This is an optimization exercise on Yosys and OpenROAD, whose aim is small area, not a production implementation.
The RTL was checked by simulation tests, not by an equivalence proof against the original design.
The series may have gaps, and a smaller design here may also do less where the tests do not look.
No driver is modelled on the clock port, so clocking that relies on it looks cheaper here than on a real chip.

Fig. 1: run 1, routed metal per tile
16 x 16 tiles, from white (low) to dark blue (high), scaled to the fullest tile. Values are wire area over tile area, all layers added.
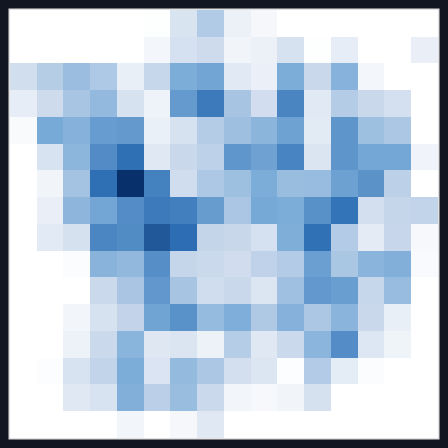
Fig. 2: run 1, zoomed window
Window x 40 to 80, y 40 to 80 µm. Cells in gray, sequential cells in the stronger gray; small squares are vias.
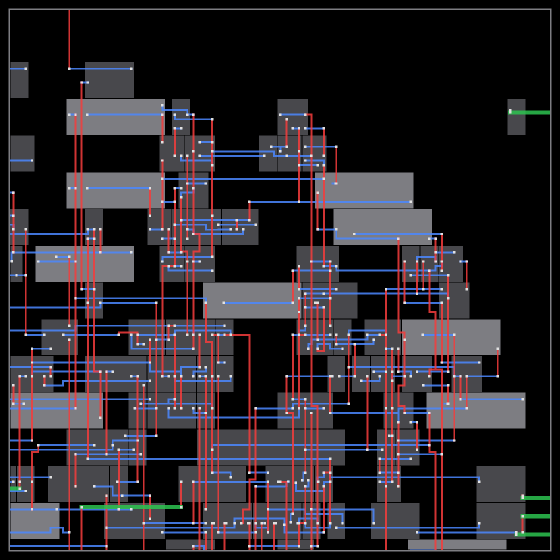
Fig. 3: run 1, nets reached from selected ports
The bar under the picture is 20 µm long.
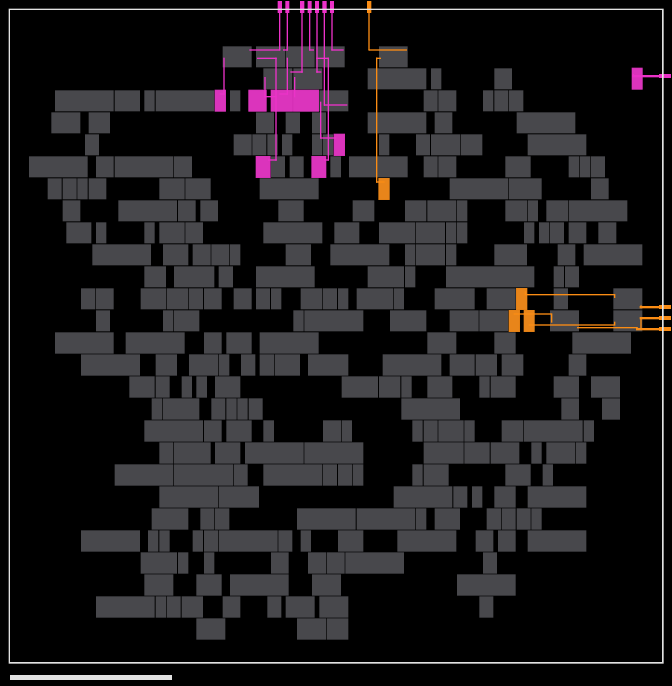
Fig. 4: run 1, finished layout with every layer on
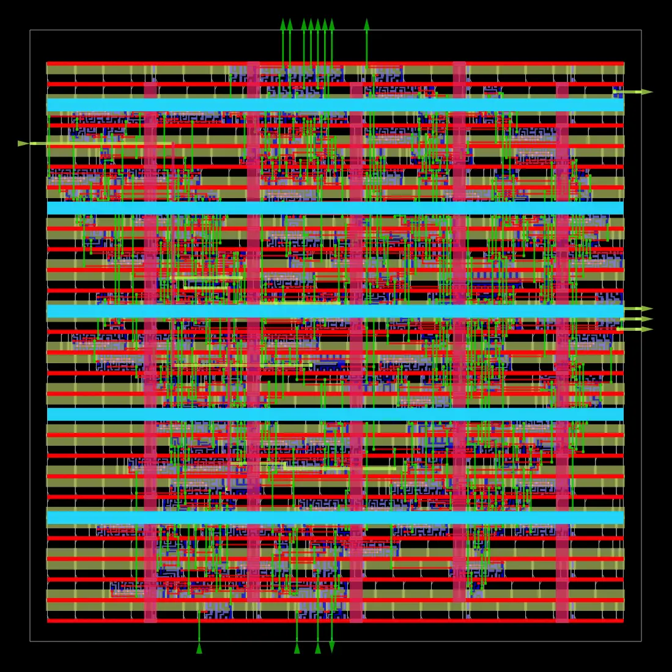
[design/flow/run.sh]
#!/bin/bash
# synth_recipe.tcl (not shown) runs the flow's synth.tcl, then flattens the netlist and writes it again
# the make line also repeats each setting of config.mk as NAME=value (left out here)
make -C /OpenROAD-flow-scripts/flow DESIGN_CONFIG=/design/flow/config.mk WORK_HOME=/design/flow/orfs CLKGATE_MAP_FILE= SYNTH_SCRIPT=/design/flow/synth_recipe.tcl finish
[design/flow/config.mk]
export PLATFORM = sky130hd
export DESIGN_NAME = test
export DESIGN_NICKNAME = test
export VERILOG_FILES = /design/flow/design.v
export SDC_FILE = /design/flow/constraint.sdc
export NUM_CORES = 4
export LEC_CHECK = 0
export CAP_MARGIN = 20
export CORE_MARGIN = 2
export CORE_UTILIZATION = 40
export SLEW_MARGIN = 20
[design/flow/constraint.sdc]
create_clock -name core_clock -period 15.0 [get_ports {sysclk}]
set_input_delay 3.0000 -clock core_clock [delete_from_list [all_inputs] [get_ports {sysclk}]]
set_output_delay 3.0000 -clock core_clock [all_outputs]
set_load 0.01 [all_outputs]
[design/flow/design.v]
module test(
input rst,
input sigin,
input sysclk,
input modecontrol,
output highfreq,
output [7:0]Cathodes,
output[3:0] AN
);
assign highfreq = modecontrol;
reg iq, iqq, oq;
reg [2:0] ts;
reg tout;
wire irise = iq & ~iqq;
wire osig = modecontrol ? tout : iq;
wire orise = osig & ~oq;
always @(posedge sysclk) begin
  if (rst) begin
    iq <= 0; iqq <= 0; oq <= 0; ts <= 0; tout <= 0;
  end else begin
    iq <= sigin; iqq <= iq; oq <= osig;
    if (irise) begin
      if (ts == 3'd4) begin ts <= 0; tout <= ~tout; end
      else ts <= ts + 1'b1;
    end
  end
end
reg [6:0] p;
reg [9:0] q;
reg ph;                       
wire tick = (p == 7'd99);
wire g = (p == 7'd49) && (q == 10'd500);
always @(posedge sysclk) begin
  if (rst) begin
    p <= 7'd50; q <= 0; ph <= 0;
  end else begin
    p <= tick ? 7'd0 : p + 1'b1;
    if (tick) q <= (q == 10'd999) ? 10'd0 : q + 1'b1;
    if (g) ph <= ~ph;
  end
end
reg r;
reg [3:0] c0, c1, c2, c3;
wire clr = rst | (g & ph);
always @(posedge sysclk) begin
  r <= ~rst & orise & ~ph & ~g;
  if (clr) begin
    c0 <= 0; c1 <= 0; c2 <= 0; c3 <= 0;
  end else if (r) begin
    c0 <= (c0 == 4'd9) ? 4'd0 : c0 + 1'b1;
    if (c0 == 4'd9) begin
      c1 <= (c1 == 4'd9) ? 4'd0 : c1 + 1'b1;
      if (c1 == 4'd9) begin
        c2 <= (c2 == 4'd9) ? 4'd0 : c2 + 1'b1;
        if (c2 == 4'd9)
          c3 <= (c3 == 4'd9) ? 4'd0 : c3 + 1'b1;
      end
    end
  end
end
reg [3:0] dig;
always @(posedge sysclk) begin
  if (rst) dig <= 4'hF;
  else if (tick)
    case (q[1:0])
      2'd0: dig <= c0;
      2'd1: dig <= c1;
      2'd2: dig <= c2;
      default: dig <= c3;
    endcase
end
wire [3:0] d = dig;
wire [6:0] seg;
assign seg[0] = (d[0] & ~d[1] & ~d[2] & ~d[3]) | (d[2] & d[3]) | (~d[0] & ~d[1] & d[2]);
assign seg[1] = (~d[0] & d[1] & d[2]) | (d[1] & d[3]) | (d[0] & ~d[1] & d[2]);
assign seg[2] = (d[1] & d[3]) | (~d[0] & d[1] & ~d[2]);
assign seg[3] = (~d[0] & ~d[1] & d[2]) | (d[0] & ~d[1] & ~d[2] & ~d[3]) | (d[0] & d[1] & d[2]);
assign seg[4] = (~d[1] & d[2]) | d[0];
assign seg[5] = (d[1] & ~d[2]) | (d[0] & ~d[2] & ~d[3]) | (d[0] & d[1]);
assign seg[6] = (~d[1] & ~d[2] & ~d[3]) | (d[0] & d[1] & d[2]);
wire blank = d[3] & d[1];
assign Cathodes = {1'b1, seg};
assign AN = {4{blank}} | ~{q[1:0] == 2'd0, q[1:0] == 2'd3, q[1:0] == 2'd2, q[1:0] == 2'd1};
endmodule
==> impl_metrics.toml, run 1 <==
[status]
status = "finished clean"

[clock_tree]
cts_tree = "built"
cts_hold_buf = 0
clkTransAtPathRegs_ps = 80

[logic_synthesis]
avgSynthCellArea_um2 = 8.44
synth_edf_count = 0
synth_cells = 278
ys_ff_latch = 46
synth_xor_area_share_pct = 5.60
synthTopCellsByCount = "dfxtp_1, nand2_1, nor2_1"
async_reset_ff_share_pct = 0
synth_top_family_by_area = "simple AND/OR/NAND/NOR gates"
synth_ff_type = "dfxtp_1"

[worst_setup_path]
cp_top_family = "buffers and inverters"
worstPathCellList = "clkdlybuf4s50_1 -> clkdlybuf4s50_1"
cp_data_required_time_ps = 12000
critPathCapture = "highfreq"
critPathBufInv = 2
ff2ff_path_depth = 4

[place]
gp_congestion = 0.833
dpl_cell_area_um2 = 2540
dp_hpwl_mm = 3.24

[sta]
whs_ps = 390
slew_headroom_pct = 62.1
min_period_over_period_pct = 46.9

[layout]
clock_buffers = 5
top_register = "q"
seq_cell_count = 46
fillers = 566
syn_to_final_growth_pct = 13.1
n_all_buffers = 17
nets = 301
layout_commonest_cell = "dfxtp_1"
final_util_pct = 47.6

[global_route]
grt_max_degree = 21
overflow = 0
met3_usage_pct = 3.48

[detailed_routing]
highest-signal-layer = "met4"
drt_iter0_drc = 71
met2_length_mm = 2.15

[die]
initial_core_util_pct = 42.1
dieHeight_um = 80.6

[worst_hold_path]
hold_depth = 1
## Picture notes: Fig. 1
The mean over all tiles is 0.11. 17% of the tiles are over half the peak. 26% of the tiles are nearly empty. The densest ninth of the die: middle.

## Picture notes: Fig. 2
Key: M3 = green; M2 = red; M1 = blue
Netlist names of flops here include c3 (4), c2 (3), dig (2). 78 logic cells have their middle in the window. Sequential cells in the window: 10. Most frequent: nand2_1 (14), dfxtp_1 (10), inv_1 (7).

## Picture notes: Fig. 3
Key: Cathodes = magenta [direction output, end cells 8, buffers 7, wire 112 µm]; AN = orange [direction output, end cells 4, buffers 4, wire 70.2 µm]

## Picture notes: Fig. 4
io pins: 17
DIE AREA: 6490 µm²
Design Area, Final: 2650 µm²

## Run 2: what changed since run 1
--- a/design/flow/config.mk
+++ b/design/flow/config.mk
@@ -9,3 +9,6 @@
 export CORE_MARGIN = 2
 export CORE_UTILIZATION = 40
+export CTS_BUF_LIST = sky130_fd_sc_hd__clkbuf_8
+export CTS_CLUSTER_DIAMETER = 200
+export CTS_CLUSTER_SIZE = 60
 export SLEW_MARGIN = 20
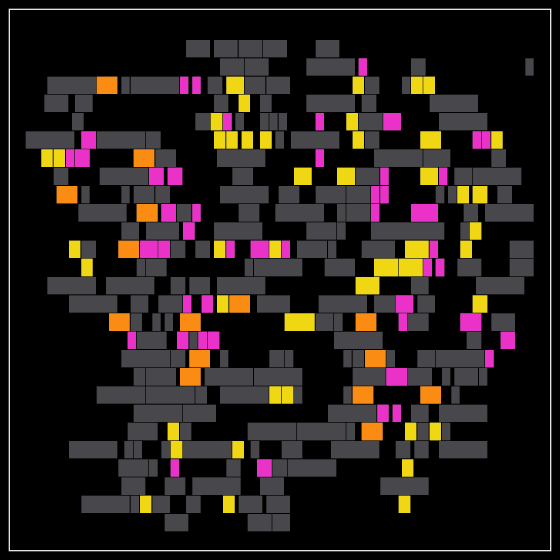
Fig. 5. Gate-type map (run 2).
Key: xor and xnor cells = orange [cells 15]; nand cells = magenta [cells 47]; aoi and oai cells = yellow [cells 45]

==> run 2 against run 1 <==
First-iteration DRC count unchanged; cell area unchanged; final cell count unchanged; largest cell class unchanged; flip-flop and latch count unchanged; highest routed layer unchanged; synthesized cell count unchanged.
==> impl_metrics.toml, run 2 <==
[sta]
slew_headroom_pct = 62.1

[worst_setup_path]
cp_data_required_time_ps = 12000
critPathCapture = "highfreq"

[logic_synthesis]
synthTopCellsByCount = "dfxtp_1, nand2_1, nor2_1"
avgSynthCellArea_um2 = 8.44
synth_cells = 278
synth_ff_type = "dfxtp_1"

[detailed_routing]
met2_length_mm = 2.15
highest-signal-layer = "met4"

[layout]
final_util_pct = 47.6
top_register = "q"
n_all_buffers = 17
syn_to_final_growth_pct = 13.1

[global_route]
overflow = 0
met3_usage_pct = 3.48

[die]
io_pins = 17
dieArea_um2 = 6490

[place]
dpl_cell_area_um2 = 2540
gp_congestion = 0.833

[status]
status = "finished clean"

[clock_tree]
cts_tree = "built"
==> run 3: a larger rewrite; changed files in full <==
removed: design/flow/run.sh
==> design/flow/design.v <==
module test(
input rst,
input sigin,
input sysclk,
input modecontrol,
output highfreq,
output [7:0]Cathodes,
output[3:0] AN
);
assign highfreq = modecontrol;
reg iq, iqq, oq;
reg [2:0] ts;
reg tout;
wire irise = iq & ~iqq;
wire osig = modecontrol ? tout : iq;
wire orise = osig & ~oq;
always @(posedge sysclk) begin
  if (rst) begin
    iq <= 0; iqq <= 0; oq <= 0; ts <= 0; tout <= 0;
  end else begin
    iq <= sigin; iqq <= iq; oq <= osig;
    if (irise) begin
      if (ts == 3'd4) begin ts <= 0; tout <= ~tout; end
      else ts <= ts + 1'b1;
    end
  end
end
reg [6:0] p;
reg [9:0] q;
reg ph;                       
wire tick = (p == 7'd93);
wire g = (p == 7'd125) && (q == 10'd524);
wire [10:0] qn = q + tick;
always @(posedge sysclk) begin
  if (rst) begin
    p <= 7'd122; q <= 10'd24; ph <= 0;
  end else begin
    p <= tick ? 7'd1 : {p[5:0], p[6] ^ p[5]};
    q <= qn[9:0] | {5'd0, qn[10], qn[10], 3'd0};
    if (g) ph <= ~ph;
  end
end
reg r;
reg [15:0] c;
wire clr = rst | (g & ph);
wire [4:0] e;
assign e[0] = r;
genvar i;
generate for (i = 0; i < 4; i = i + 1) begin : dg
  wire [3:0] b = c[4*i+3:4*i];
  wire [3:0] t;
  assign t[0] = e[i];
  assign t[1] = e[i] & b[0] & ~b[3];
  assign t[2] = e[i] & b[0] & b[1];
  assign t[3] = e[i] & b[0] & (b[3] | (b[1] & b[2]));
  assign e[i+1] = e[i] & b[0] & b[3];
  always @(posedge sysclk) c[4*i+3:4*i] <= clr ? 4'd0 : b ^ t;
end endgenerate
always @(posedge sysclk) r <= ~rst & orise & ~ph & ~g;
reg [3:0] dig;
wire [1:0] sel = q[1:0];
wire [3:0] m = sel[1] ? (sel[0] ? c[15:12] : c[11:8]) : (sel[0] ? c[7:4] : c[3:0]);
always @(posedge sysclk) dig <= rst ? 4'hF : tick ? m : dig;
wire [3:0] d = dig;
wire [6:0] seg;
assign seg[0] = (d[0] & ~d[1] & ~d[2] & ~d[3]) | (d[2] & d[3]) | (~d[0] & ~d[1] & d[2]);
assign seg[1] = (~d[0] & d[1] & d[2]) | (d[1] & d[3]) | (d[0] & ~d[1] & d[2]);
assign seg[2] = (d[1] & d[3]) | (~d[0] & d[1] & ~d[2]);
assign seg[3] = (~d[0] & ~d[1] & d[2]) | (d[0] & ~d[1] & ~d[2] & ~d[3]) | (d[0] & d[1] & d[2]);
assign seg[4] = (~d[1] & d[2]) | d[0];
assign seg[5] = (d[1] & ~d[2]) | (d[0] & ~d[2] & ~d[3]) | (d[0] & d[1]);
assign seg[6] = (~d[1] & ~d[2] & ~d[3]) | (d[0] & d[1] & d[2]);
wire blank = d[3] & d[1];
assign Cathodes = {1'b1, seg};
assign AN = {4{blank}} | ~{sel == 2'd0, sel == 2'd3, sel == 2'd2, sel == 2'd1};
endmodule
==> design/flow/flow/run.sh <==
#!/bin/bash
# Standard ORFS layout (standard.sh, standard synthesis) with two
# changes: the port buffers are the smallest buffer cell, and the clock tree
# is flat, four clock buffers (clkbuf_8) fed by the clock port, each driving the
# registers of one quarter of the core (flow/pre_cts.tcl; TritonCTS then
# finds the clock already buffered and leaves it).
set -euo pipefail
export BUFFER_PORTS_ARGS="-buffer_cell sky130_fd_sc_hd__buf_1"
export PRE_CTS_TCL="$PWD/flow/pre_cts.tcl"
bash standard.sh > standard.log 2>&1
==> design/flow/flow/pre_cts.tcl <==
# Flat clock tree: split the clock sinks into four groups by position (two
# halves by x, each split in two by y) and drive each group from the clock
# port through one clock buffer placed at the group's centroid.
set block [ord::get_db_block]
set dbu [$block getDbUnitsPerMicron]
set sinks {}
foreach it [[$block findNet sysclk] getITerms] {
  set inst [$it getInst]
  set loc [$inst getLocation]
  lappend sinks [list [lindex $loc 0] [lindex $loc 1] "[$inst getName]/[[$it getMTerm] getName]"]
}
set groups {}
set byx [lsort -integer -index 0 $sinks]
set h [expr {[llength $byx] / 2}]
foreach half [list [lrange $byx 0 [expr {$h - 1}]] [lrange $byx $h end]] {
  set byy [lsort -integer -index 1 $half]
  set q [expr {[llength $byy] / 2}]
  lappend groups [lrange $byy 0 [expr {$q - 1}]] [lrange $byy $q end]
}
set k 0
foreach grp $groups {
  set sx 0; set sy 0; set pins {}
  foreach s $grp {
    set sx [expr {$sx + [lindex $s 0]}]; set sy [expr {$sy + [lindex $s 1]}]
    lappend pins [get_pins [lindex $s 2]]
  }
  set n [llength $grp]
  set x [expr {double($sx) / $n / $dbu}]; set y [expr {double($sy) / $n / $dbu}]
  puts "clock group $k: $n sinks, buffer at $x $y"
  insert_buffer -buffer_cell sky130_fd_sc_hd__clkbuf_8 -net sysclk -load_pins $pins \
    -location [list $x $y] -buffer_name clkleaf_$k -net_name clkleaf_net_$k
  incr k
}
detailed_placement
==> design/flow/standard.sh <==
#!/bin/bash
# synth_recipe.tcl (not shown) runs the flow's synth.tcl, then flattens the netlist and writes it again
# the make line also repeats each setting of config.mk as NAME=value (left out here)
make -C /OpenROAD-flow-scripts/flow DESIGN_CONFIG=/design/flow/config.mk WORK_HOME=/design/flow/orfs CLKGATE_MAP_FILE= SYNTH_SCRIPT=/design/flow/synth_recipe.tcl "${@:-finish}"
==> design/flow/config.mk <==
export PLATFORM = sky130hd
export DESIGN_NAME = test
export DESIGN_NICKNAME = test
export VERILOG_FILES = /design/flow/design.v
export SDC_FILE = /design/flow/constraint.sdc
export NUM_CORES = 4
export LEC_CHECK = 0
export CAP_MARGIN = 20
export CORE_MARGIN = 2
export CORE_UTILIZATION = 40
export SLEW_MARGIN = 20
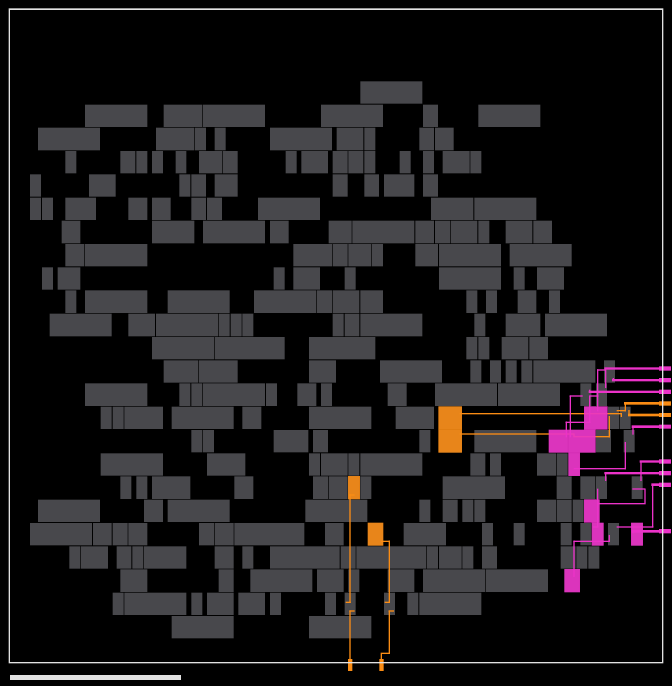
Fig. 6. Nets reached from selected ports (run 3).
The bar under the picture is 20 µm long.
Key: Cathodes = magenta [direction output, end cells 8, buffers 7, wire 102 µm]; AN = orange [direction output, end cells 4, buffers 4, wire 84.1 µm]

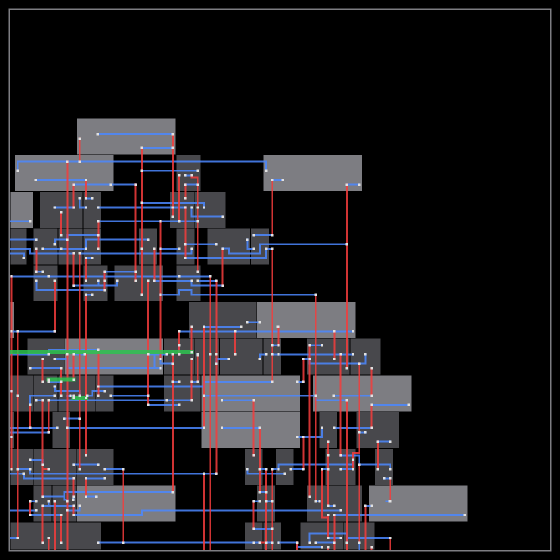
Fig. 7. Zoomed window (run 3).
Window x 36 to 76, y 36 to 76 µm. Cells in gray, sequential cells in the stronger gray; small squares are vias.
Key: M2 = red; M3 = green; M1 = blue
Most frequent: dfxtp_1 (10), nor2_1 (8), nand3_1 (7). Netlist names of flops here include q (6), p (4). 57 logic cells have their middle in the window. Sequential cells in the window: 10.

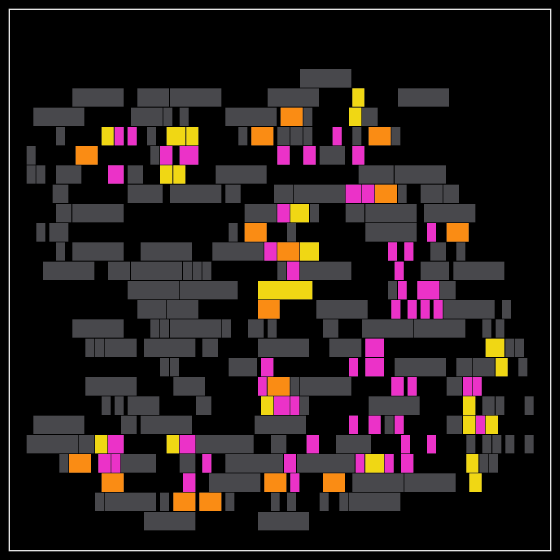
Fig. 8. Gate-type map (run 3).
Key: xor and xnor cells = orange [cells 16]; aoi and oai cells = yellow [cells 21, where spread over the die]; nand cells = magenta [cells 53]

==> run 3 against run 2 <==
Flip-flop and latch count unchanged; wire length down 23%; critical path type unchanged; critical endpoint unchanged; largest cell class unchanged.
==> impl_metrics.toml, run 3 <==
[logic_synthesis]
avgSynthCellArea_um2 = 8.82
synth_top_family_by_area = "simple AND/OR/NAND/NOR gates"
synth_cells = 237
synth_xor_area_share_pct = 6.70

[worst_setup_path]
ff2ff_path_depth = 4
cp_data_required_time_ps = 12000
worstPathCellList = "buf_1 -> buf_1"
cp_top_family = "buffers and inverters"
critPathCapture = "highfreq"

[detailed_routing]
drt_iter0_drc = 67
met2_length_mm = 1.52
highest-signal-layer = "met4"

[die]
io_pins = 17
dieHeight_um = 76.3
dieArea_um2 = 5820

[layout]
layout_commonest_cell = "dfxtp_1"
final_area_um2 = 2240
top_register = "c"
fillers = 528
seq_cell_count = 46
nets = 260
final_util_pct = 44.2
syn_to_final_growth_pct = 7.18

[place]
gp_congestion = 0.758

[status]
status = "finished clean"

[sta]
min_period_over_period_pct = 41.8
whs_ps = 402

[worst_hold_path]
hold_depth = 1
Fig. 9: run 3, routed metal per tile
15 x 15 tiles, from white (low) to dark blue (high), scaled to the fullest tile. Values are wire area over tile area, all layers added.
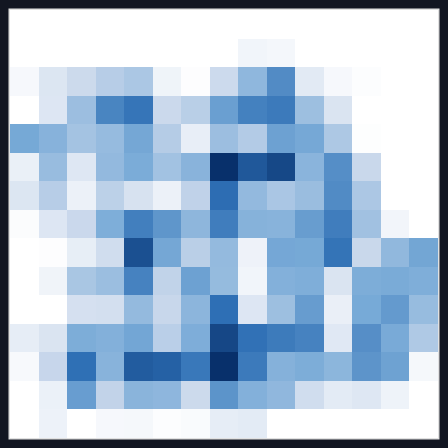

## Run 4: what changed since run 3
==> design/flow/flow/run.sh (replaced) <==
#!/bin/bash
# The standard ORFS layout (standard.sh) with these changes:
# - synthesis is standard.sh's own script (synth_recipe.tcl, unchanged) but
#   the ABC technology mapping runs the area-oriented script flow/area.abc in
#   place of ORFS's speed script (the 15 ns clock leaves ample slack);
# - before floorplanning, each gate is swapped for the smallest cell of the
#   same function (flow/downsize.tcl); repair steps size up where needed;
# - port buffers are the smallest buffer cell;
# - the clock tree is flat: four clock buffers fed by the clock port, each
#   driving the registers of one quarter of the core (flow/pre_cts.tcl;
#   TritonCTS then finds the clock already buffered and leaves it).
# Each tool's output goes to standard.log here and to ORFS's logs under orfs/.
set -euo pipefail
W=$PWD
cat > "$W/my_synth.tcl" <<EOT
# Run synth_recipe.tcl with flow/area.abc as the ABC script.
proc abc {args} {
  set i [lsearch -exact \$args -script]
  if {\$i >= 0} { lset args [expr {\$i + 1}] $W/flow/area.abc }
  yosys abc {*}\$args
}
source $W/synth_recipe.tcl
EOT
sed "s#SYNTH_SCRIPT=[^ ]*synth_recipe.tcl#SYNTH_SCRIPT=$W/my_synth.tcl#" standard.sh > my_standard.sh
grep -q "SYNTH_SCRIPT=$W/my_synth.tcl" my_standard.sh
export BUFFER_PORTS_ARGS="-buffer_cell sky130_fd_sc_hd__buf_1"
export PRE_FLOORPLAN_TCL="$W/flow/downsize.tcl"
export PRE_CTS_TCL="$W/flow/pre_cts.tcl"
bash my_standard.sh > standard.log 2>&1
==> design/flow/flow/area.abc (new file) <==
strash
ifraig
scorr
dc2
strash
&get -n
&dch -f
&nf -R 1000
&put
==> design/flow/flow/downsize.tcl (new file) <==
# Gate sizing for area: the synthesis mapper sizes gates for a much tighter
# clock than the 15 ns target, so swap each gate for the smallest cell of the
# same function (same sky130 cell name without the drive suffix). Later
# repair_design and repair_timing steps size up again wherever slew,
# capacitance or timing need it.
set nswap 0
set saved 0.0
foreach inst [get_cells *] {
  set ref [get_property $inst ref_name]
  if {![regexp {^(sky130_fd_sc_hd__[a-z0-9]+)_([0-9]+)$} $ref -> base drive]} { continue }
  set best $ref
  set best_area [get_property [get_lib_cells $ref] area]
  foreach lc [get_lib_cells ${base}_*] {
    set n [get_property $lc name]
    if {![regexp {_[0-9]+$} $n]} { continue }
    if {[string first $n $::env(DONT_USE_CELLS)] >= 0} { continue }
    set a [get_property $lc area]
    if {$a < $best_area - 1e-6} { set best $n; set best_area $a }
  }
  if {$best ne $ref} {
    set saved [expr {$saved + [get_property [get_lib_cells $ref] area] - $best_area}]
    replace_cell $inst $best
    incr nswap
  }
}
puts "downsize: $nswap cells swapped, [format %.1f $saved] um2 saved"
--- a/design/flow/flow/pre_cts.tcl
+++ b/design/flow/flow/pre_cts.tcl
@@ -28,5 +28,5 @@
   set x [expr {double($sx) / $n / $dbu}]; set y [expr {double($sy) / $n / $dbu}]
   puts "clock group $k: $n sinks, buffer at $x $y"
-  insert_buffer -buffer_cell sky130_fd_sc_hd__clkbuf_8 -net sysclk -load_pins $pins \
+  insert_buffer -buffer_cell sky130_fd_sc_hd__clkbuf_4 -net sysclk -load_pins $pins \
     -location [list $x $y] -buffer_name clkleaf_$k -net_name clkleaf_net_$k
   incr k
--- a/design/flow/config.mk
+++ b/design/flow/config.mk
@@ -8,4 +8,4 @@
 export CAP_MARGIN = 20
 export CORE_MARGIN = 2
-export CORE_UTILIZATION = 40
+export CORE_UTILIZATION = 70
 export SLEW_MARGIN = 20
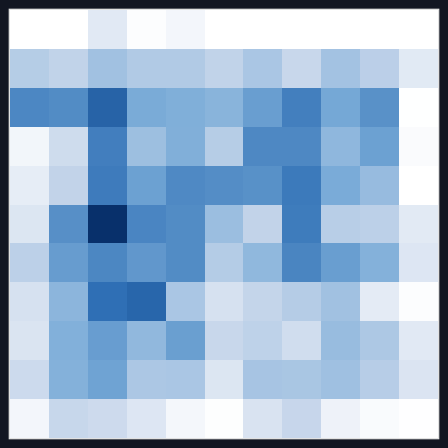
Fig. 10. Routed metal per tile (run 4).
11 x 11 tiles, from white (low) to dark blue (high), scaled to the fullest tile. Values are wire area over tile area, all layers added.
12% of the tiles are nearly empty. The mean over all tiles is 0.17. The emptiest ninth of the die: bottom right. 27% of the tiles are over half the peak. The fullest tile reaches 0.49.

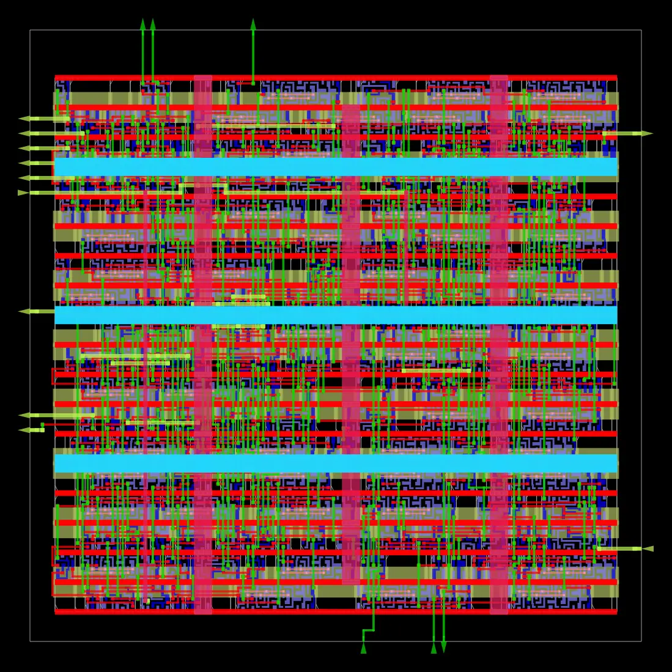
Fig. 11. Finished layout with every layer on (run 4).
DIE HEIGHT: 56.1 µm
Design Area, Final: 2010 µm²
Finished Layout Cells: 264
DIE AREA: 3140 µm²
die width: 56.1 µm

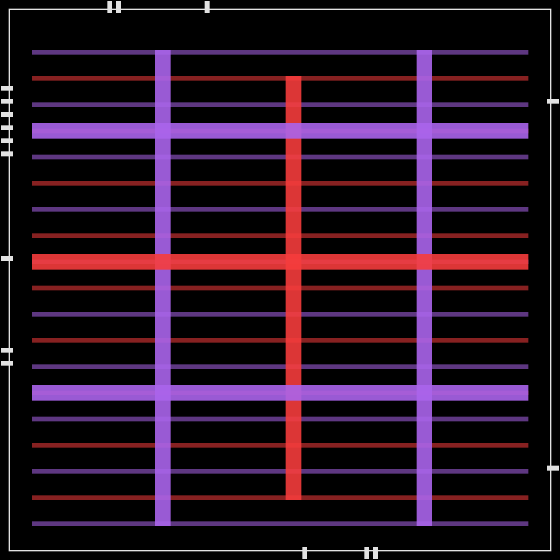
Fig. 12. Power grid (run 4).
Pins as bars on the die edge.
Key: VDD = red; VSS = purple
3 straps on met5. 17 signal pins sit on the boundary. 19 met1 rails follow the rows. 3 straps on met4.

==> run 4 against run 3 <==
Flip-flop and latch count unchanged; maximum frequency decreased by 0.10%; clock skew increased by 3.5 ps; hold slack improved by 8.5 ps; critical path type unchanged; highest routed layer unchanged.
==> impl_metrics.toml, run 4 <==
[global_route]
met3_usage_pct = 1.16
grt_max_degree = 28

[logic_synthesis]
synth_cells = 217
synth_edf_count = 0
synthTopCellsByCount = "dfxtp_1, nor2_1, nand2_1"
synth_top_family_by_area = "simple AND/OR/NAND/NOR gates"
synth_ff_type = "dfxtp_1"
synth_xor_area_share_pct = 4.60
synth_fa_ha_area_share_pct = 5.25
ys_ff_latch = 46

[detailed_routing]
highest-signal-layer = "met4"
drt_iter0_drc = 64

[layout]
final_util_pct = 79.9
fillers = 191
nets = 248
top_register = "c"

[worst_setup_path]
ff2ff_path_depth = 10
critPathCapture = "highfreq"
worstPathCellList = "buf_1 -> buf_1"
cp_data_required_time_ps = 12000
cp_top_family = "buffers and inverters"
critPathBufInv = 2

[place]
dpl_cell_area_um2 = 1980
dp_hpwl_mm = 2.50
gp_congestion = 0.794

[sta]
whs_ps = 411
min_period_over_period_pct = 41.9
slew_headroom_pct = 28.7

[status]
status = "finished clean"

[clock_tree]
cts_hold_buf = 0

[worst_hold_path]
hold_depth = 1
Fig. 13: run 4, gate-type map
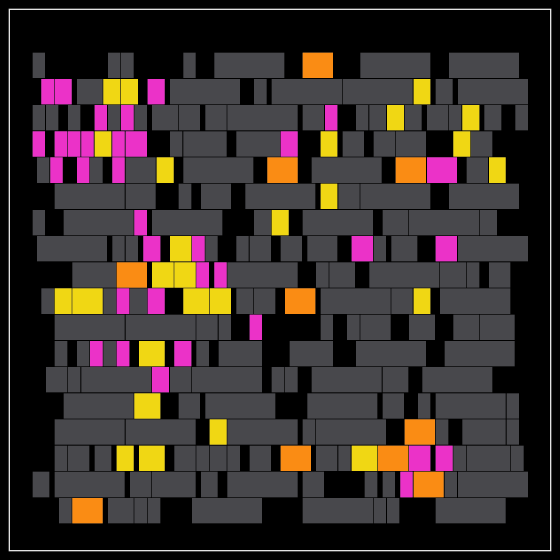

## Run 5: what changed since run 4
--- a/design/flow/flow/pre_cts.tcl
+++ b/design/flow/flow/pre_cts.tcl
@@ -28,5 +28,5 @@
   set x [expr {double($sx) / $n / $dbu}]; set y [expr {double($sy) / $n / $dbu}]
   puts "clock group $k: $n sinks, buffer at $x $y"
-  insert_buffer -buffer_cell sky130_fd_sc_hd__clkbuf_4 -net sysclk -load_pins $pins \
+  insert_buffer -buffer_cell sky130_fd_sc_hd__clkbuf_8 -net sysclk -load_pins $pins \
     -location [list $x $y] -buffer_name clkleaf_$k -net_name clkleaf_net_$k
   incr k
--- a/design/flow/config.mk
+++ b/design/flow/config.mk
@@ -8,4 +8,4 @@
 export CAP_MARGIN = 20
 export CORE_MARGIN = 2
-export CORE_UTILIZATION = 70
+export CORE_UTILIZATION = 40
 export SLEW_MARGIN = 20
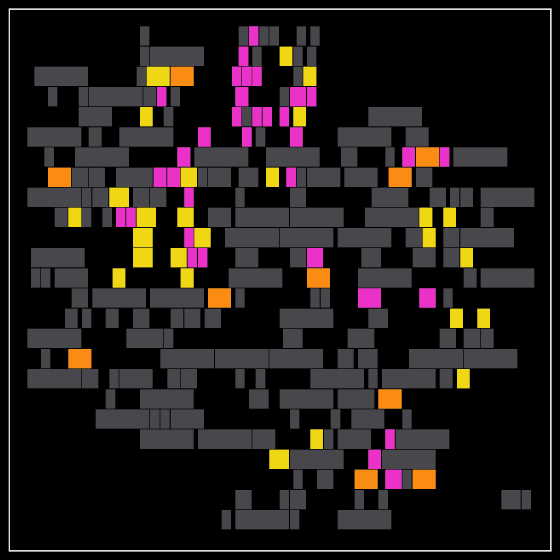
Fig. 14. Gate-type map (run 5).
Key: aoi and oai cells = yellow [cells 26]; xor and xnor cells = orange [cells 10, where spread over the die]; nand cells = magenta [cells 34]

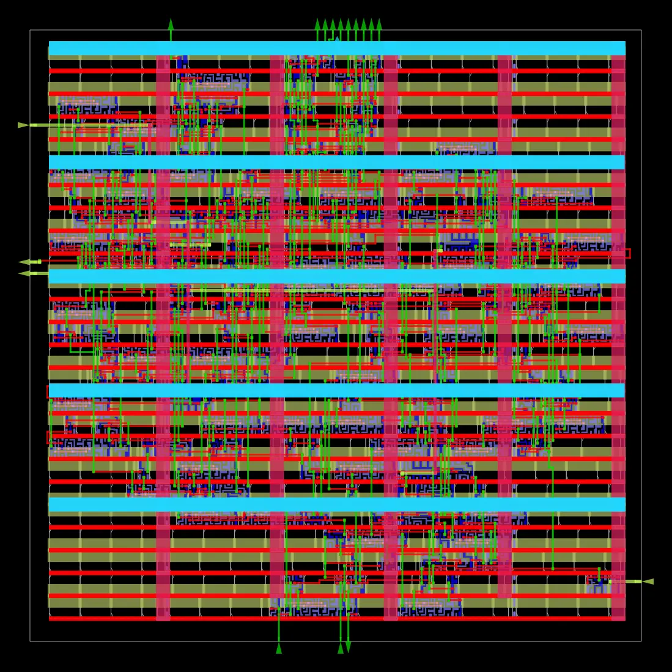
Fig. 15. Finished layout with every layer on (run 5).
final wirelength: 3.31 mm
Final Core Density: 44.6%

==> run 5 against run 4 <==
Still clean on timing, DRC and antenna; hold slack got worse by 8.6 ps; core utilization decreased by 35 points; sequential share of layout area decreased by 1.4 points; die area increased by 69%; cell area increased by 3.1%.
==> impl_metrics.toml, run 5 <==
[status]
status = "finished clean"

[global_route]
met3_usage_pct = 0.967
grt_busiest_layer = "met2"
grt_max_degree = 28

[logic_synthesis]
async_reset_ff_share_pct = 0
synth_top_family_by_area = "simple AND/OR/NAND/NOR gates"
synth_xor_area_share_pct = 4.60
synth_cells = 217
synth-simple-area-share_pct = 27.2
synthMuxAreaShare_pct = 0
ys_ff_latch = 46
synth_ff_type = "dfxtp_1"
ys_area_um2 = 1910
synth_fa_ha_area_share_pct = 5.25
synthTopCellsByCount = "dfxtp_1, nor2_1, nand2_1"
synth_edf_count = 0
yosysMostFrequentCell = "dfxtp_1"

[worst_setup_path]
cp_data_required_time_ps = 12000
critPathCapture = "highfreq"
cp_top_family = "buffers and inverters"
worstPathCellList = "buf_1 -> buf_1"
crit_top_cell = "buf_1"
worstSetupStartpointType = "input pin"
reg2reg_from = "p[0]"

[detailed_routing]
highest-signal-layer = "met4"
firstDrtPassIters = 4
met2_length_mm = 1.57
drt_iter0_drc = 40
drt-met1-wl_mm = 1.62

[sta]
slew_headroom_pct = 64.8
fin_skew_ps = 9.73
min_period_over_period_pct = 41.8

[clock_tree]
cts_hold_buf = 0

[place]
gp_congestion = 0.744
dpl_cell_area_um2 = 2020
dp_hpwl_mm = 2.38

[layout]
nets = 249
layout_commonest_cell = "dfxtp_1"
post_layout_nonfiller_instances = 289
seq_cell_count = 46
fillers = 461

[die]
initial_core_util_pct = 40.7
dieArea_um2 = 5310
die_x_um = 72.9
dieHeight_um = 72.9
io_pins = 17

[worst_hold_path]
hold_depth = 1
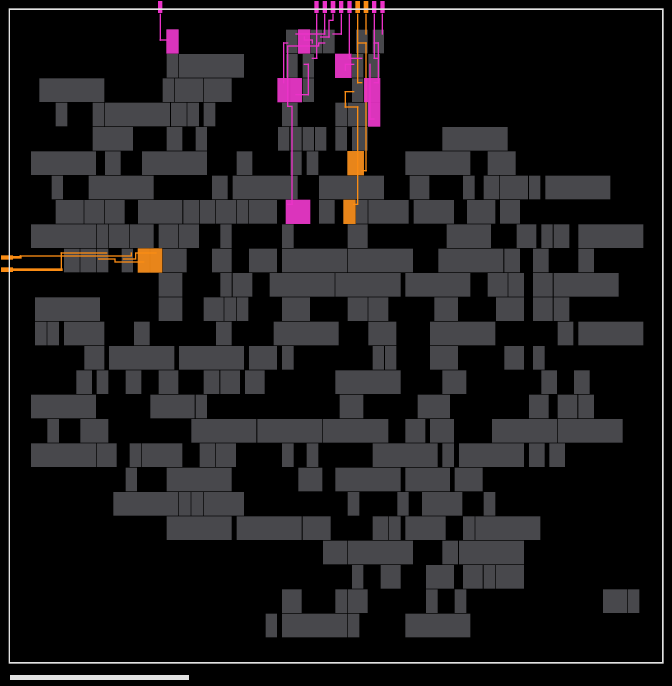
Fig. 16. Nets reached from selected ports (run 5).
The bar under the picture is 20 µm long.
Key: Cathodes = magenta [direction output, end cells 8, buffers 7, wire 83.9 µm]; AN = orange [direction output, end cells 4, buffers 4, wire 76.9 µm]

Fig. 17: run 5, zoomed window
Window x 33 to 73, y 33 to 73 µm. Cells in gray, sequential cells in the stronger gray; small squares are vias.
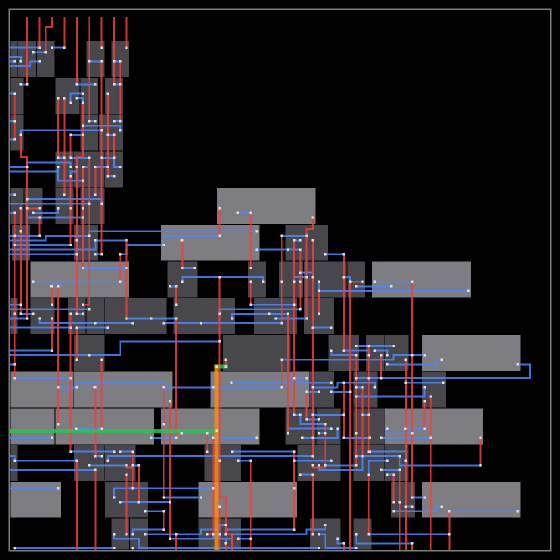

## Run 6: what changed since run 5
--- a/design/flow/design.v
+++ b/design/flow/design.v
@@ -16,8 +16,9 @@
 wire orise = osig & ~oq;
 always @(posedge sysclk) begin
+  iqq <= iq; oq <= osig;
   if (rst) begin
-    iq <= 0; iqq <= 0; oq <= 0; ts <= 0; tout <= 0;
+    iq <= 0; ts <= 0; tout <= 0;
   end else begin
-    iq <= sigin; iqq <= iq; oq <= osig;
+    iq <= sigin;
     if (irise) begin
       if (ts == 3'd4) begin ts <= 0; tout <= ~tout; end
--- a/design/flow/flow/run.sh
+++ b/design/flow/flow/run.sh
@@ -7,6 +7,6 @@
 #   same function (flow/downsize.tcl); repair steps size up where needed;
 # - port buffers are the smallest buffer cell;
-# - the clock tree is flat: four clock buffers fed by the clock port, each
-#   driving the registers of one quarter of the core (flow/pre_cts.tcl;
+# - the clock tree is flat: three clock buffers fed by the clock port, each
+#   driving the registers of one third of the core (split by x) (flow/pre_cts.tcl;
 #   TritonCTS then finds the clock already buffered and leaves it).
 # Each tool's output goes to standard.log here and to ORFS's logs under orfs/.
==> design/flow/flow/area.abc (replaced) <==
strash
ifraig
scorr
&get -n
&deepsyn -T 20
&put
strash
&get -n
&dch -f
&nf -R 1000
&put
==> design/flow/flow/pre_cts.tcl (replaced) <==
# Flat clock tree: split the clock sinks into three groups by x position and
# drive each group from the clock port through one clock buffer placed at the
# group's centroid.
set block [ord::get_db_block]
set dbu [$block getDbUnitsPerMicron]
set sinks {}
foreach it [[$block findNet sysclk] getITerms] {
  set inst [$it getInst]
  set loc [$inst getLocation]
  lappend sinks [list [lindex $loc 0] [lindex $loc 1] "[$inst getName]/[[$it getMTerm] getName]"]
}
set ngroups 3
set byx [lsort -integer -index 0 $sinks]
set n [llength $byx]
for {set k 0} {$k < $ngroups} {incr k} {
  set grp [lrange $byx [expr {$k * $n / $ngroups}] [expr {($k + 1) * $n / $ngroups - 1}]]
  set sx 0; set sy 0; set pins {}
  foreach s $grp {
    set sx [expr {$sx + [lindex $s 0]}]; set sy [expr {$sy + [lindex $s 1]}]
    lappend pins [get_pins [lindex $s 2]]
  }
  set m [llength $grp]
  set x [expr {double($sx) / $m / $dbu}]; set y [expr {double($sy) / $m / $dbu}]
  puts "clock group $k: $m sinks, buffer at $x $y"
  insert_buffer -buffer_cell sky130_fd_sc_hd__clkbuf_8 -net sysclk -load_pins $pins \
    -location [list $x $y] -buffer_name clkleaf_$k -net_name clkleaf_net_$k
}
detailed_placement
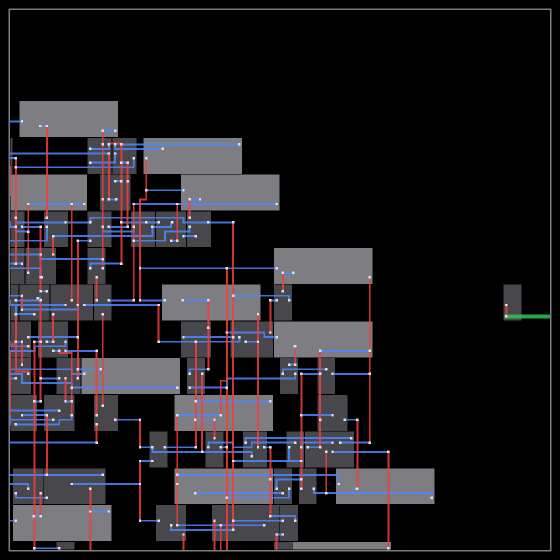
Fig. 18. Zoomed window (run 6).
Window x 32 to 72, y 32 to 72 µm. Cells in gray, sequential cells in the stronger gray; small squares are vias.
Key: M1 = blue; M3 = green; M2 = red
54 logic cells have their middle in the window. Sequential cells in the window: 12. Netlist names of flops here include p (6), q (6). Most frequent: dfxtp_1 (12), nor2_1 (11), nor3_1 (5).

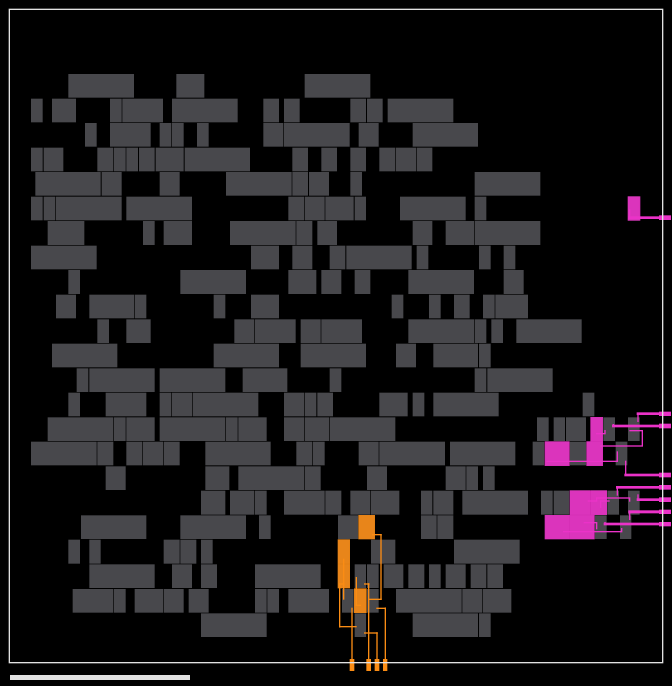
Fig. 19. Nets reached from selected ports (run 6).
The bar under the picture is 20 µm long.
Key: AN = orange [direction output, end cells 4, buffers 4, wire 49.6 µm]; Cathodes = magenta [direction output, end cells 8, buffers 7, wire 69.2 µm]

==> run 6 against run 5 <==
Register-to-register slack improved by 290 ps; still clean on timing, DRC and antenna; critical endpoint unchanged; first-iteration DRC count increased by 98%; critical path type unchanged; hold slack got worse by 40 ps; maximum frequency increased by 0.40%; largest cell class is now registers; clock skew decreased by 4.6 ps.
==> impl_metrics.toml, run 6 <==
[layout]
nets = 243
fillers = 440
post_layout_nonfiller_instances = 281
final_area_um2 = 2030
seq_cell_count = 46
layout_commonest_cell = "dfxtp_1"
top_register = "c"

[global_route]
met3_usage_pct = 0.833
grt_busiest_layer = "met2"
grt_max_degree = 24
overflow = 0

[worst_hold_path]
hold_depth = 0

[detailed_routing]
drt-met1-wl_mm = 1.71
highest-signal-layer = "met4"
drt_iter0_drc = 79
firstDrtPassIters = 4
met2_length_mm = 1.35

[sta]
min_period_over_period_pct = 41.7
whs_ps = 362
fin_skew_ps = 5.08
slew_headroom_pct = 61.2
setup_viol = 0

[logic_synthesis]
ys_ff_latch = 46
synth_fa_ha_area_share_pct = 5.34
synth_ff_type = "dfxtp_1"
ys_area_um2 = 1880
synth-simple-area-share_pct = 27.7
synth_xor_area_share_pct = 4.20
synth_cells = 212
synth_edf_count = 0
synth_top_family_by_area = "simple AND/OR/NAND/NOR gates"
async_reset_ff_share_pct = 0

[die]
dieArea_um2 = 5230
die_x_um = 72.3
dieHeight_um = 72.3

[status]
status = "finished clean"

[worst_setup_path]
ff2ff_path_depth = 10
critPathCapture = "highfreq"
cp_data_required_time_ps = 12000
worstPathCellList = "buf_1 -> buf_1"
critPathBufInv = 2
cpMaxStageDelayCell = "buf_1"
crit_top_cell = "buf_1"
worst-setup-path-type = "in2out"
cp_top_family = "buffers and inverters"
worstSetupStartpointType = "input pin"

[place]
gp_congestion = 0.732
dp_slack_ps = 8750
dp_hpwl_mm = 2.37
numPortBuffers = 15

[clock_tree]
cts_hold_buf = 0
cts-resized-gates = 0
clkTransAtPathRegs_ps = 90
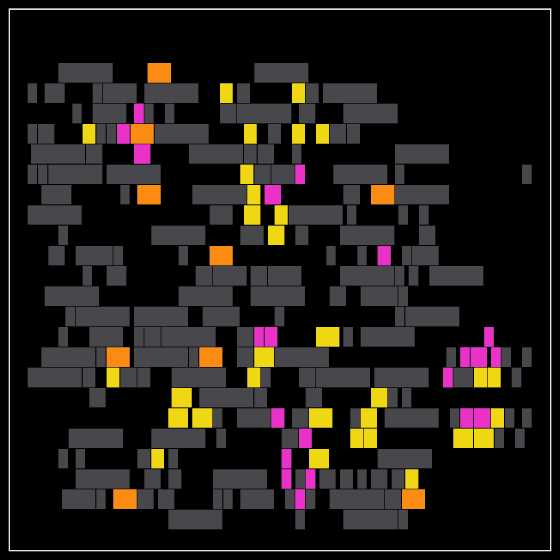
Fig. 20. Gate-type map (run 6).
Key: nand cells = magenta [cells 21, where spread over the die]; aoi and oai cells = yellow [cells 31]; xor and xnor cells = orange [cells 9]

Fig. 21: run 6, routed metal per tile
14 x 14 tiles, from white (low) to dark blue (high), scaled to the fullest tile. Values are wire area over tile area, all layers added.
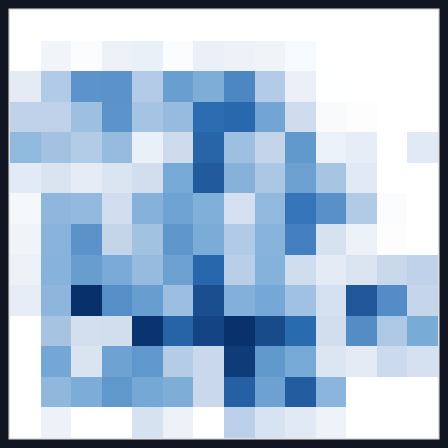

## Run 7: what changed since run 6
--- a/design/flow/design.v
+++ b/design/flow/design.v
@@ -31,9 +31,9 @@
 reg ph;                       
 wire tick = (p == 7'd93);
-wire g = (p == 7'd125) && (q == 10'd524);
+wire g = (p == 7'd125) && (&q);
 wire [10:0] qn = q + tick;
 always @(posedge sysclk) begin
   if (rst) begin
-    p <= 7'd122; q <= 10'd24; ph <= 0;
+    p <= 7'd122; q <= 10'd523; ph <= 0;
   end else begin
     p <= tick ? 7'd1 : {p[5:0], p[6] ^ p[5]};
@@ -61,5 +61,5 @@
 reg [3:0] dig;
 wire [1:0] sel = q[1:0];
-wire [3:0] m = sel[1] ? (sel[0] ? c[15:12] : c[11:8]) : (sel[0] ? c[7:4] : c[3:0]);
+wire [3:0] m = sel[1] ? (sel[0] ? c[3:0] : c[15:12]) : (sel[0] ? c[11:8] : c[7:4]);
 always @(posedge sysclk) dig <= rst ? 4'hF : tick ? m : dig;
 wire [3:0] d = dig;
@@ -74,4 +74,4 @@
 wire blank = d[3] & d[1];
 assign Cathodes = {1'b1, seg};
-assign AN = {4{blank}} | ~{sel == 2'd0, sel == 2'd3, sel == 2'd2, sel == 2'd1};
+assign AN = {4{blank}} | ~{sel == 2'd3, sel == 2'd2, sel == 2'd1, sel == 2'd0};
 endmodule
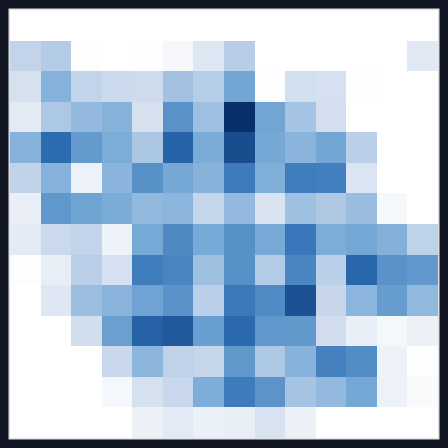
Fig. 22. Routed metal per tile (run 7).
14 x 14 tiles, from white (low) to dark blue (high), scaled to the fullest tile. Values are wire area over tile area, all layers added.
The mean over all tiles is 0.096. 27% of the tiles are nearly empty. The emptiest ninth of the die: top right. The fullest tile reaches 0.33. 25% of the tiles are over half the peak.

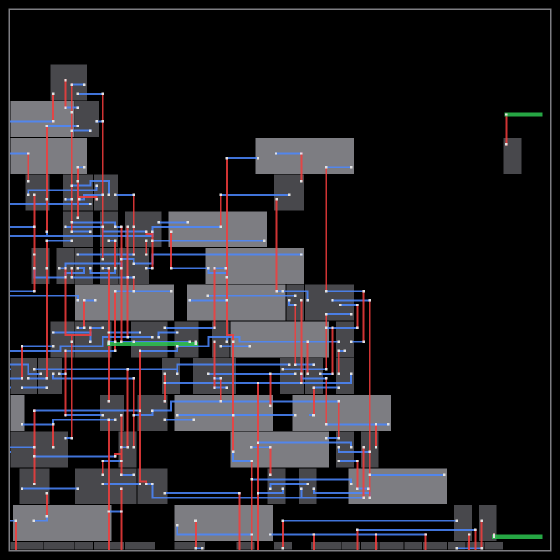
Fig. 23. Zoomed window (run 7).
Window x 32 to 72, y 32 to 72 µm. Cells in gray, sequential cells in the stronger gray; small squares are vias.
Key: M2 = red; M3 = green; M1 = blue
Sequential cells in the window: 14. Most frequent: nor2_1 (14), dfxtp_1 (14), a21oi_1 (4). Netlist names of flops here include p (7), q (6). 57 logic cells have their middle in the window.

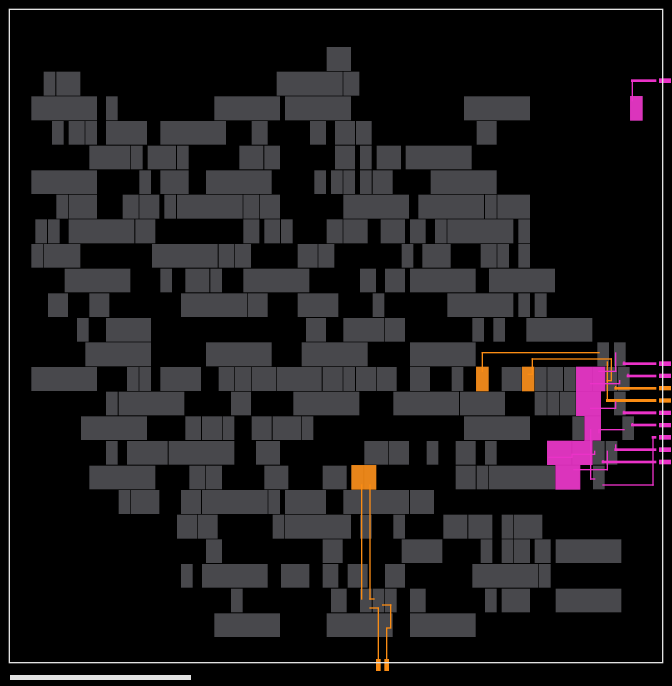
Fig. 24. Nets reached from selected ports (run 7).
The bar under the picture is 20 µm long.
Key: AN = orange [direction output, end cells 4, buffers 4, wire 82.2 µm]; Cathodes = magenta [direction output, end cells 8, buffers 7, wire 71.0 µm]

==> run 7 against run 6 <==
Still clean; die area fell by 0.77%; flip-flop and latch count did not move; largest cell class unchanged; maximum frequency barely moved; register-to-register slack improved by 40 ps; sequential share of layout area rose by 0.34 points.
==> impl_metrics.toml, run 7 <==
[status]
status = "finished clean"

[die]
io_pins = 17
die_x_um = 72.1
dieArea_um2 = 5190
dieHeight_um = 72.1

[worst_hold_path]
hold_depth = 0

[layout]
fillers = 442
post_layout_nonfiller_instances = 280

[worst_setup_path]
reg2reg_from = "c[0]"
ff2ff_path_depth = 11
critPathBufInv = 2

[logic_synthesis]
synth_edf_count = 0
synth-simple-area-share_pct = 24.8
synthMuxAreaShare_pct = 0.605
synth_fa_ha_area_share_pct = 5.38
synth_ff_type = "dfxtp_1"

[detailed_routing]
drt_iter0_drc = 56
highest-signal-layer = "met4"
firstDrtPassIters = 4

[place]
dpl_cell_area_um2 = 1970
numPortBuffers = 15
dp_hpwl_mm = 2.34

[global_route]
overflow = 0

[sta]
whs_ps = 365

[clock_tree]
cts-resized-gates = 0
cts_hold_buf = 0

[power_and_ir_drop]
Fig. 25: run 7, gate-type map
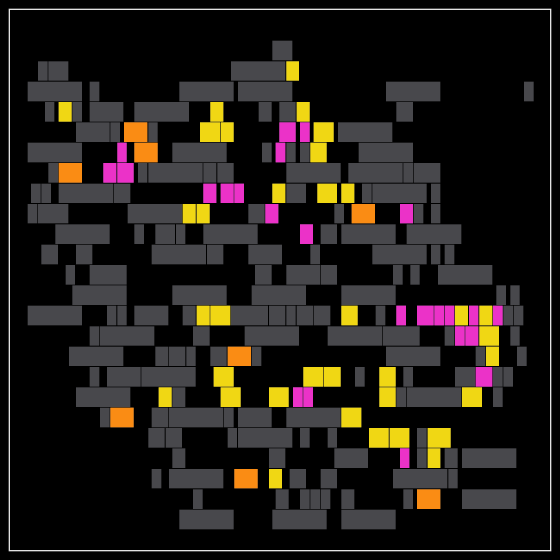

## Run 8: what changed since run 7
==> design/flow/flow/area.abc (replaced) <==
strash
ifraig
scorr
&get -n
&deepsyn -T 20
&put
strash
&get -n
&dch -f
&nf -R 1000 -p
&put
--- a/design/flow/config.mk
+++ b/design/flow/config.mk
@@ -6,6 +6,6 @@
 export NUM_CORES = 4
 export LEC_CHECK = 0
-export CAP_MARGIN = 20
+export CAP_MARGIN = 0
 export CORE_MARGIN = 2
 export CORE_UTILIZATION = 40
-export SLEW_MARGIN = 20
+export SLEW_MARGIN = 0
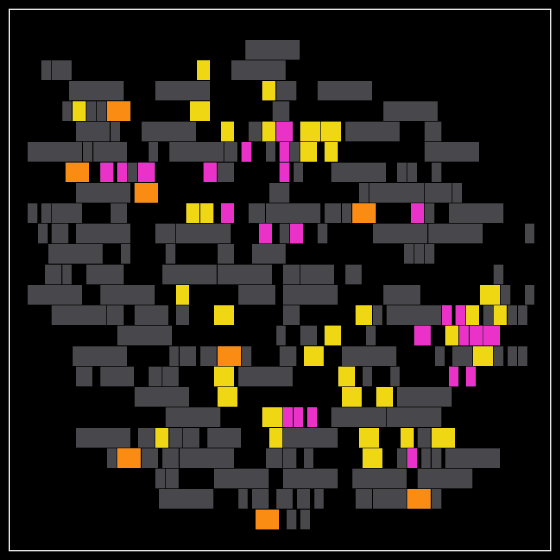
Fig. 26. Gate-type map (run 8).
Key: xor and xnor cells = orange [cells 8]; nand cells = magenta [cells 24]; aoi and oai cells = yellow [cells 34]

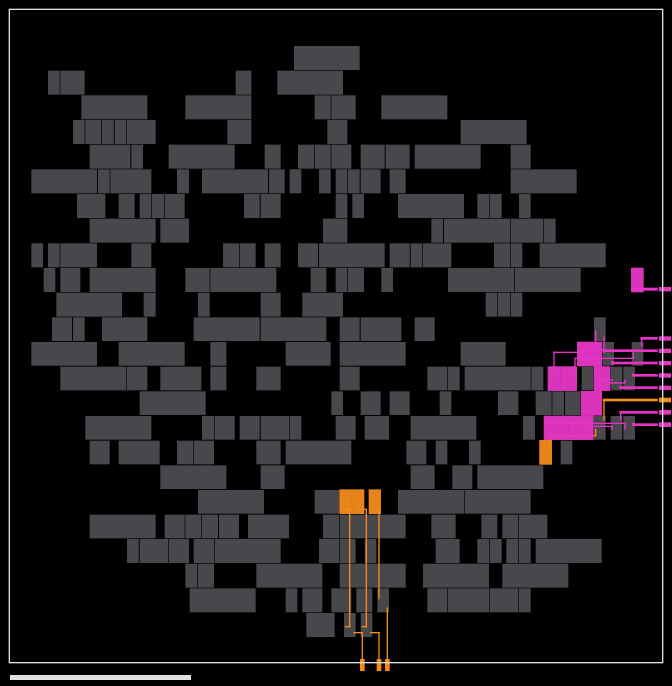
Fig. 27. Nets reached from selected ports (run 8).
The bar under the picture is 20 µm long.
Key: Cathodes = magenta [direction output, end cells 8, buffers 7, wire 69.3 µm]; AN = orange [direction output, end cells 4, buffers 4, wire 66.4 µm]

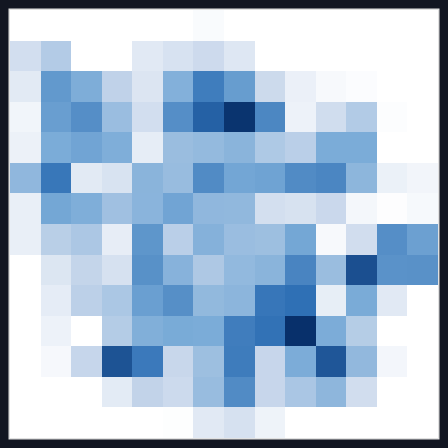
Fig. 28. Routed metal per tile (run 8).
14 x 14 tiles, from white (low) to dark blue (high), scaled to the fullest tile. Values are wire area over tile area, all layers added.
The mean over all tiles is 0.094. The emptiest ninth of the die: top right. The fullest tile reaches 0.34.

==> run 8 against run 7 <==
Highest routed layer unchanged; clock skew increased by 5.1 ps; still clean on timing, DRC and antenna; cell area is 0.31% lower; die area down 0.32%; critical path type unchanged.
==> impl_metrics.toml, run 8 <==
[logic_synthesis]
async_reset_ff_share_pct = 0
ys_area_um2 = 1850
synth_fa_ha_area_share_pct = 5.40
synth_cells = 207
synth-simple-area-share_pct = 26.0
synthTopCellsByCount = "dfxtp_1, nor2_1, nand2_1"
synth_ff_type = "dfxtp_1"
yosysMostFrequentCell = "dfxtp_1"

[detailed_routing]
met2_length_mm = 1.40
totalWireLength_mm = 3.14
drt_iter0_drc = 67
drt-met1-wl_mm = 1.61
highest-signal-layer = "met4"

[sta]
whs_ps = 365
fin_skew_ps = 10.4
slew_headroom_pct = 63.9

[worst_setup_path]
reg2reg_from = "c[0]"
ff2ff_path_depth = 11
critPathCapture = "highfreq"
cp_data_required_time_ps = 12000
cpMaxStageDelayCell = "buf_1"
worstSetupStartpointType = "input pin"

[layout]
final_util_pct = 45.5

[place]
dp_hpwl_mm = 2.33
numPortBuffers = 15

[status]
status = "finished clean"

[global_route]
overflow = 0

[die]
initial_core_util_pct = 41.8
io_pins = 17
dieArea_um2 = 5180

[clock_tree]
cts-resized-gates = 0
clkTransAtPathRegs_ps = 90
Fig. 29: run 8, finished layout with every layer on
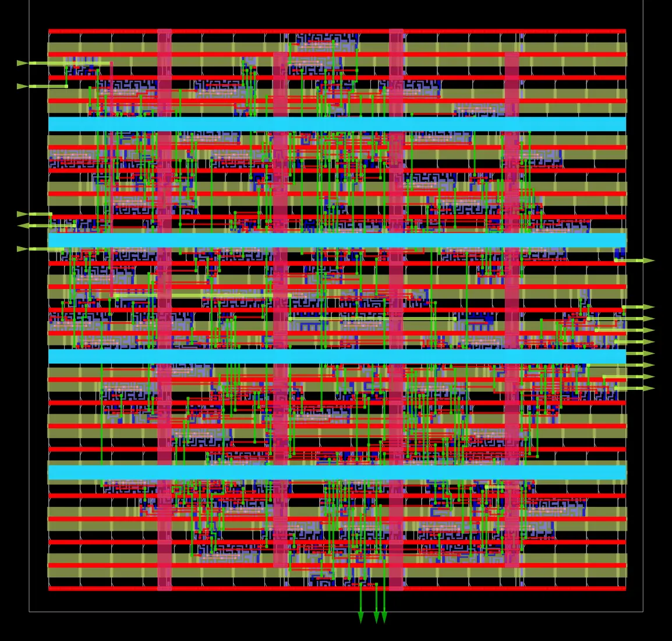

## Run 9: what changed since run 8
--- a/design/flow/flow/pre_cts.tcl
+++ b/design/flow/flow/pre_cts.tcl
@@ -10,9 +10,14 @@
   lappend sinks [list [lindex $loc 0] [lindex $loc 1] "[$inst getName]/[[$it getMTerm] getName]"]
 }
-set ngroups 3
+# group sizes and buffers: the two larger groups get clkbuf_8, the smallest
+# (a fifth of the sinks) clkbuf_4
 set byx [lsort -integer -index 0 $sinks]
 set n [llength $byx]
-for {set k 0} {$k < $ngroups} {incr k} {
-  set grp [lrange $byx [expr {$k * $n / $ngroups}] [expr {($k + 1) * $n / $ngroups - 1}]]
+set n3 [expr {$n / 5}]
+set n1 [expr {($n - $n3) / 2}]
+set bounds [list 0 $n1 [expr {$n - $n3}] $n]
+set cells {sky130_fd_sc_hd__clkbuf_8 sky130_fd_sc_hd__clkbuf_8 sky130_fd_sc_hd__clkbuf_4}
+for {set k 0} {$k < 3} {incr k} {
+  set grp [lrange $byx [lindex $bounds $k] [expr {[lindex $bounds [expr {$k + 1}]] - 1}]]
   set sx 0; set sy 0; set pins {}
   foreach s $grp {
@@ -22,6 +27,6 @@
   set m [llength $grp]
   set x [expr {double($sx) / $m / $dbu}]; set y [expr {double($sy) / $m / $dbu}]
-  puts "clock group $k: $m sinks, buffer at $x $y"
-  insert_buffer -buffer_cell sky130_fd_sc_hd__clkbuf_8 -net sysclk -load_pins $pins \
+  puts "clock group $k: $m sinks, [lindex $cells $k] at $x $y"
+  insert_buffer -buffer_cell [lindex $cells $k] -net sysclk -load_pins $pins \
     -location [list $x $y] -buffer_name clkleaf_$k -net_name clkleaf_net_$k
 }
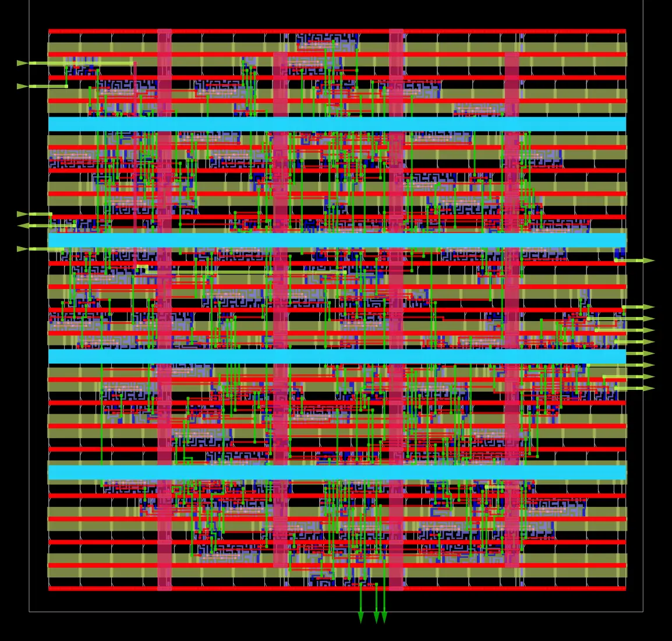
Fig. 30. Finished layout with every layer on (run 9).
Design Area, Final: 2000 µm²
final wirelength: 3.15 mm
Final Core Density: 45.4%

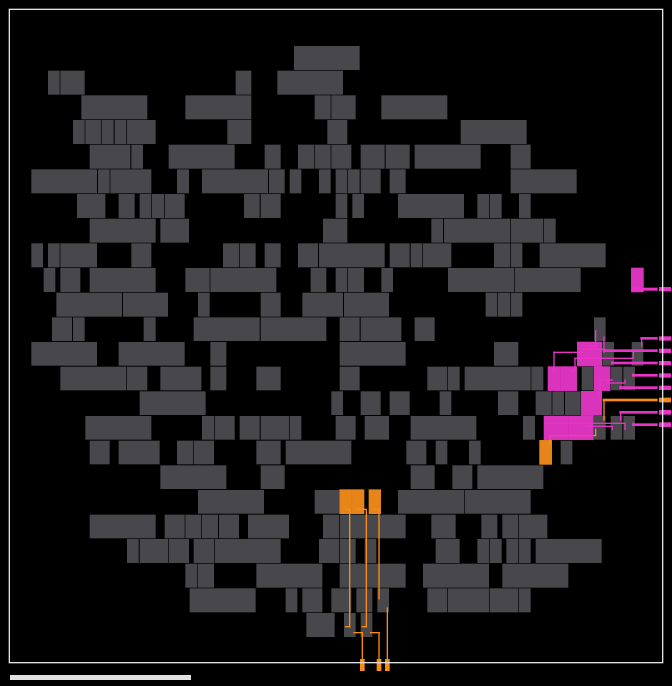
Fig. 31. Nets reached from selected ports (run 9).
The bar under the picture is 20 µm long.
Key: AN = orange [direction output, end cells 4, buffers 4, wire 66.4 µm]; Cathodes = magenta [direction output, end cells 8, buffers 7, wire 69.3 µm]

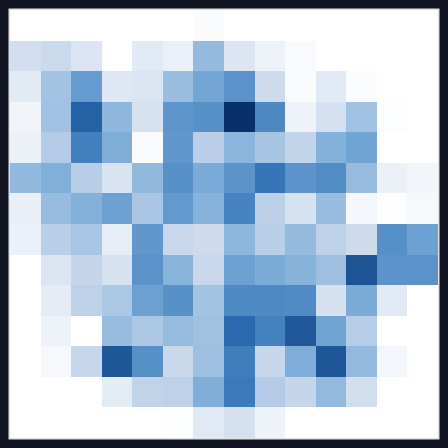
Fig. 32. Routed metal per tile (run 9).
14 x 14 tiles, from white (low) to dark blue (high), scaled to the fullest tile. Values are wire area over tile area, all layers added.
The fullest tile reaches 0.34. 21% of the tiles are over half the peak. The emptiest ninth of the die: top right. 26% of the tiles are nearly empty. The mean over all tiles is 0.094. The densest ninth of the die: middle.

==> run 9 against run 8 <==
Cell area shrank 0.31%; first-iteration DRC count decreased by 19%; hold slack better by 2.3 ps; global-route usage rose by 0.059 points; final cell count unchanged; clock skew up 3.5 ps; via count rose by 0.57%; highest routed layer unchanged; synthesized cell count did not move; setup slack did not move.
==> impl_metrics.toml, run 9 <==
[die]
die_x_um = 71.9
dieArea_um2 = 5180
io_pins = 17
dieHeight_um = 71.9

[logic_synthesis]
yosysMostFrequentCell = "dfxtp_1"
synth_edf_count = 0
synthTopCellsByCount = "dfxtp_1, nor2_1, nand2_1"
synth_cells = 207
synth_top_family_by_area = "simple AND/OR/NAND/NOR gates"

[global_route]
grt_max_degree = 25
grt_busiest_layer = "met2"

[detailed_routing]
drt_iter0_drc = 54
firstDrtPassIters = 4
highest-signal-layer = "met4"

[sta]
whs_ps = 368
fin_skew_ps = 13.9
setup_viol = 0

[worst_setup_path]
critPathCapture = "highfreq"
cp_data_required_time_ps = 12000
crit_top_cell = "buf_1"
critPathBufInv = 2
cp_top_family = "buffers and inverters"
worstSetupStartpointType = "input pin"

[layout]
top_register = "c"
post_layout_nonfiller_instances = 276
nets = 238
seq_cell_count = 46

[clock_tree]
cts_hold_buf = 0

[place]
dp_slack_ps = 8750
gp_congestion = 0.739

[worst_hold_path]
hold_depth = 0

[status]
status = "finished clean"
## Run 10: what changed since run 9
--- a/design/flow/flow/run.sh
+++ b/design/flow/flow/run.sh
@@ -7,6 +7,7 @@
 #   same function (flow/downsize.tcl); repair steps size up where needed;
 # - port buffers are the smallest buffer cell;
-# - the clock tree is flat: three clock buffers fed by the clock port, each
-#   driving the registers of one third of the core (split by x) (flow/pre_cts.tcl;
+# - the clock tree is flat: three clock buffers fed by the clock port (two
+#   clkbuf_8 and one clkbuf_4 for the smallest group), each driving the
+#   registers of one slice of the core, split by x (flow/pre_cts.tcl;
 #   TritonCTS then finds the clock already buffered and leaves it).
 # Each tool's output goes to standard.log here and to ORFS's logs under orfs/.
--- a/design/flow/flow/pre_cts.tcl
+++ b/design/flow/flow/pre_cts.tcl
@@ -1,5 +1,5 @@
-# Flat clock tree: split the clock sinks into three groups by x position and
-# drive each group from the clock port through one clock buffer placed at the
-# group's centroid.
+# Flat clock tree: split the clock sinks into three groups by x position (two
+# of two fifths each, one of a fifth) and drive each group from the clock port
+# through one clock buffer placed at the group's centroid.
 set block [ord::get_db_block]
 set dbu [$block getDbUnitsPerMicron]
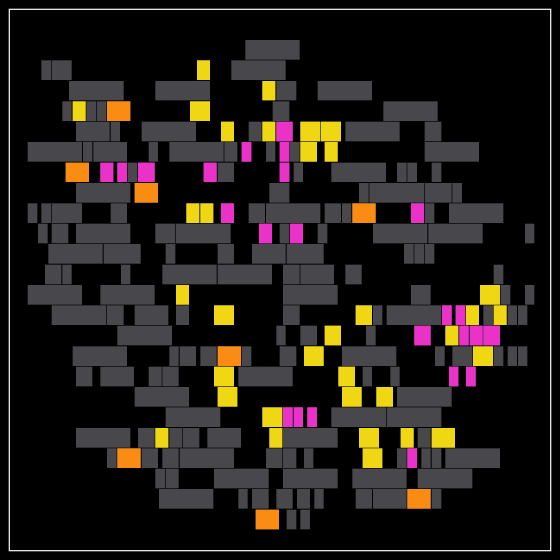
Fig. 33. Gate-type map (run 10).
Key: nand cells = magenta [cells 24]; xor and xnor cells = orange [cells 8]; aoi and oai cells = yellow [cells 34]

==> run 10 against run 9 <==
Synthesized cell count unchanged; maximum frequency unchanged; critical path depth unchanged; die area is the same; hold slack did not move; setup slack unchanged; largest cell class unchanged; first-iteration DRC count stayed put; sequential share of layout area stayed put; via count stayed put; final cell count stayed put.
==> impl_metrics.toml, run 10 <==
[logic_synthesis]
synth_ff_type = "dfxtp_1"
ys_ff_latch = 46
synth_cells = 207
synth_xor_area_share_pct = 3.78
synth-simple-area-share_pct = 26.0
ys_area_um2 = 1850
yosysMostFrequentCell = "dfxtp_1"
synth_edf_count = 0
synthMuxAreaShare_pct = 0.607
async_reset_ff_share_pct = 0
synthTopCellsByCount = "dfxtp_1, nor2_1, nand2_1"
synth_fa_ha_area_share_pct = 5.40

[place]
gp_congestion = 0.739
dp_hpwl_mm = 2.33
numPortBuffers = 15
dp_slack_ps = 8750

[layout]
nets = 238
final_area_um2 = 2000
fillers = 429
layout_commonest_cell = "dfxtp_1"
top_register = "c"
final_util_pct = 45.4
seq_cell_count = 46

[clock_tree]
clkTransAtPathRegs_ps = 100

[global_route]
grt_max_degree = 25
met3_usage_pct = 0.972
grt_busiest_layer = "met2"

[status]
status = "finished clean"

[die]
io_pins = 17
dieArea_um2 = 5180
initial_core_util_pct = 41.8

[sta]
fin_skew_ps = 13.9
whs_ps = 368
setup_viol = 0
slew_headroom_pct = 63.9

[detailed_routing]
highest-signal-layer = "met4"
met2_length_mm = 1.39
drt-met1-wl_mm = 1.65
drt_iter0_drc = 54
firstDrtPassIters = 4

[worst_setup_path]
cpMaxStageDelayCell = "buf_1"
worstPathCellList = "buf_1 -> buf_1"
critPathBufInv = 2
worst-setup-path-type = "in2out"
critPathCapture = "highfreq"
ff2ff_path_depth = 11
cp_top_family = "buffers and inverters"
crit_top_cell = "buf_1"
reg2reg_from = "c[0]"

[worst_hold_path]
hold_depth = 0
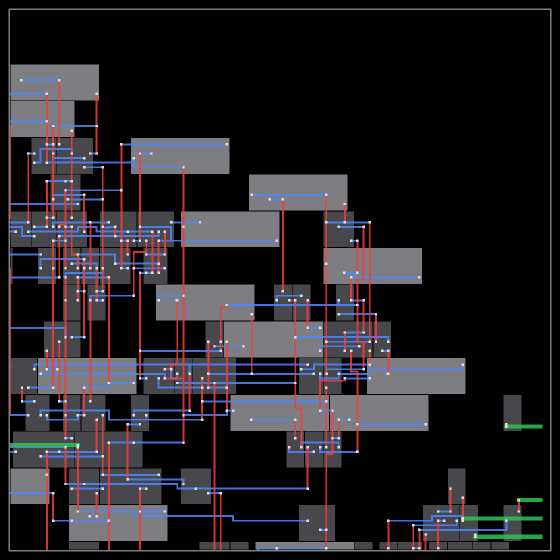
Fig. 34. Zoomed window (run 10).
Window x 32 to 72, y 32 to 72 µm. Cells in gray, sequential cells in the stronger gray; small squares are vias.
Key: M3 = green; M1 = blue; M2 = red
Most frequent: nor2_1 (15), dfxtp_1 (13). Sequential cells in the window: 13. Netlist names of flops here include p (7), q (6). 60 logic cells have their middle in the window.

## Run 11: what changed since run 10
--- a/design/flow/design.v
+++ b/design/flow/design.v
@@ -22,6 +22,6 @@
     iq <= sigin;
     if (irise) begin
-      if (ts == 3'd4) begin ts <= 0; tout <= ~tout; end
-      else ts <= ts + 1'b1;
+      ts <= {ts[1:0], ~ts[2] & ~ts[1]};
+      if (ts[2] & ~ts[1]) tout <= ~tout;
     end
   end
--- a/design/flow/config.mk
+++ b/design/flow/config.mk
@@ -9,3 +9,4 @@
 export CORE_MARGIN = 2
 export CORE_UTILIZATION = 40
+export GPL_TIMING_DRIVEN = 0
 export SLEW_MARGIN = 0
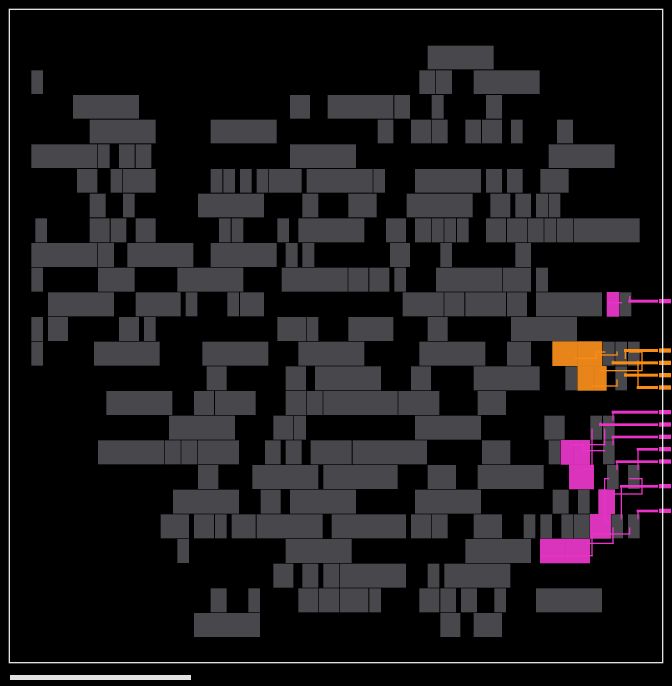
Fig. 35. Nets reached from selected ports (run 11).
The bar under the picture is 20 µm long.
Key: AN = orange [direction output, end cells 4, buffers 4, wire 35.4 µm]; Cathodes = magenta [direction output, end cells 8, buffers 8, wire 84.9 µm]

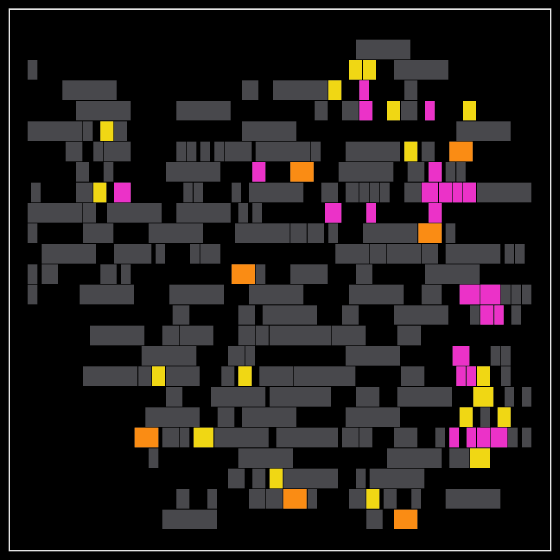
Fig. 36. Gate-type map (run 11).
Key: xor and xnor cells = orange [cells 7]; nand cells = magenta [cells 24]; aoi and oai cells = yellow [cells 18, where spread over the die]

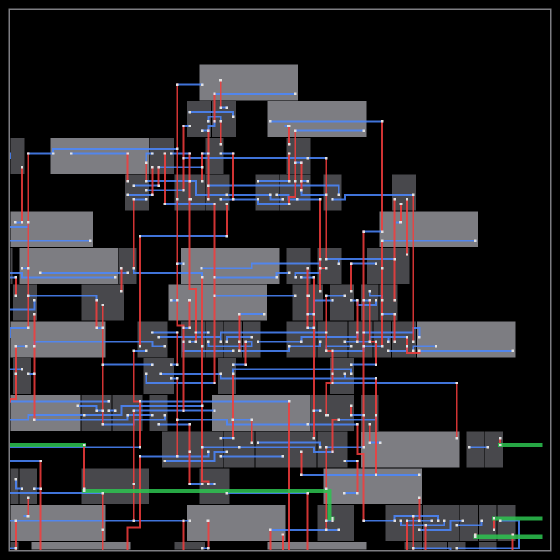
Fig. 37. Zoomed window (run 11).
Window x 32 to 72, y 32 to 72 µm. Cells in gray, sequential cells in the stronger gray; small squares are vias.
Key: M2 = red; M3 = green; M1 = blue
Most frequent: dfxtp_1 (16), nor2_1 (10), nand3_1 (6). Netlist names of flops here include q (10), p (4), c (2). Sequential cells in the window: 16. 72 logic cells have their middle in the window.

==> run 11 against run 10 <==
Global-route usage shrank 0.78 points; die area is 0.18% lower; first-iteration DRC count is 89% higher; clock skew shrank 3.2 ps; wire length fell by 3.7%; register-to-register slack worse by 20 ps; sequential share of layout area rose by 0.086 points.
==> impl_metrics.toml, run 11 <==
[status]
status = "finished clean"

[die]
dieHeight_um = 71.9
initial_core_util_pct = 42.0

[worst_setup_path]
cp_top_family = "buffers and inverters"
ff2ff_path_depth = 10
critPathCapture = "highfreq"
worst-setup-path-type = "in2out"
critPathBufInv = 3
crit_top_cell = "buf_1"

[place]
gp_congestion = 0.759
dp_hpwl_mm = 2.23
dpl_cell_area_um2 = 1960

[logic_synthesis]
yosysMostFrequentCell = "dfxtp_1"
synth_xor_area_share_pct = 3.31
synth_top_family_by_area = "simple AND/OR/NAND/NOR gates"
synth_fa_ha_area_share_pct = 4.06

[layout]
fillers = 442
final_util_pct = 45.6

[detailed_routing]
firstDrtPassIters = 4

[sta]
setup_viol = 0
fin_skew_ps = 10.7

[clock_tree]
clkTransAtPathRegs_ps = 100
Fig. 38: run 11, routed metal per tile
14 x 14 tiles, from white (low) to dark blue (high), scaled to the fullest tile. Values are wire area over tile area, all layers added.
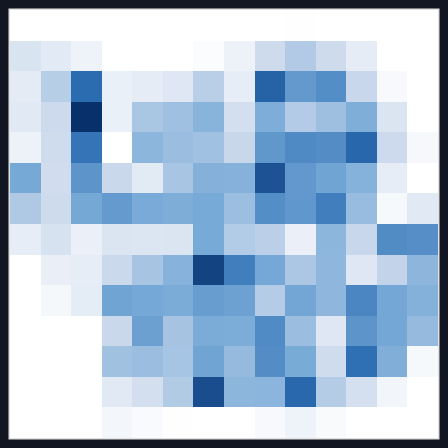

## Run 12: what changed since run 11
--- a/design/flow/config.mk
+++ b/design/flow/config.mk
@@ -9,4 +9,3 @@
 export CORE_MARGIN = 2
 export CORE_UTILIZATION = 40
-export GPL_TIMING_DRIVEN = 0
 export SLEW_MARGIN = 0
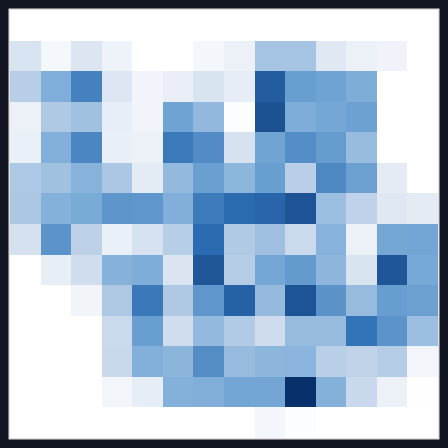
Fig. 39. Routed metal per tile (run 12).
14 x 14 tiles, from white (low) to dark blue (high), scaled to the fullest tile. Values are wire area over tile area, all layers added.
24% of the tiles are over half the peak. 26% of the tiles are nearly empty. The densest ninth of the die: middle.

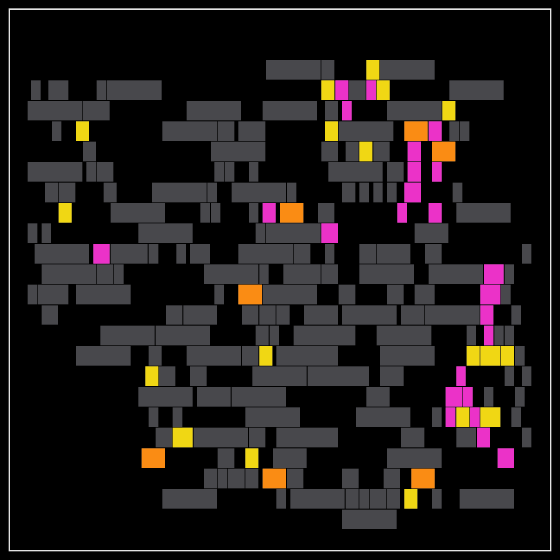
Fig. 40. Gate-type map (run 12).
Key: aoi and oai cells = yellow [cells 18, where spread over the die]; xor and xnor cells = orange [cells 7]; nand cells = magenta [cells 24]

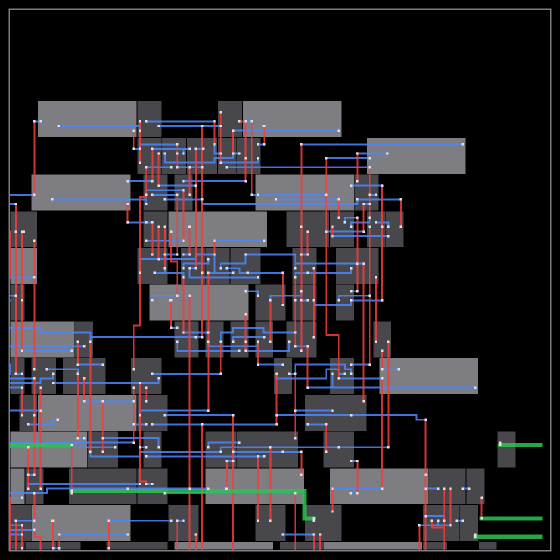
Fig. 41. Zoomed window (run 12).
Window x 32 to 72, y 32 to 72 µm. Cells in gray, sequential cells in the stronger gray; small squares are vias.
Key: M2 = red; M1 = blue; M3 = green
Most frequent: dfxtp_1 (14), nor2_1 (12), nand3_1 (6). 72 logic cells have their middle in the window. Netlist names of flops here include q (10), p (3). Sequential cells in the window: 14.

==> run 12 against run 11 <==
Sequential share of layout area unchanged; via count up 0.37%; clock skew down 2.1 ps; cell area unchanged; wire length up 0.82%; setup slack better by 95 ps; first-iteration DRC count down 47%; critical path type unchanged; highest routed layer unchanged.
==> impl_metrics.toml, run 12 <==
[clock_tree]
cts_hold_buf = 0
cts-resized-gates = 0
clkTransAtPathRegs_ps = 100

[global_route]
overflow = 0
grt_busiest_layer = "met2"

[sta]
min_period_over_period_pct = 41.7
fin_skew_ps = 8.59
slew_headroom_pct = 65.3

[worst_setup_path]
reg2reg_from = "c[0]"
worstPathCellList = "buf_1 -> buf_1"
critPathBufInv = 2
cpMaxStageDelayCell = "buf_1"
crit_top_cell = "buf_1"
ff2ff_path_depth = 10

[logic_synthesis]
synthTopCellsByCount = "dfxtp_1, nor2_1, nor3_1"
synth_fa_ha_area_share_pct = 4.06
synth_cells = 195
synthMuxAreaShare_pct = 6.02
ys_area_um2 = 1850
synth_ff_type = "dfxtp_1"

[layout]
fillers = 438
post_layout_nonfiller_instances = 264
final_util_pct = 45.6

[worst_hold_path]
hold_depth = 0

[die]
initial_core_util_pct = 42.0
dieHeight_um = 71.9
io_pins = 17

[place]
gp_congestion = 0.758
numPortBuffers = 15

[detailed_routing]
met2_length_mm = 1.40

[status]
status = "finished clean"
Fig. 42: run 12, nets reached from selected ports
The bar under the picture is 20 µm long.
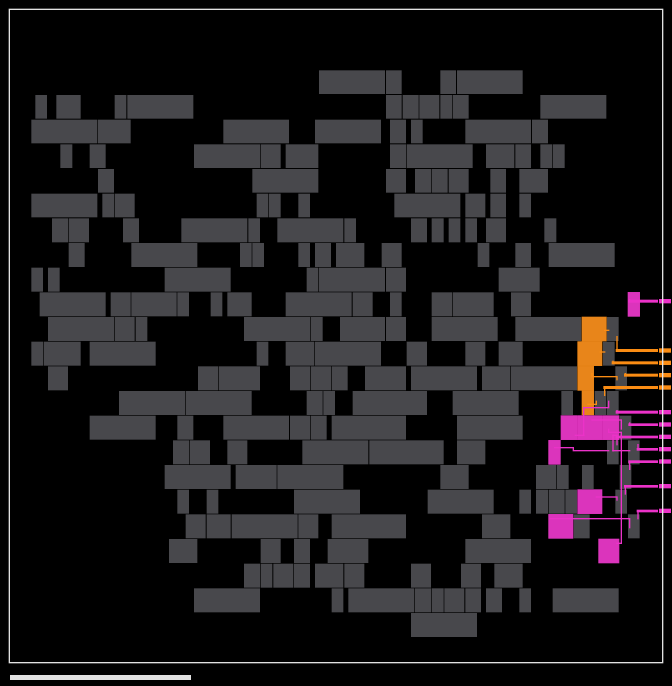

## Run 13: what changed since run 12
--- a/design/flow/design.v
+++ b/design/flow/design.v
@@ -37,5 +37,5 @@
     p <= 7'd122; q <= 10'd523; ph <= 0;
   end else begin
-    p <= tick ? 7'd1 : {p[5:0], p[6] ^ p[5]};
+    p <= {p[5:0], p[6] ^ p[5]} ^ ({7{tick}} & 7'b0111010);
     q <= qn[9:0] | {5'd0, qn[10], qn[10], 3'd0};
     if (g) ph <= ~ph;
@@ -74,4 +74,4 @@
 wire blank = d[3] & d[1];
 assign Cathodes = {1'b1, seg};
-assign AN = {4{blank}} | ~{sel == 2'd3, sel == 2'd2, sel == 2'd1, sel == 2'd0};
+assign AN = {blank | (sel != 2'd3), sel != 2'd2, sel != 2'd1, sel != 2'd0};
 endmodule
--- a/design/flow/config.mk
+++ b/design/flow/config.mk
@@ -9,3 +9,4 @@
 export CORE_MARGIN = 2
 export CORE_UTILIZATION = 40
+export PLACE_DENSITY = 0.9
 export SLEW_MARGIN = 0
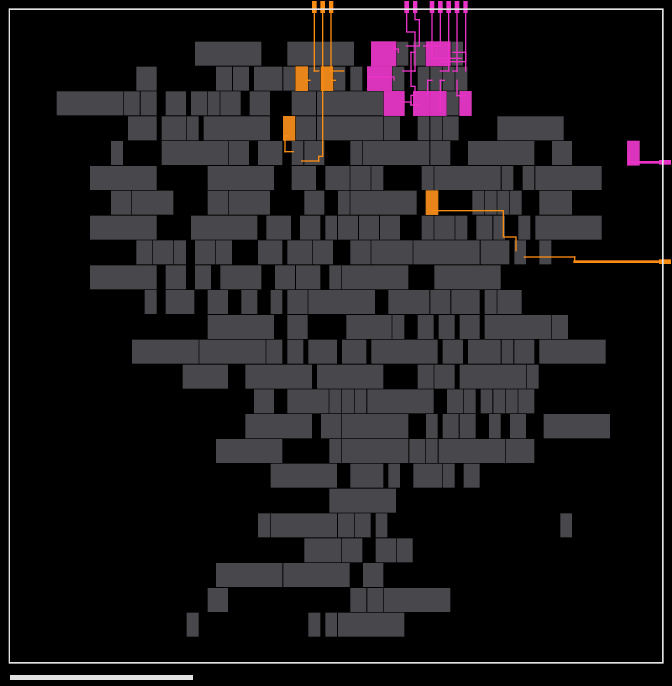
Fig. 43. Nets reached from selected ports (run 13).
The bar under the picture is 20 µm long.
Key: Cathodes = magenta [direction output, end cells 8, buffers 7, wire 79.2 µm]; AN = orange [direction output, end cells 4, buffers 4, wire 65.7 µm]

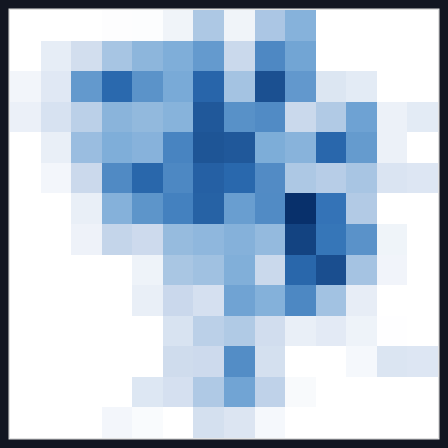
Fig. 44. Routed metal per tile (run 13).
14 x 14 tiles, from white (low) to dark blue (high), scaled to the fullest tile. Values are wire area over tile area, all layers added.
The emptiest ninth of the die: bottom left. The mean over all tiles is 0.090. The densest ninth of the die: middle. The fullest tile reaches 0.36. 20% of the tiles are over half the peak.

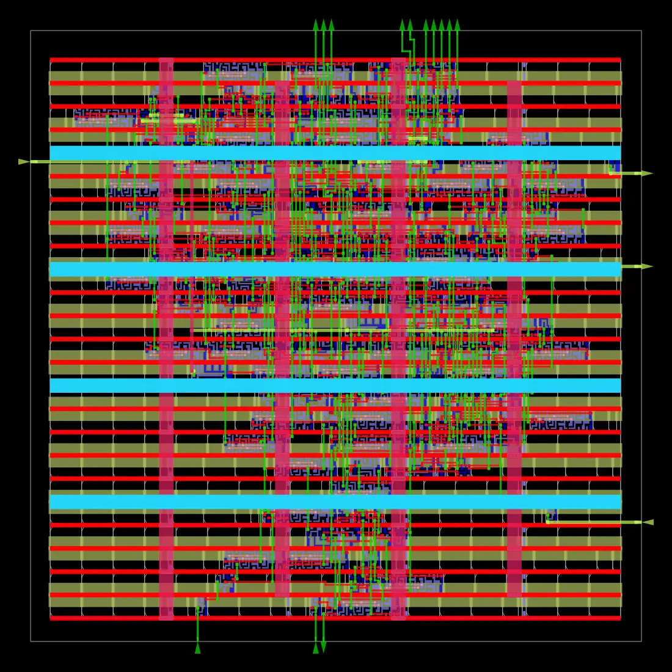
Fig. 45. Finished layout with every layer on (run 13).
# rows: 24
final wirelength: 2.96 mm
DIE AREA: 5100 µm²
Final Core Density: 45.2%

==> run 13 against run 12 <==
Maximum frequency is essentially flat; via count rose by 3.3%; largest cell class unchanged; critical path type unchanged; hold slack got worse by 17 ps; critical endpoint unchanged; wire length decreased by 3.3%; die area is 1.2% lower; global-route usage shrank 0.86 points; still clean.
==> impl_metrics.toml, run 13 <==
[layout]
final_area_um2 = 1970
nets = 232
top_register = "c"
seq_cell_count = 46
post_layout_nonfiller_instances = 272
fillers = 406

[place]
dp_slack_ps = 8740
dp_hpwl_mm = 2.21
gp_congestion = 0.815
dpl_cell_area_um2 = 1930

[sta]
fin_skew_ps = 8.33
slew_headroom_pct = 32.7
whs_ps = 362
setup_viol = 0

[worst_setup_path]
worstSetupStartpointType = "input pin"
worstPathCellList = "buf_1 -> buf_1"
cp_top_family = "buffers and inverters"
reg2reg_from = "c[0]"
critPathBufInv = 2
cpMaxStageDelayCell = "buf_1"
cp_data_required_time_ps = 12000
worst-setup-path-type = "in2out"
ff2ff_path_depth = 10
critPathCapture = "highfreq"
crit_top_cell = "buf_1"

[clock_tree]
cts_hold_buf = 0
clkTransAtPathRegs_ps = 110

[logic_synthesis]
synth_fa_ha_area_share_pct = 4.11
synth_top_family_by_area = "simple AND/OR/NAND/NOR gates"
synth_ff_type = "dfxtp_1"
async_reset_ff_share_pct = 0
ys_ff_latch = 46
synth_edf_count = 0
synth_cells = 204
yosysMostFrequentCell = "dfxtp_1"
synthMuxAreaShare_pct = 1.16
synth-simple-area-share_pct = 27.7

[global_route]
overflow = 0
grt_busiest_layer = "met2"
met3_usage_pct = 1.55
grt_max_degree = 26

[detailed_routing]
drt-met1-wl_mm = 1.38
firstDrtPassIters = 4
highest-signal-layer = "met4"

[worst_hold_path]
hold_depth = 0

[die]
initial_core_util_pct = 41.8
die_x_um = 71.4

[status]
status = "finished clean"
Fig. 46: run 13, gate-type map
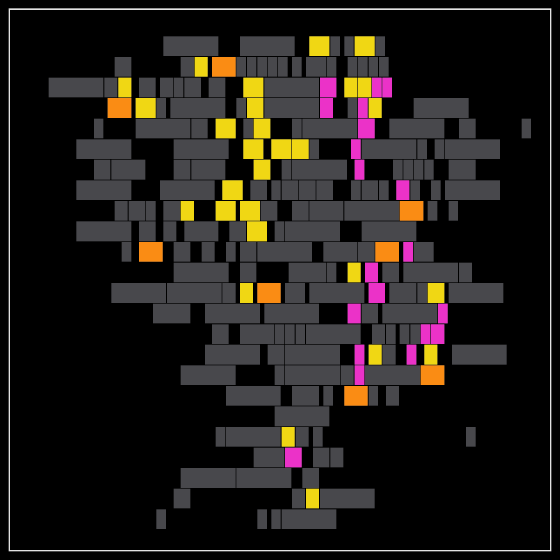

## Run 14: what changed since run 13
--- a/design/flow/design.v
+++ b/design/flow/design.v
@@ -37,5 +37,5 @@
     p <= 7'd122; q <= 10'd523; ph <= 0;
   end else begin
-    p <= {p[5:0], p[6] ^ p[5]} ^ ({7{tick}} & 7'b0111010);
+    p <= tick ? 7'd1 : {p[5:0], p[6] ^ p[5]};
     q <= qn[9:0] | {5'd0, qn[10], qn[10], 3'd0};
     if (g) ph <= ~ph;
@@ -74,4 +74,4 @@
 wire blank = d[3] & d[1];
 assign Cathodes = {1'b1, seg};
-assign AN = {blank | (sel != 2'd3), sel != 2'd2, sel != 2'd1, sel != 2'd0};
+assign AN = {4{blank}} | ~{sel == 2'd3, sel == 2'd2, sel == 2'd1, sel == 2'd0};
 endmodule
==> design/flow/flow/pre_cts.tcl (replaced) <==
# Flat clock tree: split the clock sinks into four groups by position (two
# halves by x, each split in two by y) and drive each group from the clock
# port through one clock buffer placed at the group's centroid.
set block [ord::get_db_block]
set dbu [$block getDbUnitsPerMicron]
set sinks {}
foreach it [[$block findNet sysclk] getITerms] {
  set inst [$it getInst]
  set loc [$inst getLocation]
  lappend sinks [list [lindex $loc 0] [lindex $loc 1] "[$inst getName]/[[$it getMTerm] getName]"]
}
set groups {}
set byx [lsort -integer -index 0 $sinks]
set h [expr {[llength $byx] / 2}]
foreach half [list [lrange $byx 0 [expr {$h - 1}]] [lrange $byx $h end]] {
  set byy [lsort -integer -index 1 $half]
  set q [expr {[llength $byy] / 2}]
  lappend groups [lrange $byy 0 [expr {$q - 1}]] [lrange $byy $q end]
}
set k 0
foreach grp $groups {
  set sx 0; set sy 0; set pins {}
  foreach s $grp {
    set sx [expr {$sx + [lindex $s 0]}]; set sy [expr {$sy + [lindex $s 1]}]
    lappend pins [get_pins [lindex $s 2]]
  }
  set n [llength $grp]
  set x [expr {double($sx) / $n / $dbu}]; set y [expr {double($sy) / $n / $dbu}]
  puts "clock group $k: $n sinks, buffer at $x $y"
  insert_buffer -buffer_cell sky130_fd_sc_hd__clkbuf_4 -net sysclk -load_pins $pins \
    -location [list $x $y] -buffer_name clkleaf_$k -net_name clkleaf_net_$k
  incr k
}
detailed_placement
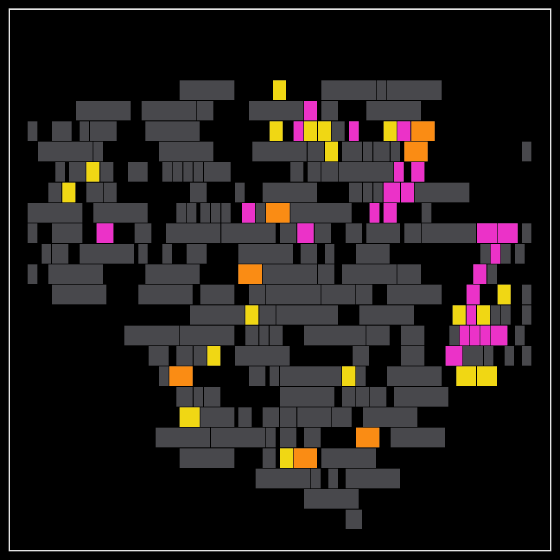
Fig. 47. Gate-type map (run 14).
Key: nand cells = magenta [cells 24]; xor and xnor cells = orange [cells 7]; aoi and oai cells = yellow [cells 18]

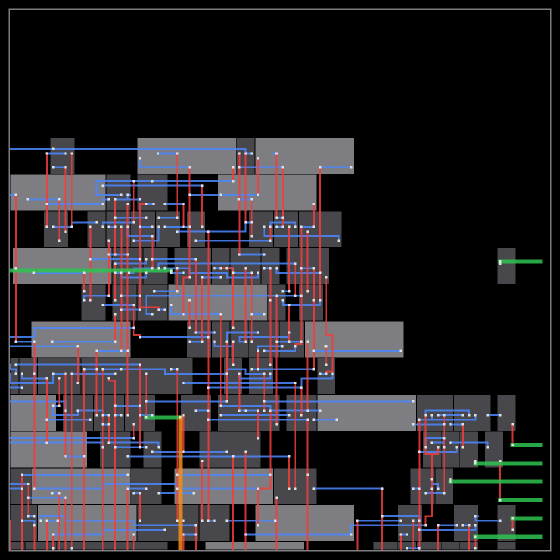
Fig. 48. Zoomed window (run 14).
Window x 32 to 72, y 32 to 72 µm. Cells in gray, sequential cells in the stronger gray; small squares are vias.
Key: M2 = red; M1 = blue; M4 = orange; M3 = green
Sequential cells in the window: 14. Netlist names of flops here include q (10), c (3). Most frequent: dfxtp_1 (14), nor2_1 (9), nand3_1 (7). 77 logic cells have their middle in the window.

==> run 14 against run 13 <==
Critical path depth did not move; largest cell class unchanged; flip-flop and latch count did not move.
==> impl_metrics.toml, run 14 <==
[logic_synthesis]
async_reset_ff_share_pct = 0
synth_cells = 195
synth_xor_area_share_pct = 3.31
synthTopCellsByCount = "dfxtp_1, nor2_1, nor3_1"
synth-simple-area-share_pct = 27.7
ys_ff_latch = 46
synth_top_family_by_area = "simple AND/OR/NAND/NOR gates"
synthMuxAreaShare_pct = 6.02

[detailed_routing]
highest-signal-layer = "met4"
drt-met1-wl_mm = 1.42
totalWireLength_mm = 3.05
drt_iter0_drc = 42

[layout]
post_layout_nonfiller_instances = 265
final_area_um2 = 1990
layout_commonest_cell = "dfxtp_1"
fillers = 416
final_util_pct = 45.5
nets = 225

[place]
dp_hpwl_mm = 2.26
gp_congestion = 0.728
dp_slack_ps = 8740
dpl_cell_area_um2 = 1960

[global_route]
met3_usage_pct = 1.41
grt_busiest_layer = "met2"
overflow = 0
grt_max_degree = 26

[die]
die_x_um = 71.9
dieArea_um2 = 5170

[status]
status = "finished clean"

[worst_setup_path]
cp_data_required_time_ps = 12000
worstPathCellList = "buf_1 -> buf_1"
cpMaxStageDelayCell = "buf_1"
reg2reg_from = "c[0]"
worst-setup-path-type = "in2out"
worstSetupStartpointType = "input pin"

[sta]
setup_viol = 0

[clock_tree]
cts-resized-gates = 0
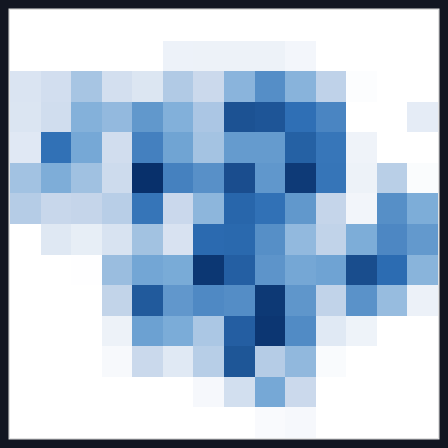
Fig. 49. Routed metal per tile (run 14).
14 x 14 tiles, from white (low) to dark blue (high), scaled to the fullest tile. Values are wire area over tile area, all layers added.
36% of the tiles are nearly empty. The fullest tile reaches 0.34. The mean over all tiles is 0.093. The emptiest ninth of the die: bottom left. 27% of the tiles are over half the peak.

## Run 15: what changed since run 14
--- a/design/flow/flow/run.sh
+++ b/design/flow/flow/run.sh
@@ -7,7 +7,6 @@
 #   same function (flow/downsize.tcl); repair steps size up where needed;
 # - port buffers are the smallest buffer cell;
-# - the clock tree is flat: three clock buffers fed by the clock port (two
-#   clkbuf_8 and one clkbuf_4 for the smallest group), each driving the
-#   registers of one slice of the core, split by x (flow/pre_cts.tcl;
+# - the clock tree is flat: four clkbuf_4 clock buffers fed by the clock
+#   port, each driving the registers of one quarter of the core (flow/pre_cts.tcl;
 #   TritonCTS then finds the clock already buffered and leaves it).
 # Each tool's output goes to standard.log here and to ORFS's logs under orfs/.
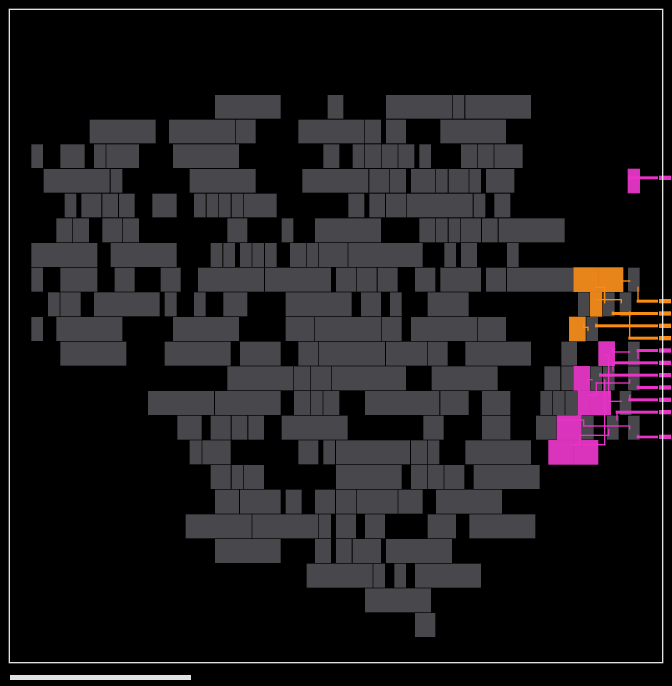
Fig. 50. Nets reached from selected ports (run 15).
The bar under the picture is 20 µm long.
Key: AN = orange [direction output, end cells 4, buffers 4, wire 29.1 µm]; Cathodes = magenta [direction output, end cells 8, buffers 7, wire 71.0 µm]

==> run 15 against run 14 <==
Register-to-register slack about the same; core utilization unchanged; setup slack unchanged; die area unchanged; first-iteration DRC count unchanged; cell area unchanged; wire length unchanged; via count unchanged.
==> impl_metrics.toml, run 15 <==
[layout]
fillers = 416
nets = 225
top_register = "c"
final_util_pct = 45.5
final_area_um2 = 1990
post_layout_nonfiller_instances = 265
seq_cell_count = 46
layout_commonest_cell = "dfxtp_1"

[logic_synthesis]
synth_top_family_by_area = "simple AND/OR/NAND/NOR gates"
synthMuxAreaShare_pct = 6.02
synth_ff_type = "dfxtp_1"
yosysMostFrequentCell = "dfxtp_1"
synth-simple-area-share_pct = 27.7
ys_ff_latch = 46
synthTopCellsByCount = "dfxtp_1, nor2_1, nor3_1"
async_reset_ff_share_pct = 0
ys_area_um2 = 1850
synth_xor_area_share_pct = 3.31
synth_fa_ha_area_share_pct = 4.06

[worst_setup_path]
cpMaxStageDelayCell = "buf_1"
ff2ff_path_depth = 10
cp_top_family = "buffers and inverters"
worstSetupStartpointType = "input pin"
worst-setup-path-type = "in2out"
worstPathCellList = "buf_1 -> buf_1"
critPathBufInv = 2

[global_route]
grt_busiest_layer = "met2"
grt_max_degree = 26
met3_usage_pct = 1.41

[place]
gp_congestion = 0.728
dp_hpwl_mm = 2.26

[worst_hold_path]
hold_depth = 0

[clock_tree]
clkTransAtPathRegs_ps = 100
cts_hold_buf = 0

[die]
dieArea_um2 = 5170
dieHeight_um = 71.9
die_x_um = 71.9
io_pins = 17

[detailed_routing]
highest-signal-layer = "met4"
drt_iter0_drc = 42
drt-met1-wl_mm = 1.42
totalWireLength_mm = 3.05
firstDrtPassIters = 4

[sta]
fin_skew_ps = 13.9
slew_headroom_pct = 65.4
min_period_over_period_pct = 41.7
whs_ps = 376
setup_viol = 0

[status]
status = "finished clean"
## Run 16: what changed since run 15
--- a/design/flow/design.v
+++ b/design/flow/design.v
@@ -74,4 +74,4 @@
 wire blank = d[3] & d[1];
 assign Cathodes = {1'b1, seg};
-assign AN = {4{blank}} | ~{sel == 2'd3, sel == 2'd2, sel == 2'd1, sel == 2'd0};
+assign AN = {blank | (sel != 2'd3), sel != 2'd2, sel != 2'd1, sel != 2'd0};
 endmodule
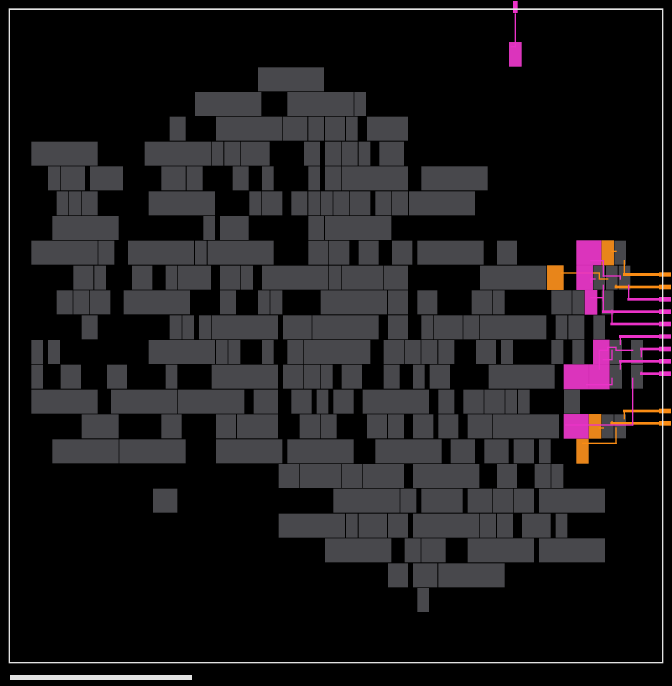
Fig. 51. Nets reached from selected ports (run 16).
The bar under the picture is 20 µm long.
Key: AN = orange [direction output, end cells 4, buffers 4, wire 32.7 µm]; Cathodes = magenta [direction output, end cells 8, buffers 7, wire 72.5 µm]

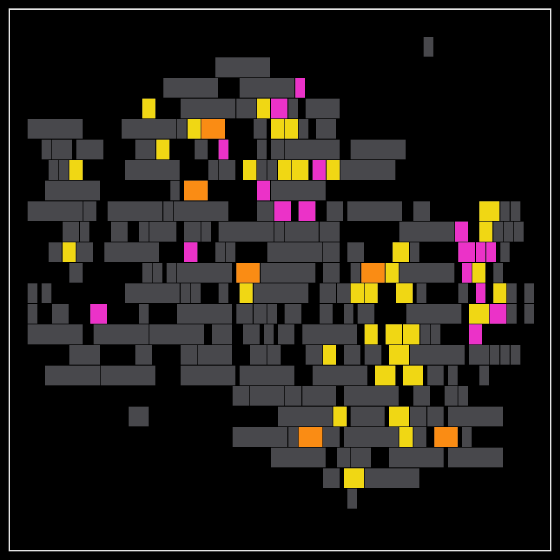
Fig. 52. Gate-type map (run 16).
Key: nand cells = magenta [cells 17]; xor and xnor cells = orange [cells 6]; aoi and oai cells = yellow [cells 34]

==> run 16 against run 15 <==
Final cell count grew 4.2%; critical path type unchanged; wire length grew 2.4%; sequential share of layout area grew 0.47 points; setup slack lost 6.9 ps; hold slack lost 3.5 ps; maximum frequency shrank 0.11%; core utilization shrank 0.46 points; synthesized cell count grew 5.6%; critical path depth is the same; global-route usage shrank 0.50 points; clock skew shrank 4.1 ps.
==> impl_metrics.toml, run 16 <==
[worst_setup_path]
worstPathCellList = "buf_1 -> buf_1"
cp_top_family = "buffers and inverters"
reg2reg_from = "c[0]"
critPathCapture = "highfreq"
worst-setup-path-type = "in2out"
ff2ff_path_depth = 9
crit_top_cell = "buf_1"
cp_data_required_time_ps = 12000
cpMaxStageDelayCell = "buf_1"
worstSetupStartpointType = "input pin"
critPathBufInv = 2

[clock_tree]
cts_hold_buf = 0
cts-resized-gates = 0
clkTransAtPathRegs_ps = 100

[layout]
top_register = "c"
layout_commonest_cell = "dfxtp_1"
final_area_um2 = 1970
final_util_pct = 45.0
nets = 236
post_layout_nonfiller_instances = 276

[global_route]
grt_busiest_layer = "met2"
grt_max_degree = 26
overflow = 0
met3_usage_pct = 1.41

[die]
initial_core_util_pct = 41.6
dieHeight_um = 71.5
rows = 24
die_x_um = 71.5
dieArea_um2 = 5110

[logic_synthesis]
ys_ff_latch = 46
synth_edf_count = 0
synthMuxAreaShare_pct = 1.16
yosysMostFrequentCell = "dfxtp_1"
synth_top_family_by_area = "simple AND/OR/NAND/NOR gates"
synth_xor_area_share_pct = 2.87
async_reset_ff_share_pct = 0
ys_area_um2 = 1830

[detailed_routing]
met2_length_mm = 1.41
drt-met1-wl_mm = 1.51
totalWireLength_mm = 3.13
drt_iter0_drc = 64
highest-signal-layer = "met4"
firstDrtPassIters = 4

[place]
gp_congestion = 0.782
dp_slack_ps = 8730
dp_hpwl_mm = 2.27
dpl_cell_area_um2 = 1940

[status]
status = "finished clean"

[sta]
setup_viol = 0
fin_skew_ps = 9.78
whs_ps = 372
min_period_over_period_pct = 41.8

[worst_hold_path]
hold_depth = 0
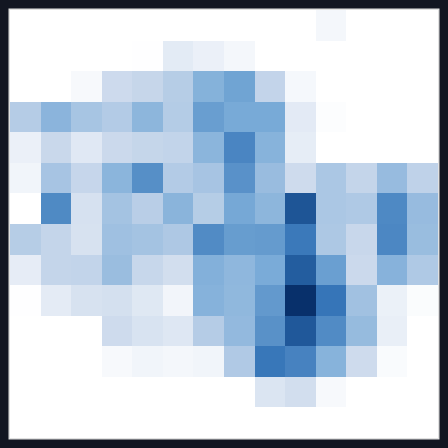
Fig. 53. Routed metal per tile (run 16).
14 x 14 tiles, from white (low) to dark blue (high), scaled to the fullest tile. Values are wire area over tile area, all layers added.
13% of the tiles are over half the peak. The fullest tile reaches 0.45. The mean over all tiles is 0.098.

Fig. 54: run 16, zoomed window
Window x 32 to 72, y 32 to 72 µm. Cells in gray, sequential cells in the stronger gray; small squares are vias.
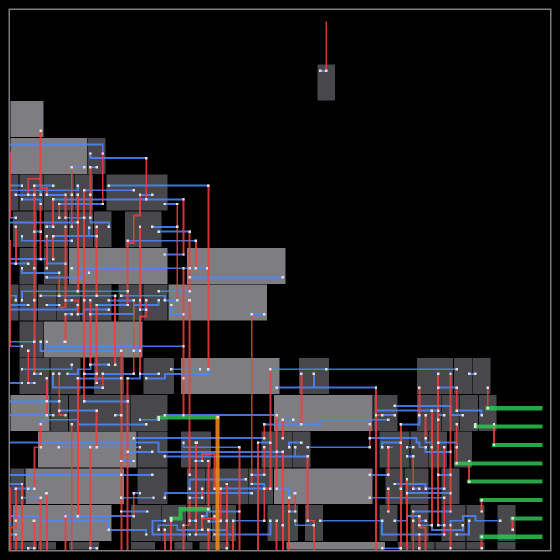

## Run 17: what changed since run 16
--- a/design/flow/design.v
+++ b/design/flow/design.v
@@ -37,5 +37,5 @@
     p <= 7'd122; q <= 10'd523; ph <= 0;
   end else begin
-    p <= tick ? 7'd1 : {p[5:0], p[6] ^ p[5]};
+    p <= {p[5:0], p[6] ^ p[5]} ^ ({7{tick}} & 7'b0111010);
     q <= qn[9:0] | {5'd0, qn[10], qn[10], 3'd0};
     if (g) ph <= ~ph;
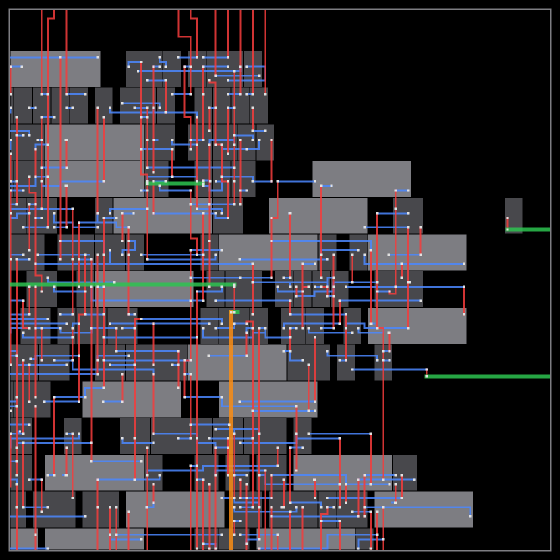
Fig. 55. Zoomed window (run 17).
Window x 31 to 71, y 31 to 71 µm. Cells in gray, sequential cells in the stronger gray; small squares are vias.
Key: M1 = blue; M4 = orange; M3 = green; M2 = red
Netlist names of flops here include p (7), q (5), dig (4). Sequential cells in the window: 19. 109 logic cells have their middle in the window. Most frequent: nor2_1 (20), dfxtp_1 (19), buf_1 (11).

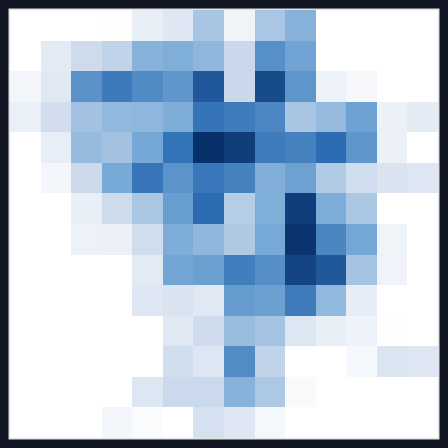
Fig. 56. Routed metal per tile (run 17).
14 x 14 tiles, from white (low) to dark blue (high), scaled to the fullest tile. Values are wire area over tile area, all layers added.
22% of the tiles are over half the peak. 34% of the tiles are nearly empty. The fullest tile reaches 0.36. The mean over all tiles is 0.090.

==> run 17 against run 16 <==
Die area shrank 0.20%; largest cell class unchanged; highest routed layer unchanged; maximum frequency grew 0.16%; critical endpoint unchanged; wire length shrank 5.2%; still clean on timing, DRC and antenna; hold slack lost 3.3 ps; register-to-register slack gained 40 ps.
==> impl_metrics.toml, run 17 <==
[status]
status = "finished clean"

[die]
rows = 24
io_pins = 17
dieArea_um2 = 5100
initial_core_util_pct = 41.8

[layout]
layout_commonest_cell = "dfxtp_1"
post_layout_nonfiller_instances = 273
final_util_pct = 45.1
nets = 233
top_register = "c"
seq_cell_count = 46

[logic_synthesis]
async_reset_ff_share_pct = 0
synth_top_family_by_area = "simple AND/OR/NAND/NOR gates"
synth-simple-area-share_pct = 27.7
synthTopCellsByCount = "dfxtp_1, nor2_1, nor3_1"
synth_xor_area_share_pct = 3.84
ys_ff_latch = 46
synth_ff_type = "dfxtp_1"
ys_area_um2 = 1830

[worst_setup_path]
cp_data_required_time_ps = 12000
cpMaxStageDelayCell = "buf_1"
critPathCapture = "highfreq"
ff2ff_path_depth = 10

[detailed_routing]
met2_length_mm = 1.43
highest-signal-layer = "met4"
firstDrtPassIters = 4
drt-met1-wl_mm = 1.41

[sta]
setup_viol = 0
slew_headroom_pct = 33.6
min_period_over_period_pct = 41.7

[global_route]
grt_busiest_layer = "met2"
grt_max_degree = 26
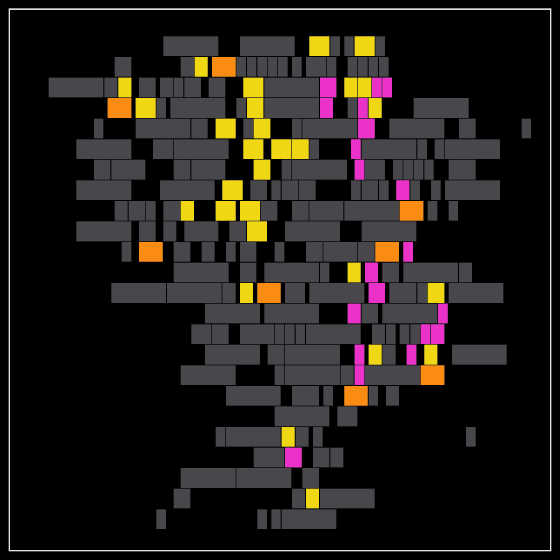
Fig. 57. Gate-type map (run 17).
Key: nand cells = magenta [cells 20]; aoi and oai cells = yellow [cells 28]; xor and xnor cells = orange [cells 8]


## Gallery

Finished layout with every layer on.
shot_01.png
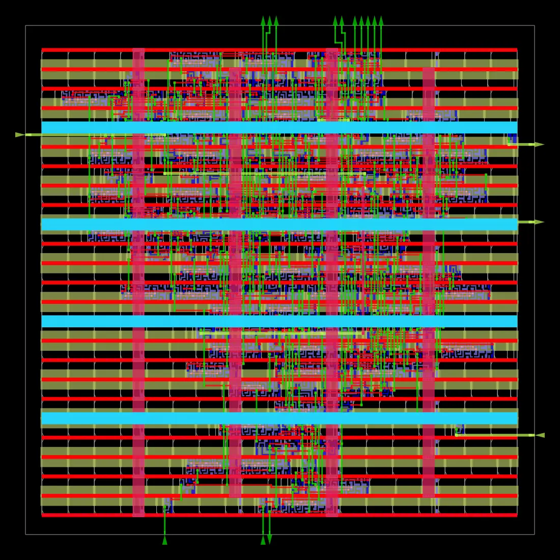
shot_02.png
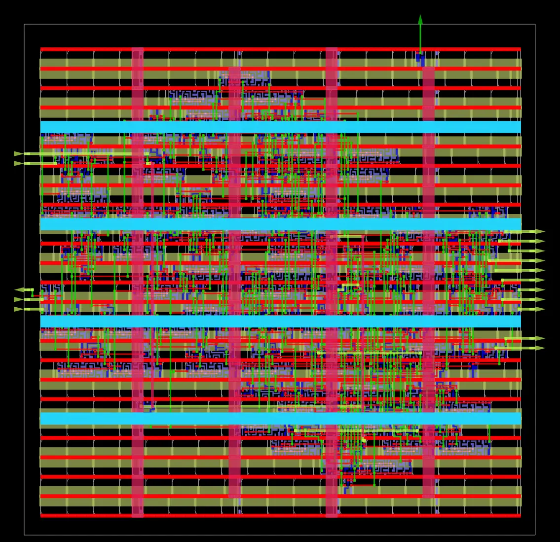
shot_03.png
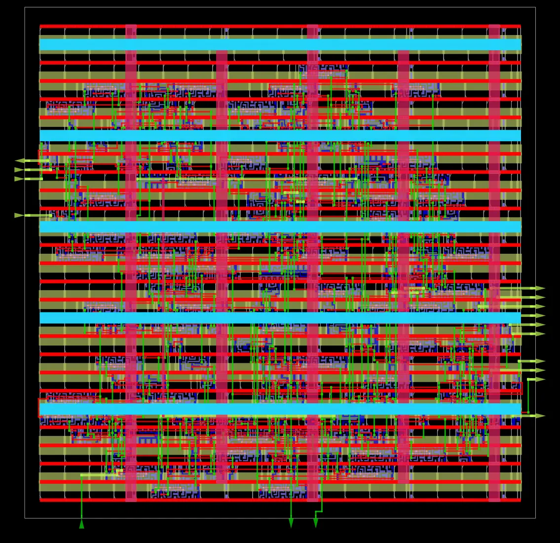
shot_04.png
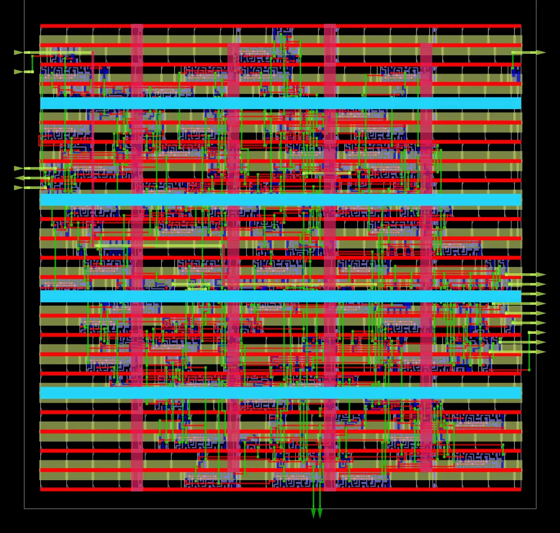
- shot_02.png = run 16
- shot_04.png = run 7
- shot_03.png = run 3
- shot_01.png = run 17

## re-timing with driven ports
No port has a modelled driver above. Below, the same layouts with a new extraction and two added sets of constraints.
Step 1 sets driving cells, clkbuf_16 on the clock port and buf_2 on the other inputs (assumed; they add their load-dependent delay and slew).
Step 2 moves the port delays by t, midway between the first and last clock arrival at a register: inputs arrive t later, outputs are due t later. That takes back most of the time a late clock gives input paths.
a / b / c = ideal / step 1 / step 2; a / b = the first two.
run | t, ns | setup slack, ns | hold slack, ns | pins driven straight from the clock port
run 1 | 0.325 | 7.968 / 7.943 / 7.943 | 0.390 / 0.390 / 0.390 | 1
run 2 | 0.325 | 7.968 / 7.943 / 7.943 | 0.390 / 0.390 / 0.390 | 1
run 3 | 0.191 | 8.728 / 8.703 / 8.703 | 0.402 / 0.402 / 0.402 | 4
run 4 | 0.212 | 8.722 / 8.699 / 8.699 | 0.411 / 0.410 / 0.410 | 4
run 5 | 0.190 | 8.724 / 8.699 / 8.699 | 0.402 / 0.402 / 0.402 | 4
run 6 | 0.192 | 8.748 / 8.726 / 8.726 | 0.362 / 0.362 / 0.362 | 3
run 7 | 0.192 | 8.745 / 8.723 / 8.723 | 0.365 / 0.365 / 0.365 | 3
run 8 | 0.192 | 8.751 / 8.729 / 8.729 | 0.365 / 0.365 / 0.365 | 3
run 9 | 0.200 | 8.751 / 8.729 / 8.729 | 0.368 / 0.368 / 0.368 | 3
run 10 | 0.200 | 8.751 / 8.729 / 8.729 | 0.368 / 0.368 / 0.368 | 3
run 11 | 0.200 | 8.646 / 8.621 / 8.621 | 0.371 / 0.371 / 0.371 | 3
run 12 | 0.199 | 8.741 / 8.719 / 8.719 | 0.380 / 0.380 / 0.380 | 3
run 13 | 0.196 | 8.743 / 8.721 / 8.721 | 0.362 / 0.362 / 0.362 | 3
run 14 | 0.211 | 8.743 / 8.719 / 8.719 | 0.376 / 0.376 / 0.376 | 4
run 15 | 0.211 | 8.743 / 8.719 / 8.719 | 0.376 / 0.376 / 0.376 | 4
run 16 | 0.214 | 8.736 / 8.715 / 8.715 | 0.372 / 0.372 / 0.372 | 4
run 17 | 0.210 | 8.747 / 8.725 / 8.725 | 0.369 / 0.369 / 0.369 | 4
After both steps setup and hold are still met in every run listed.
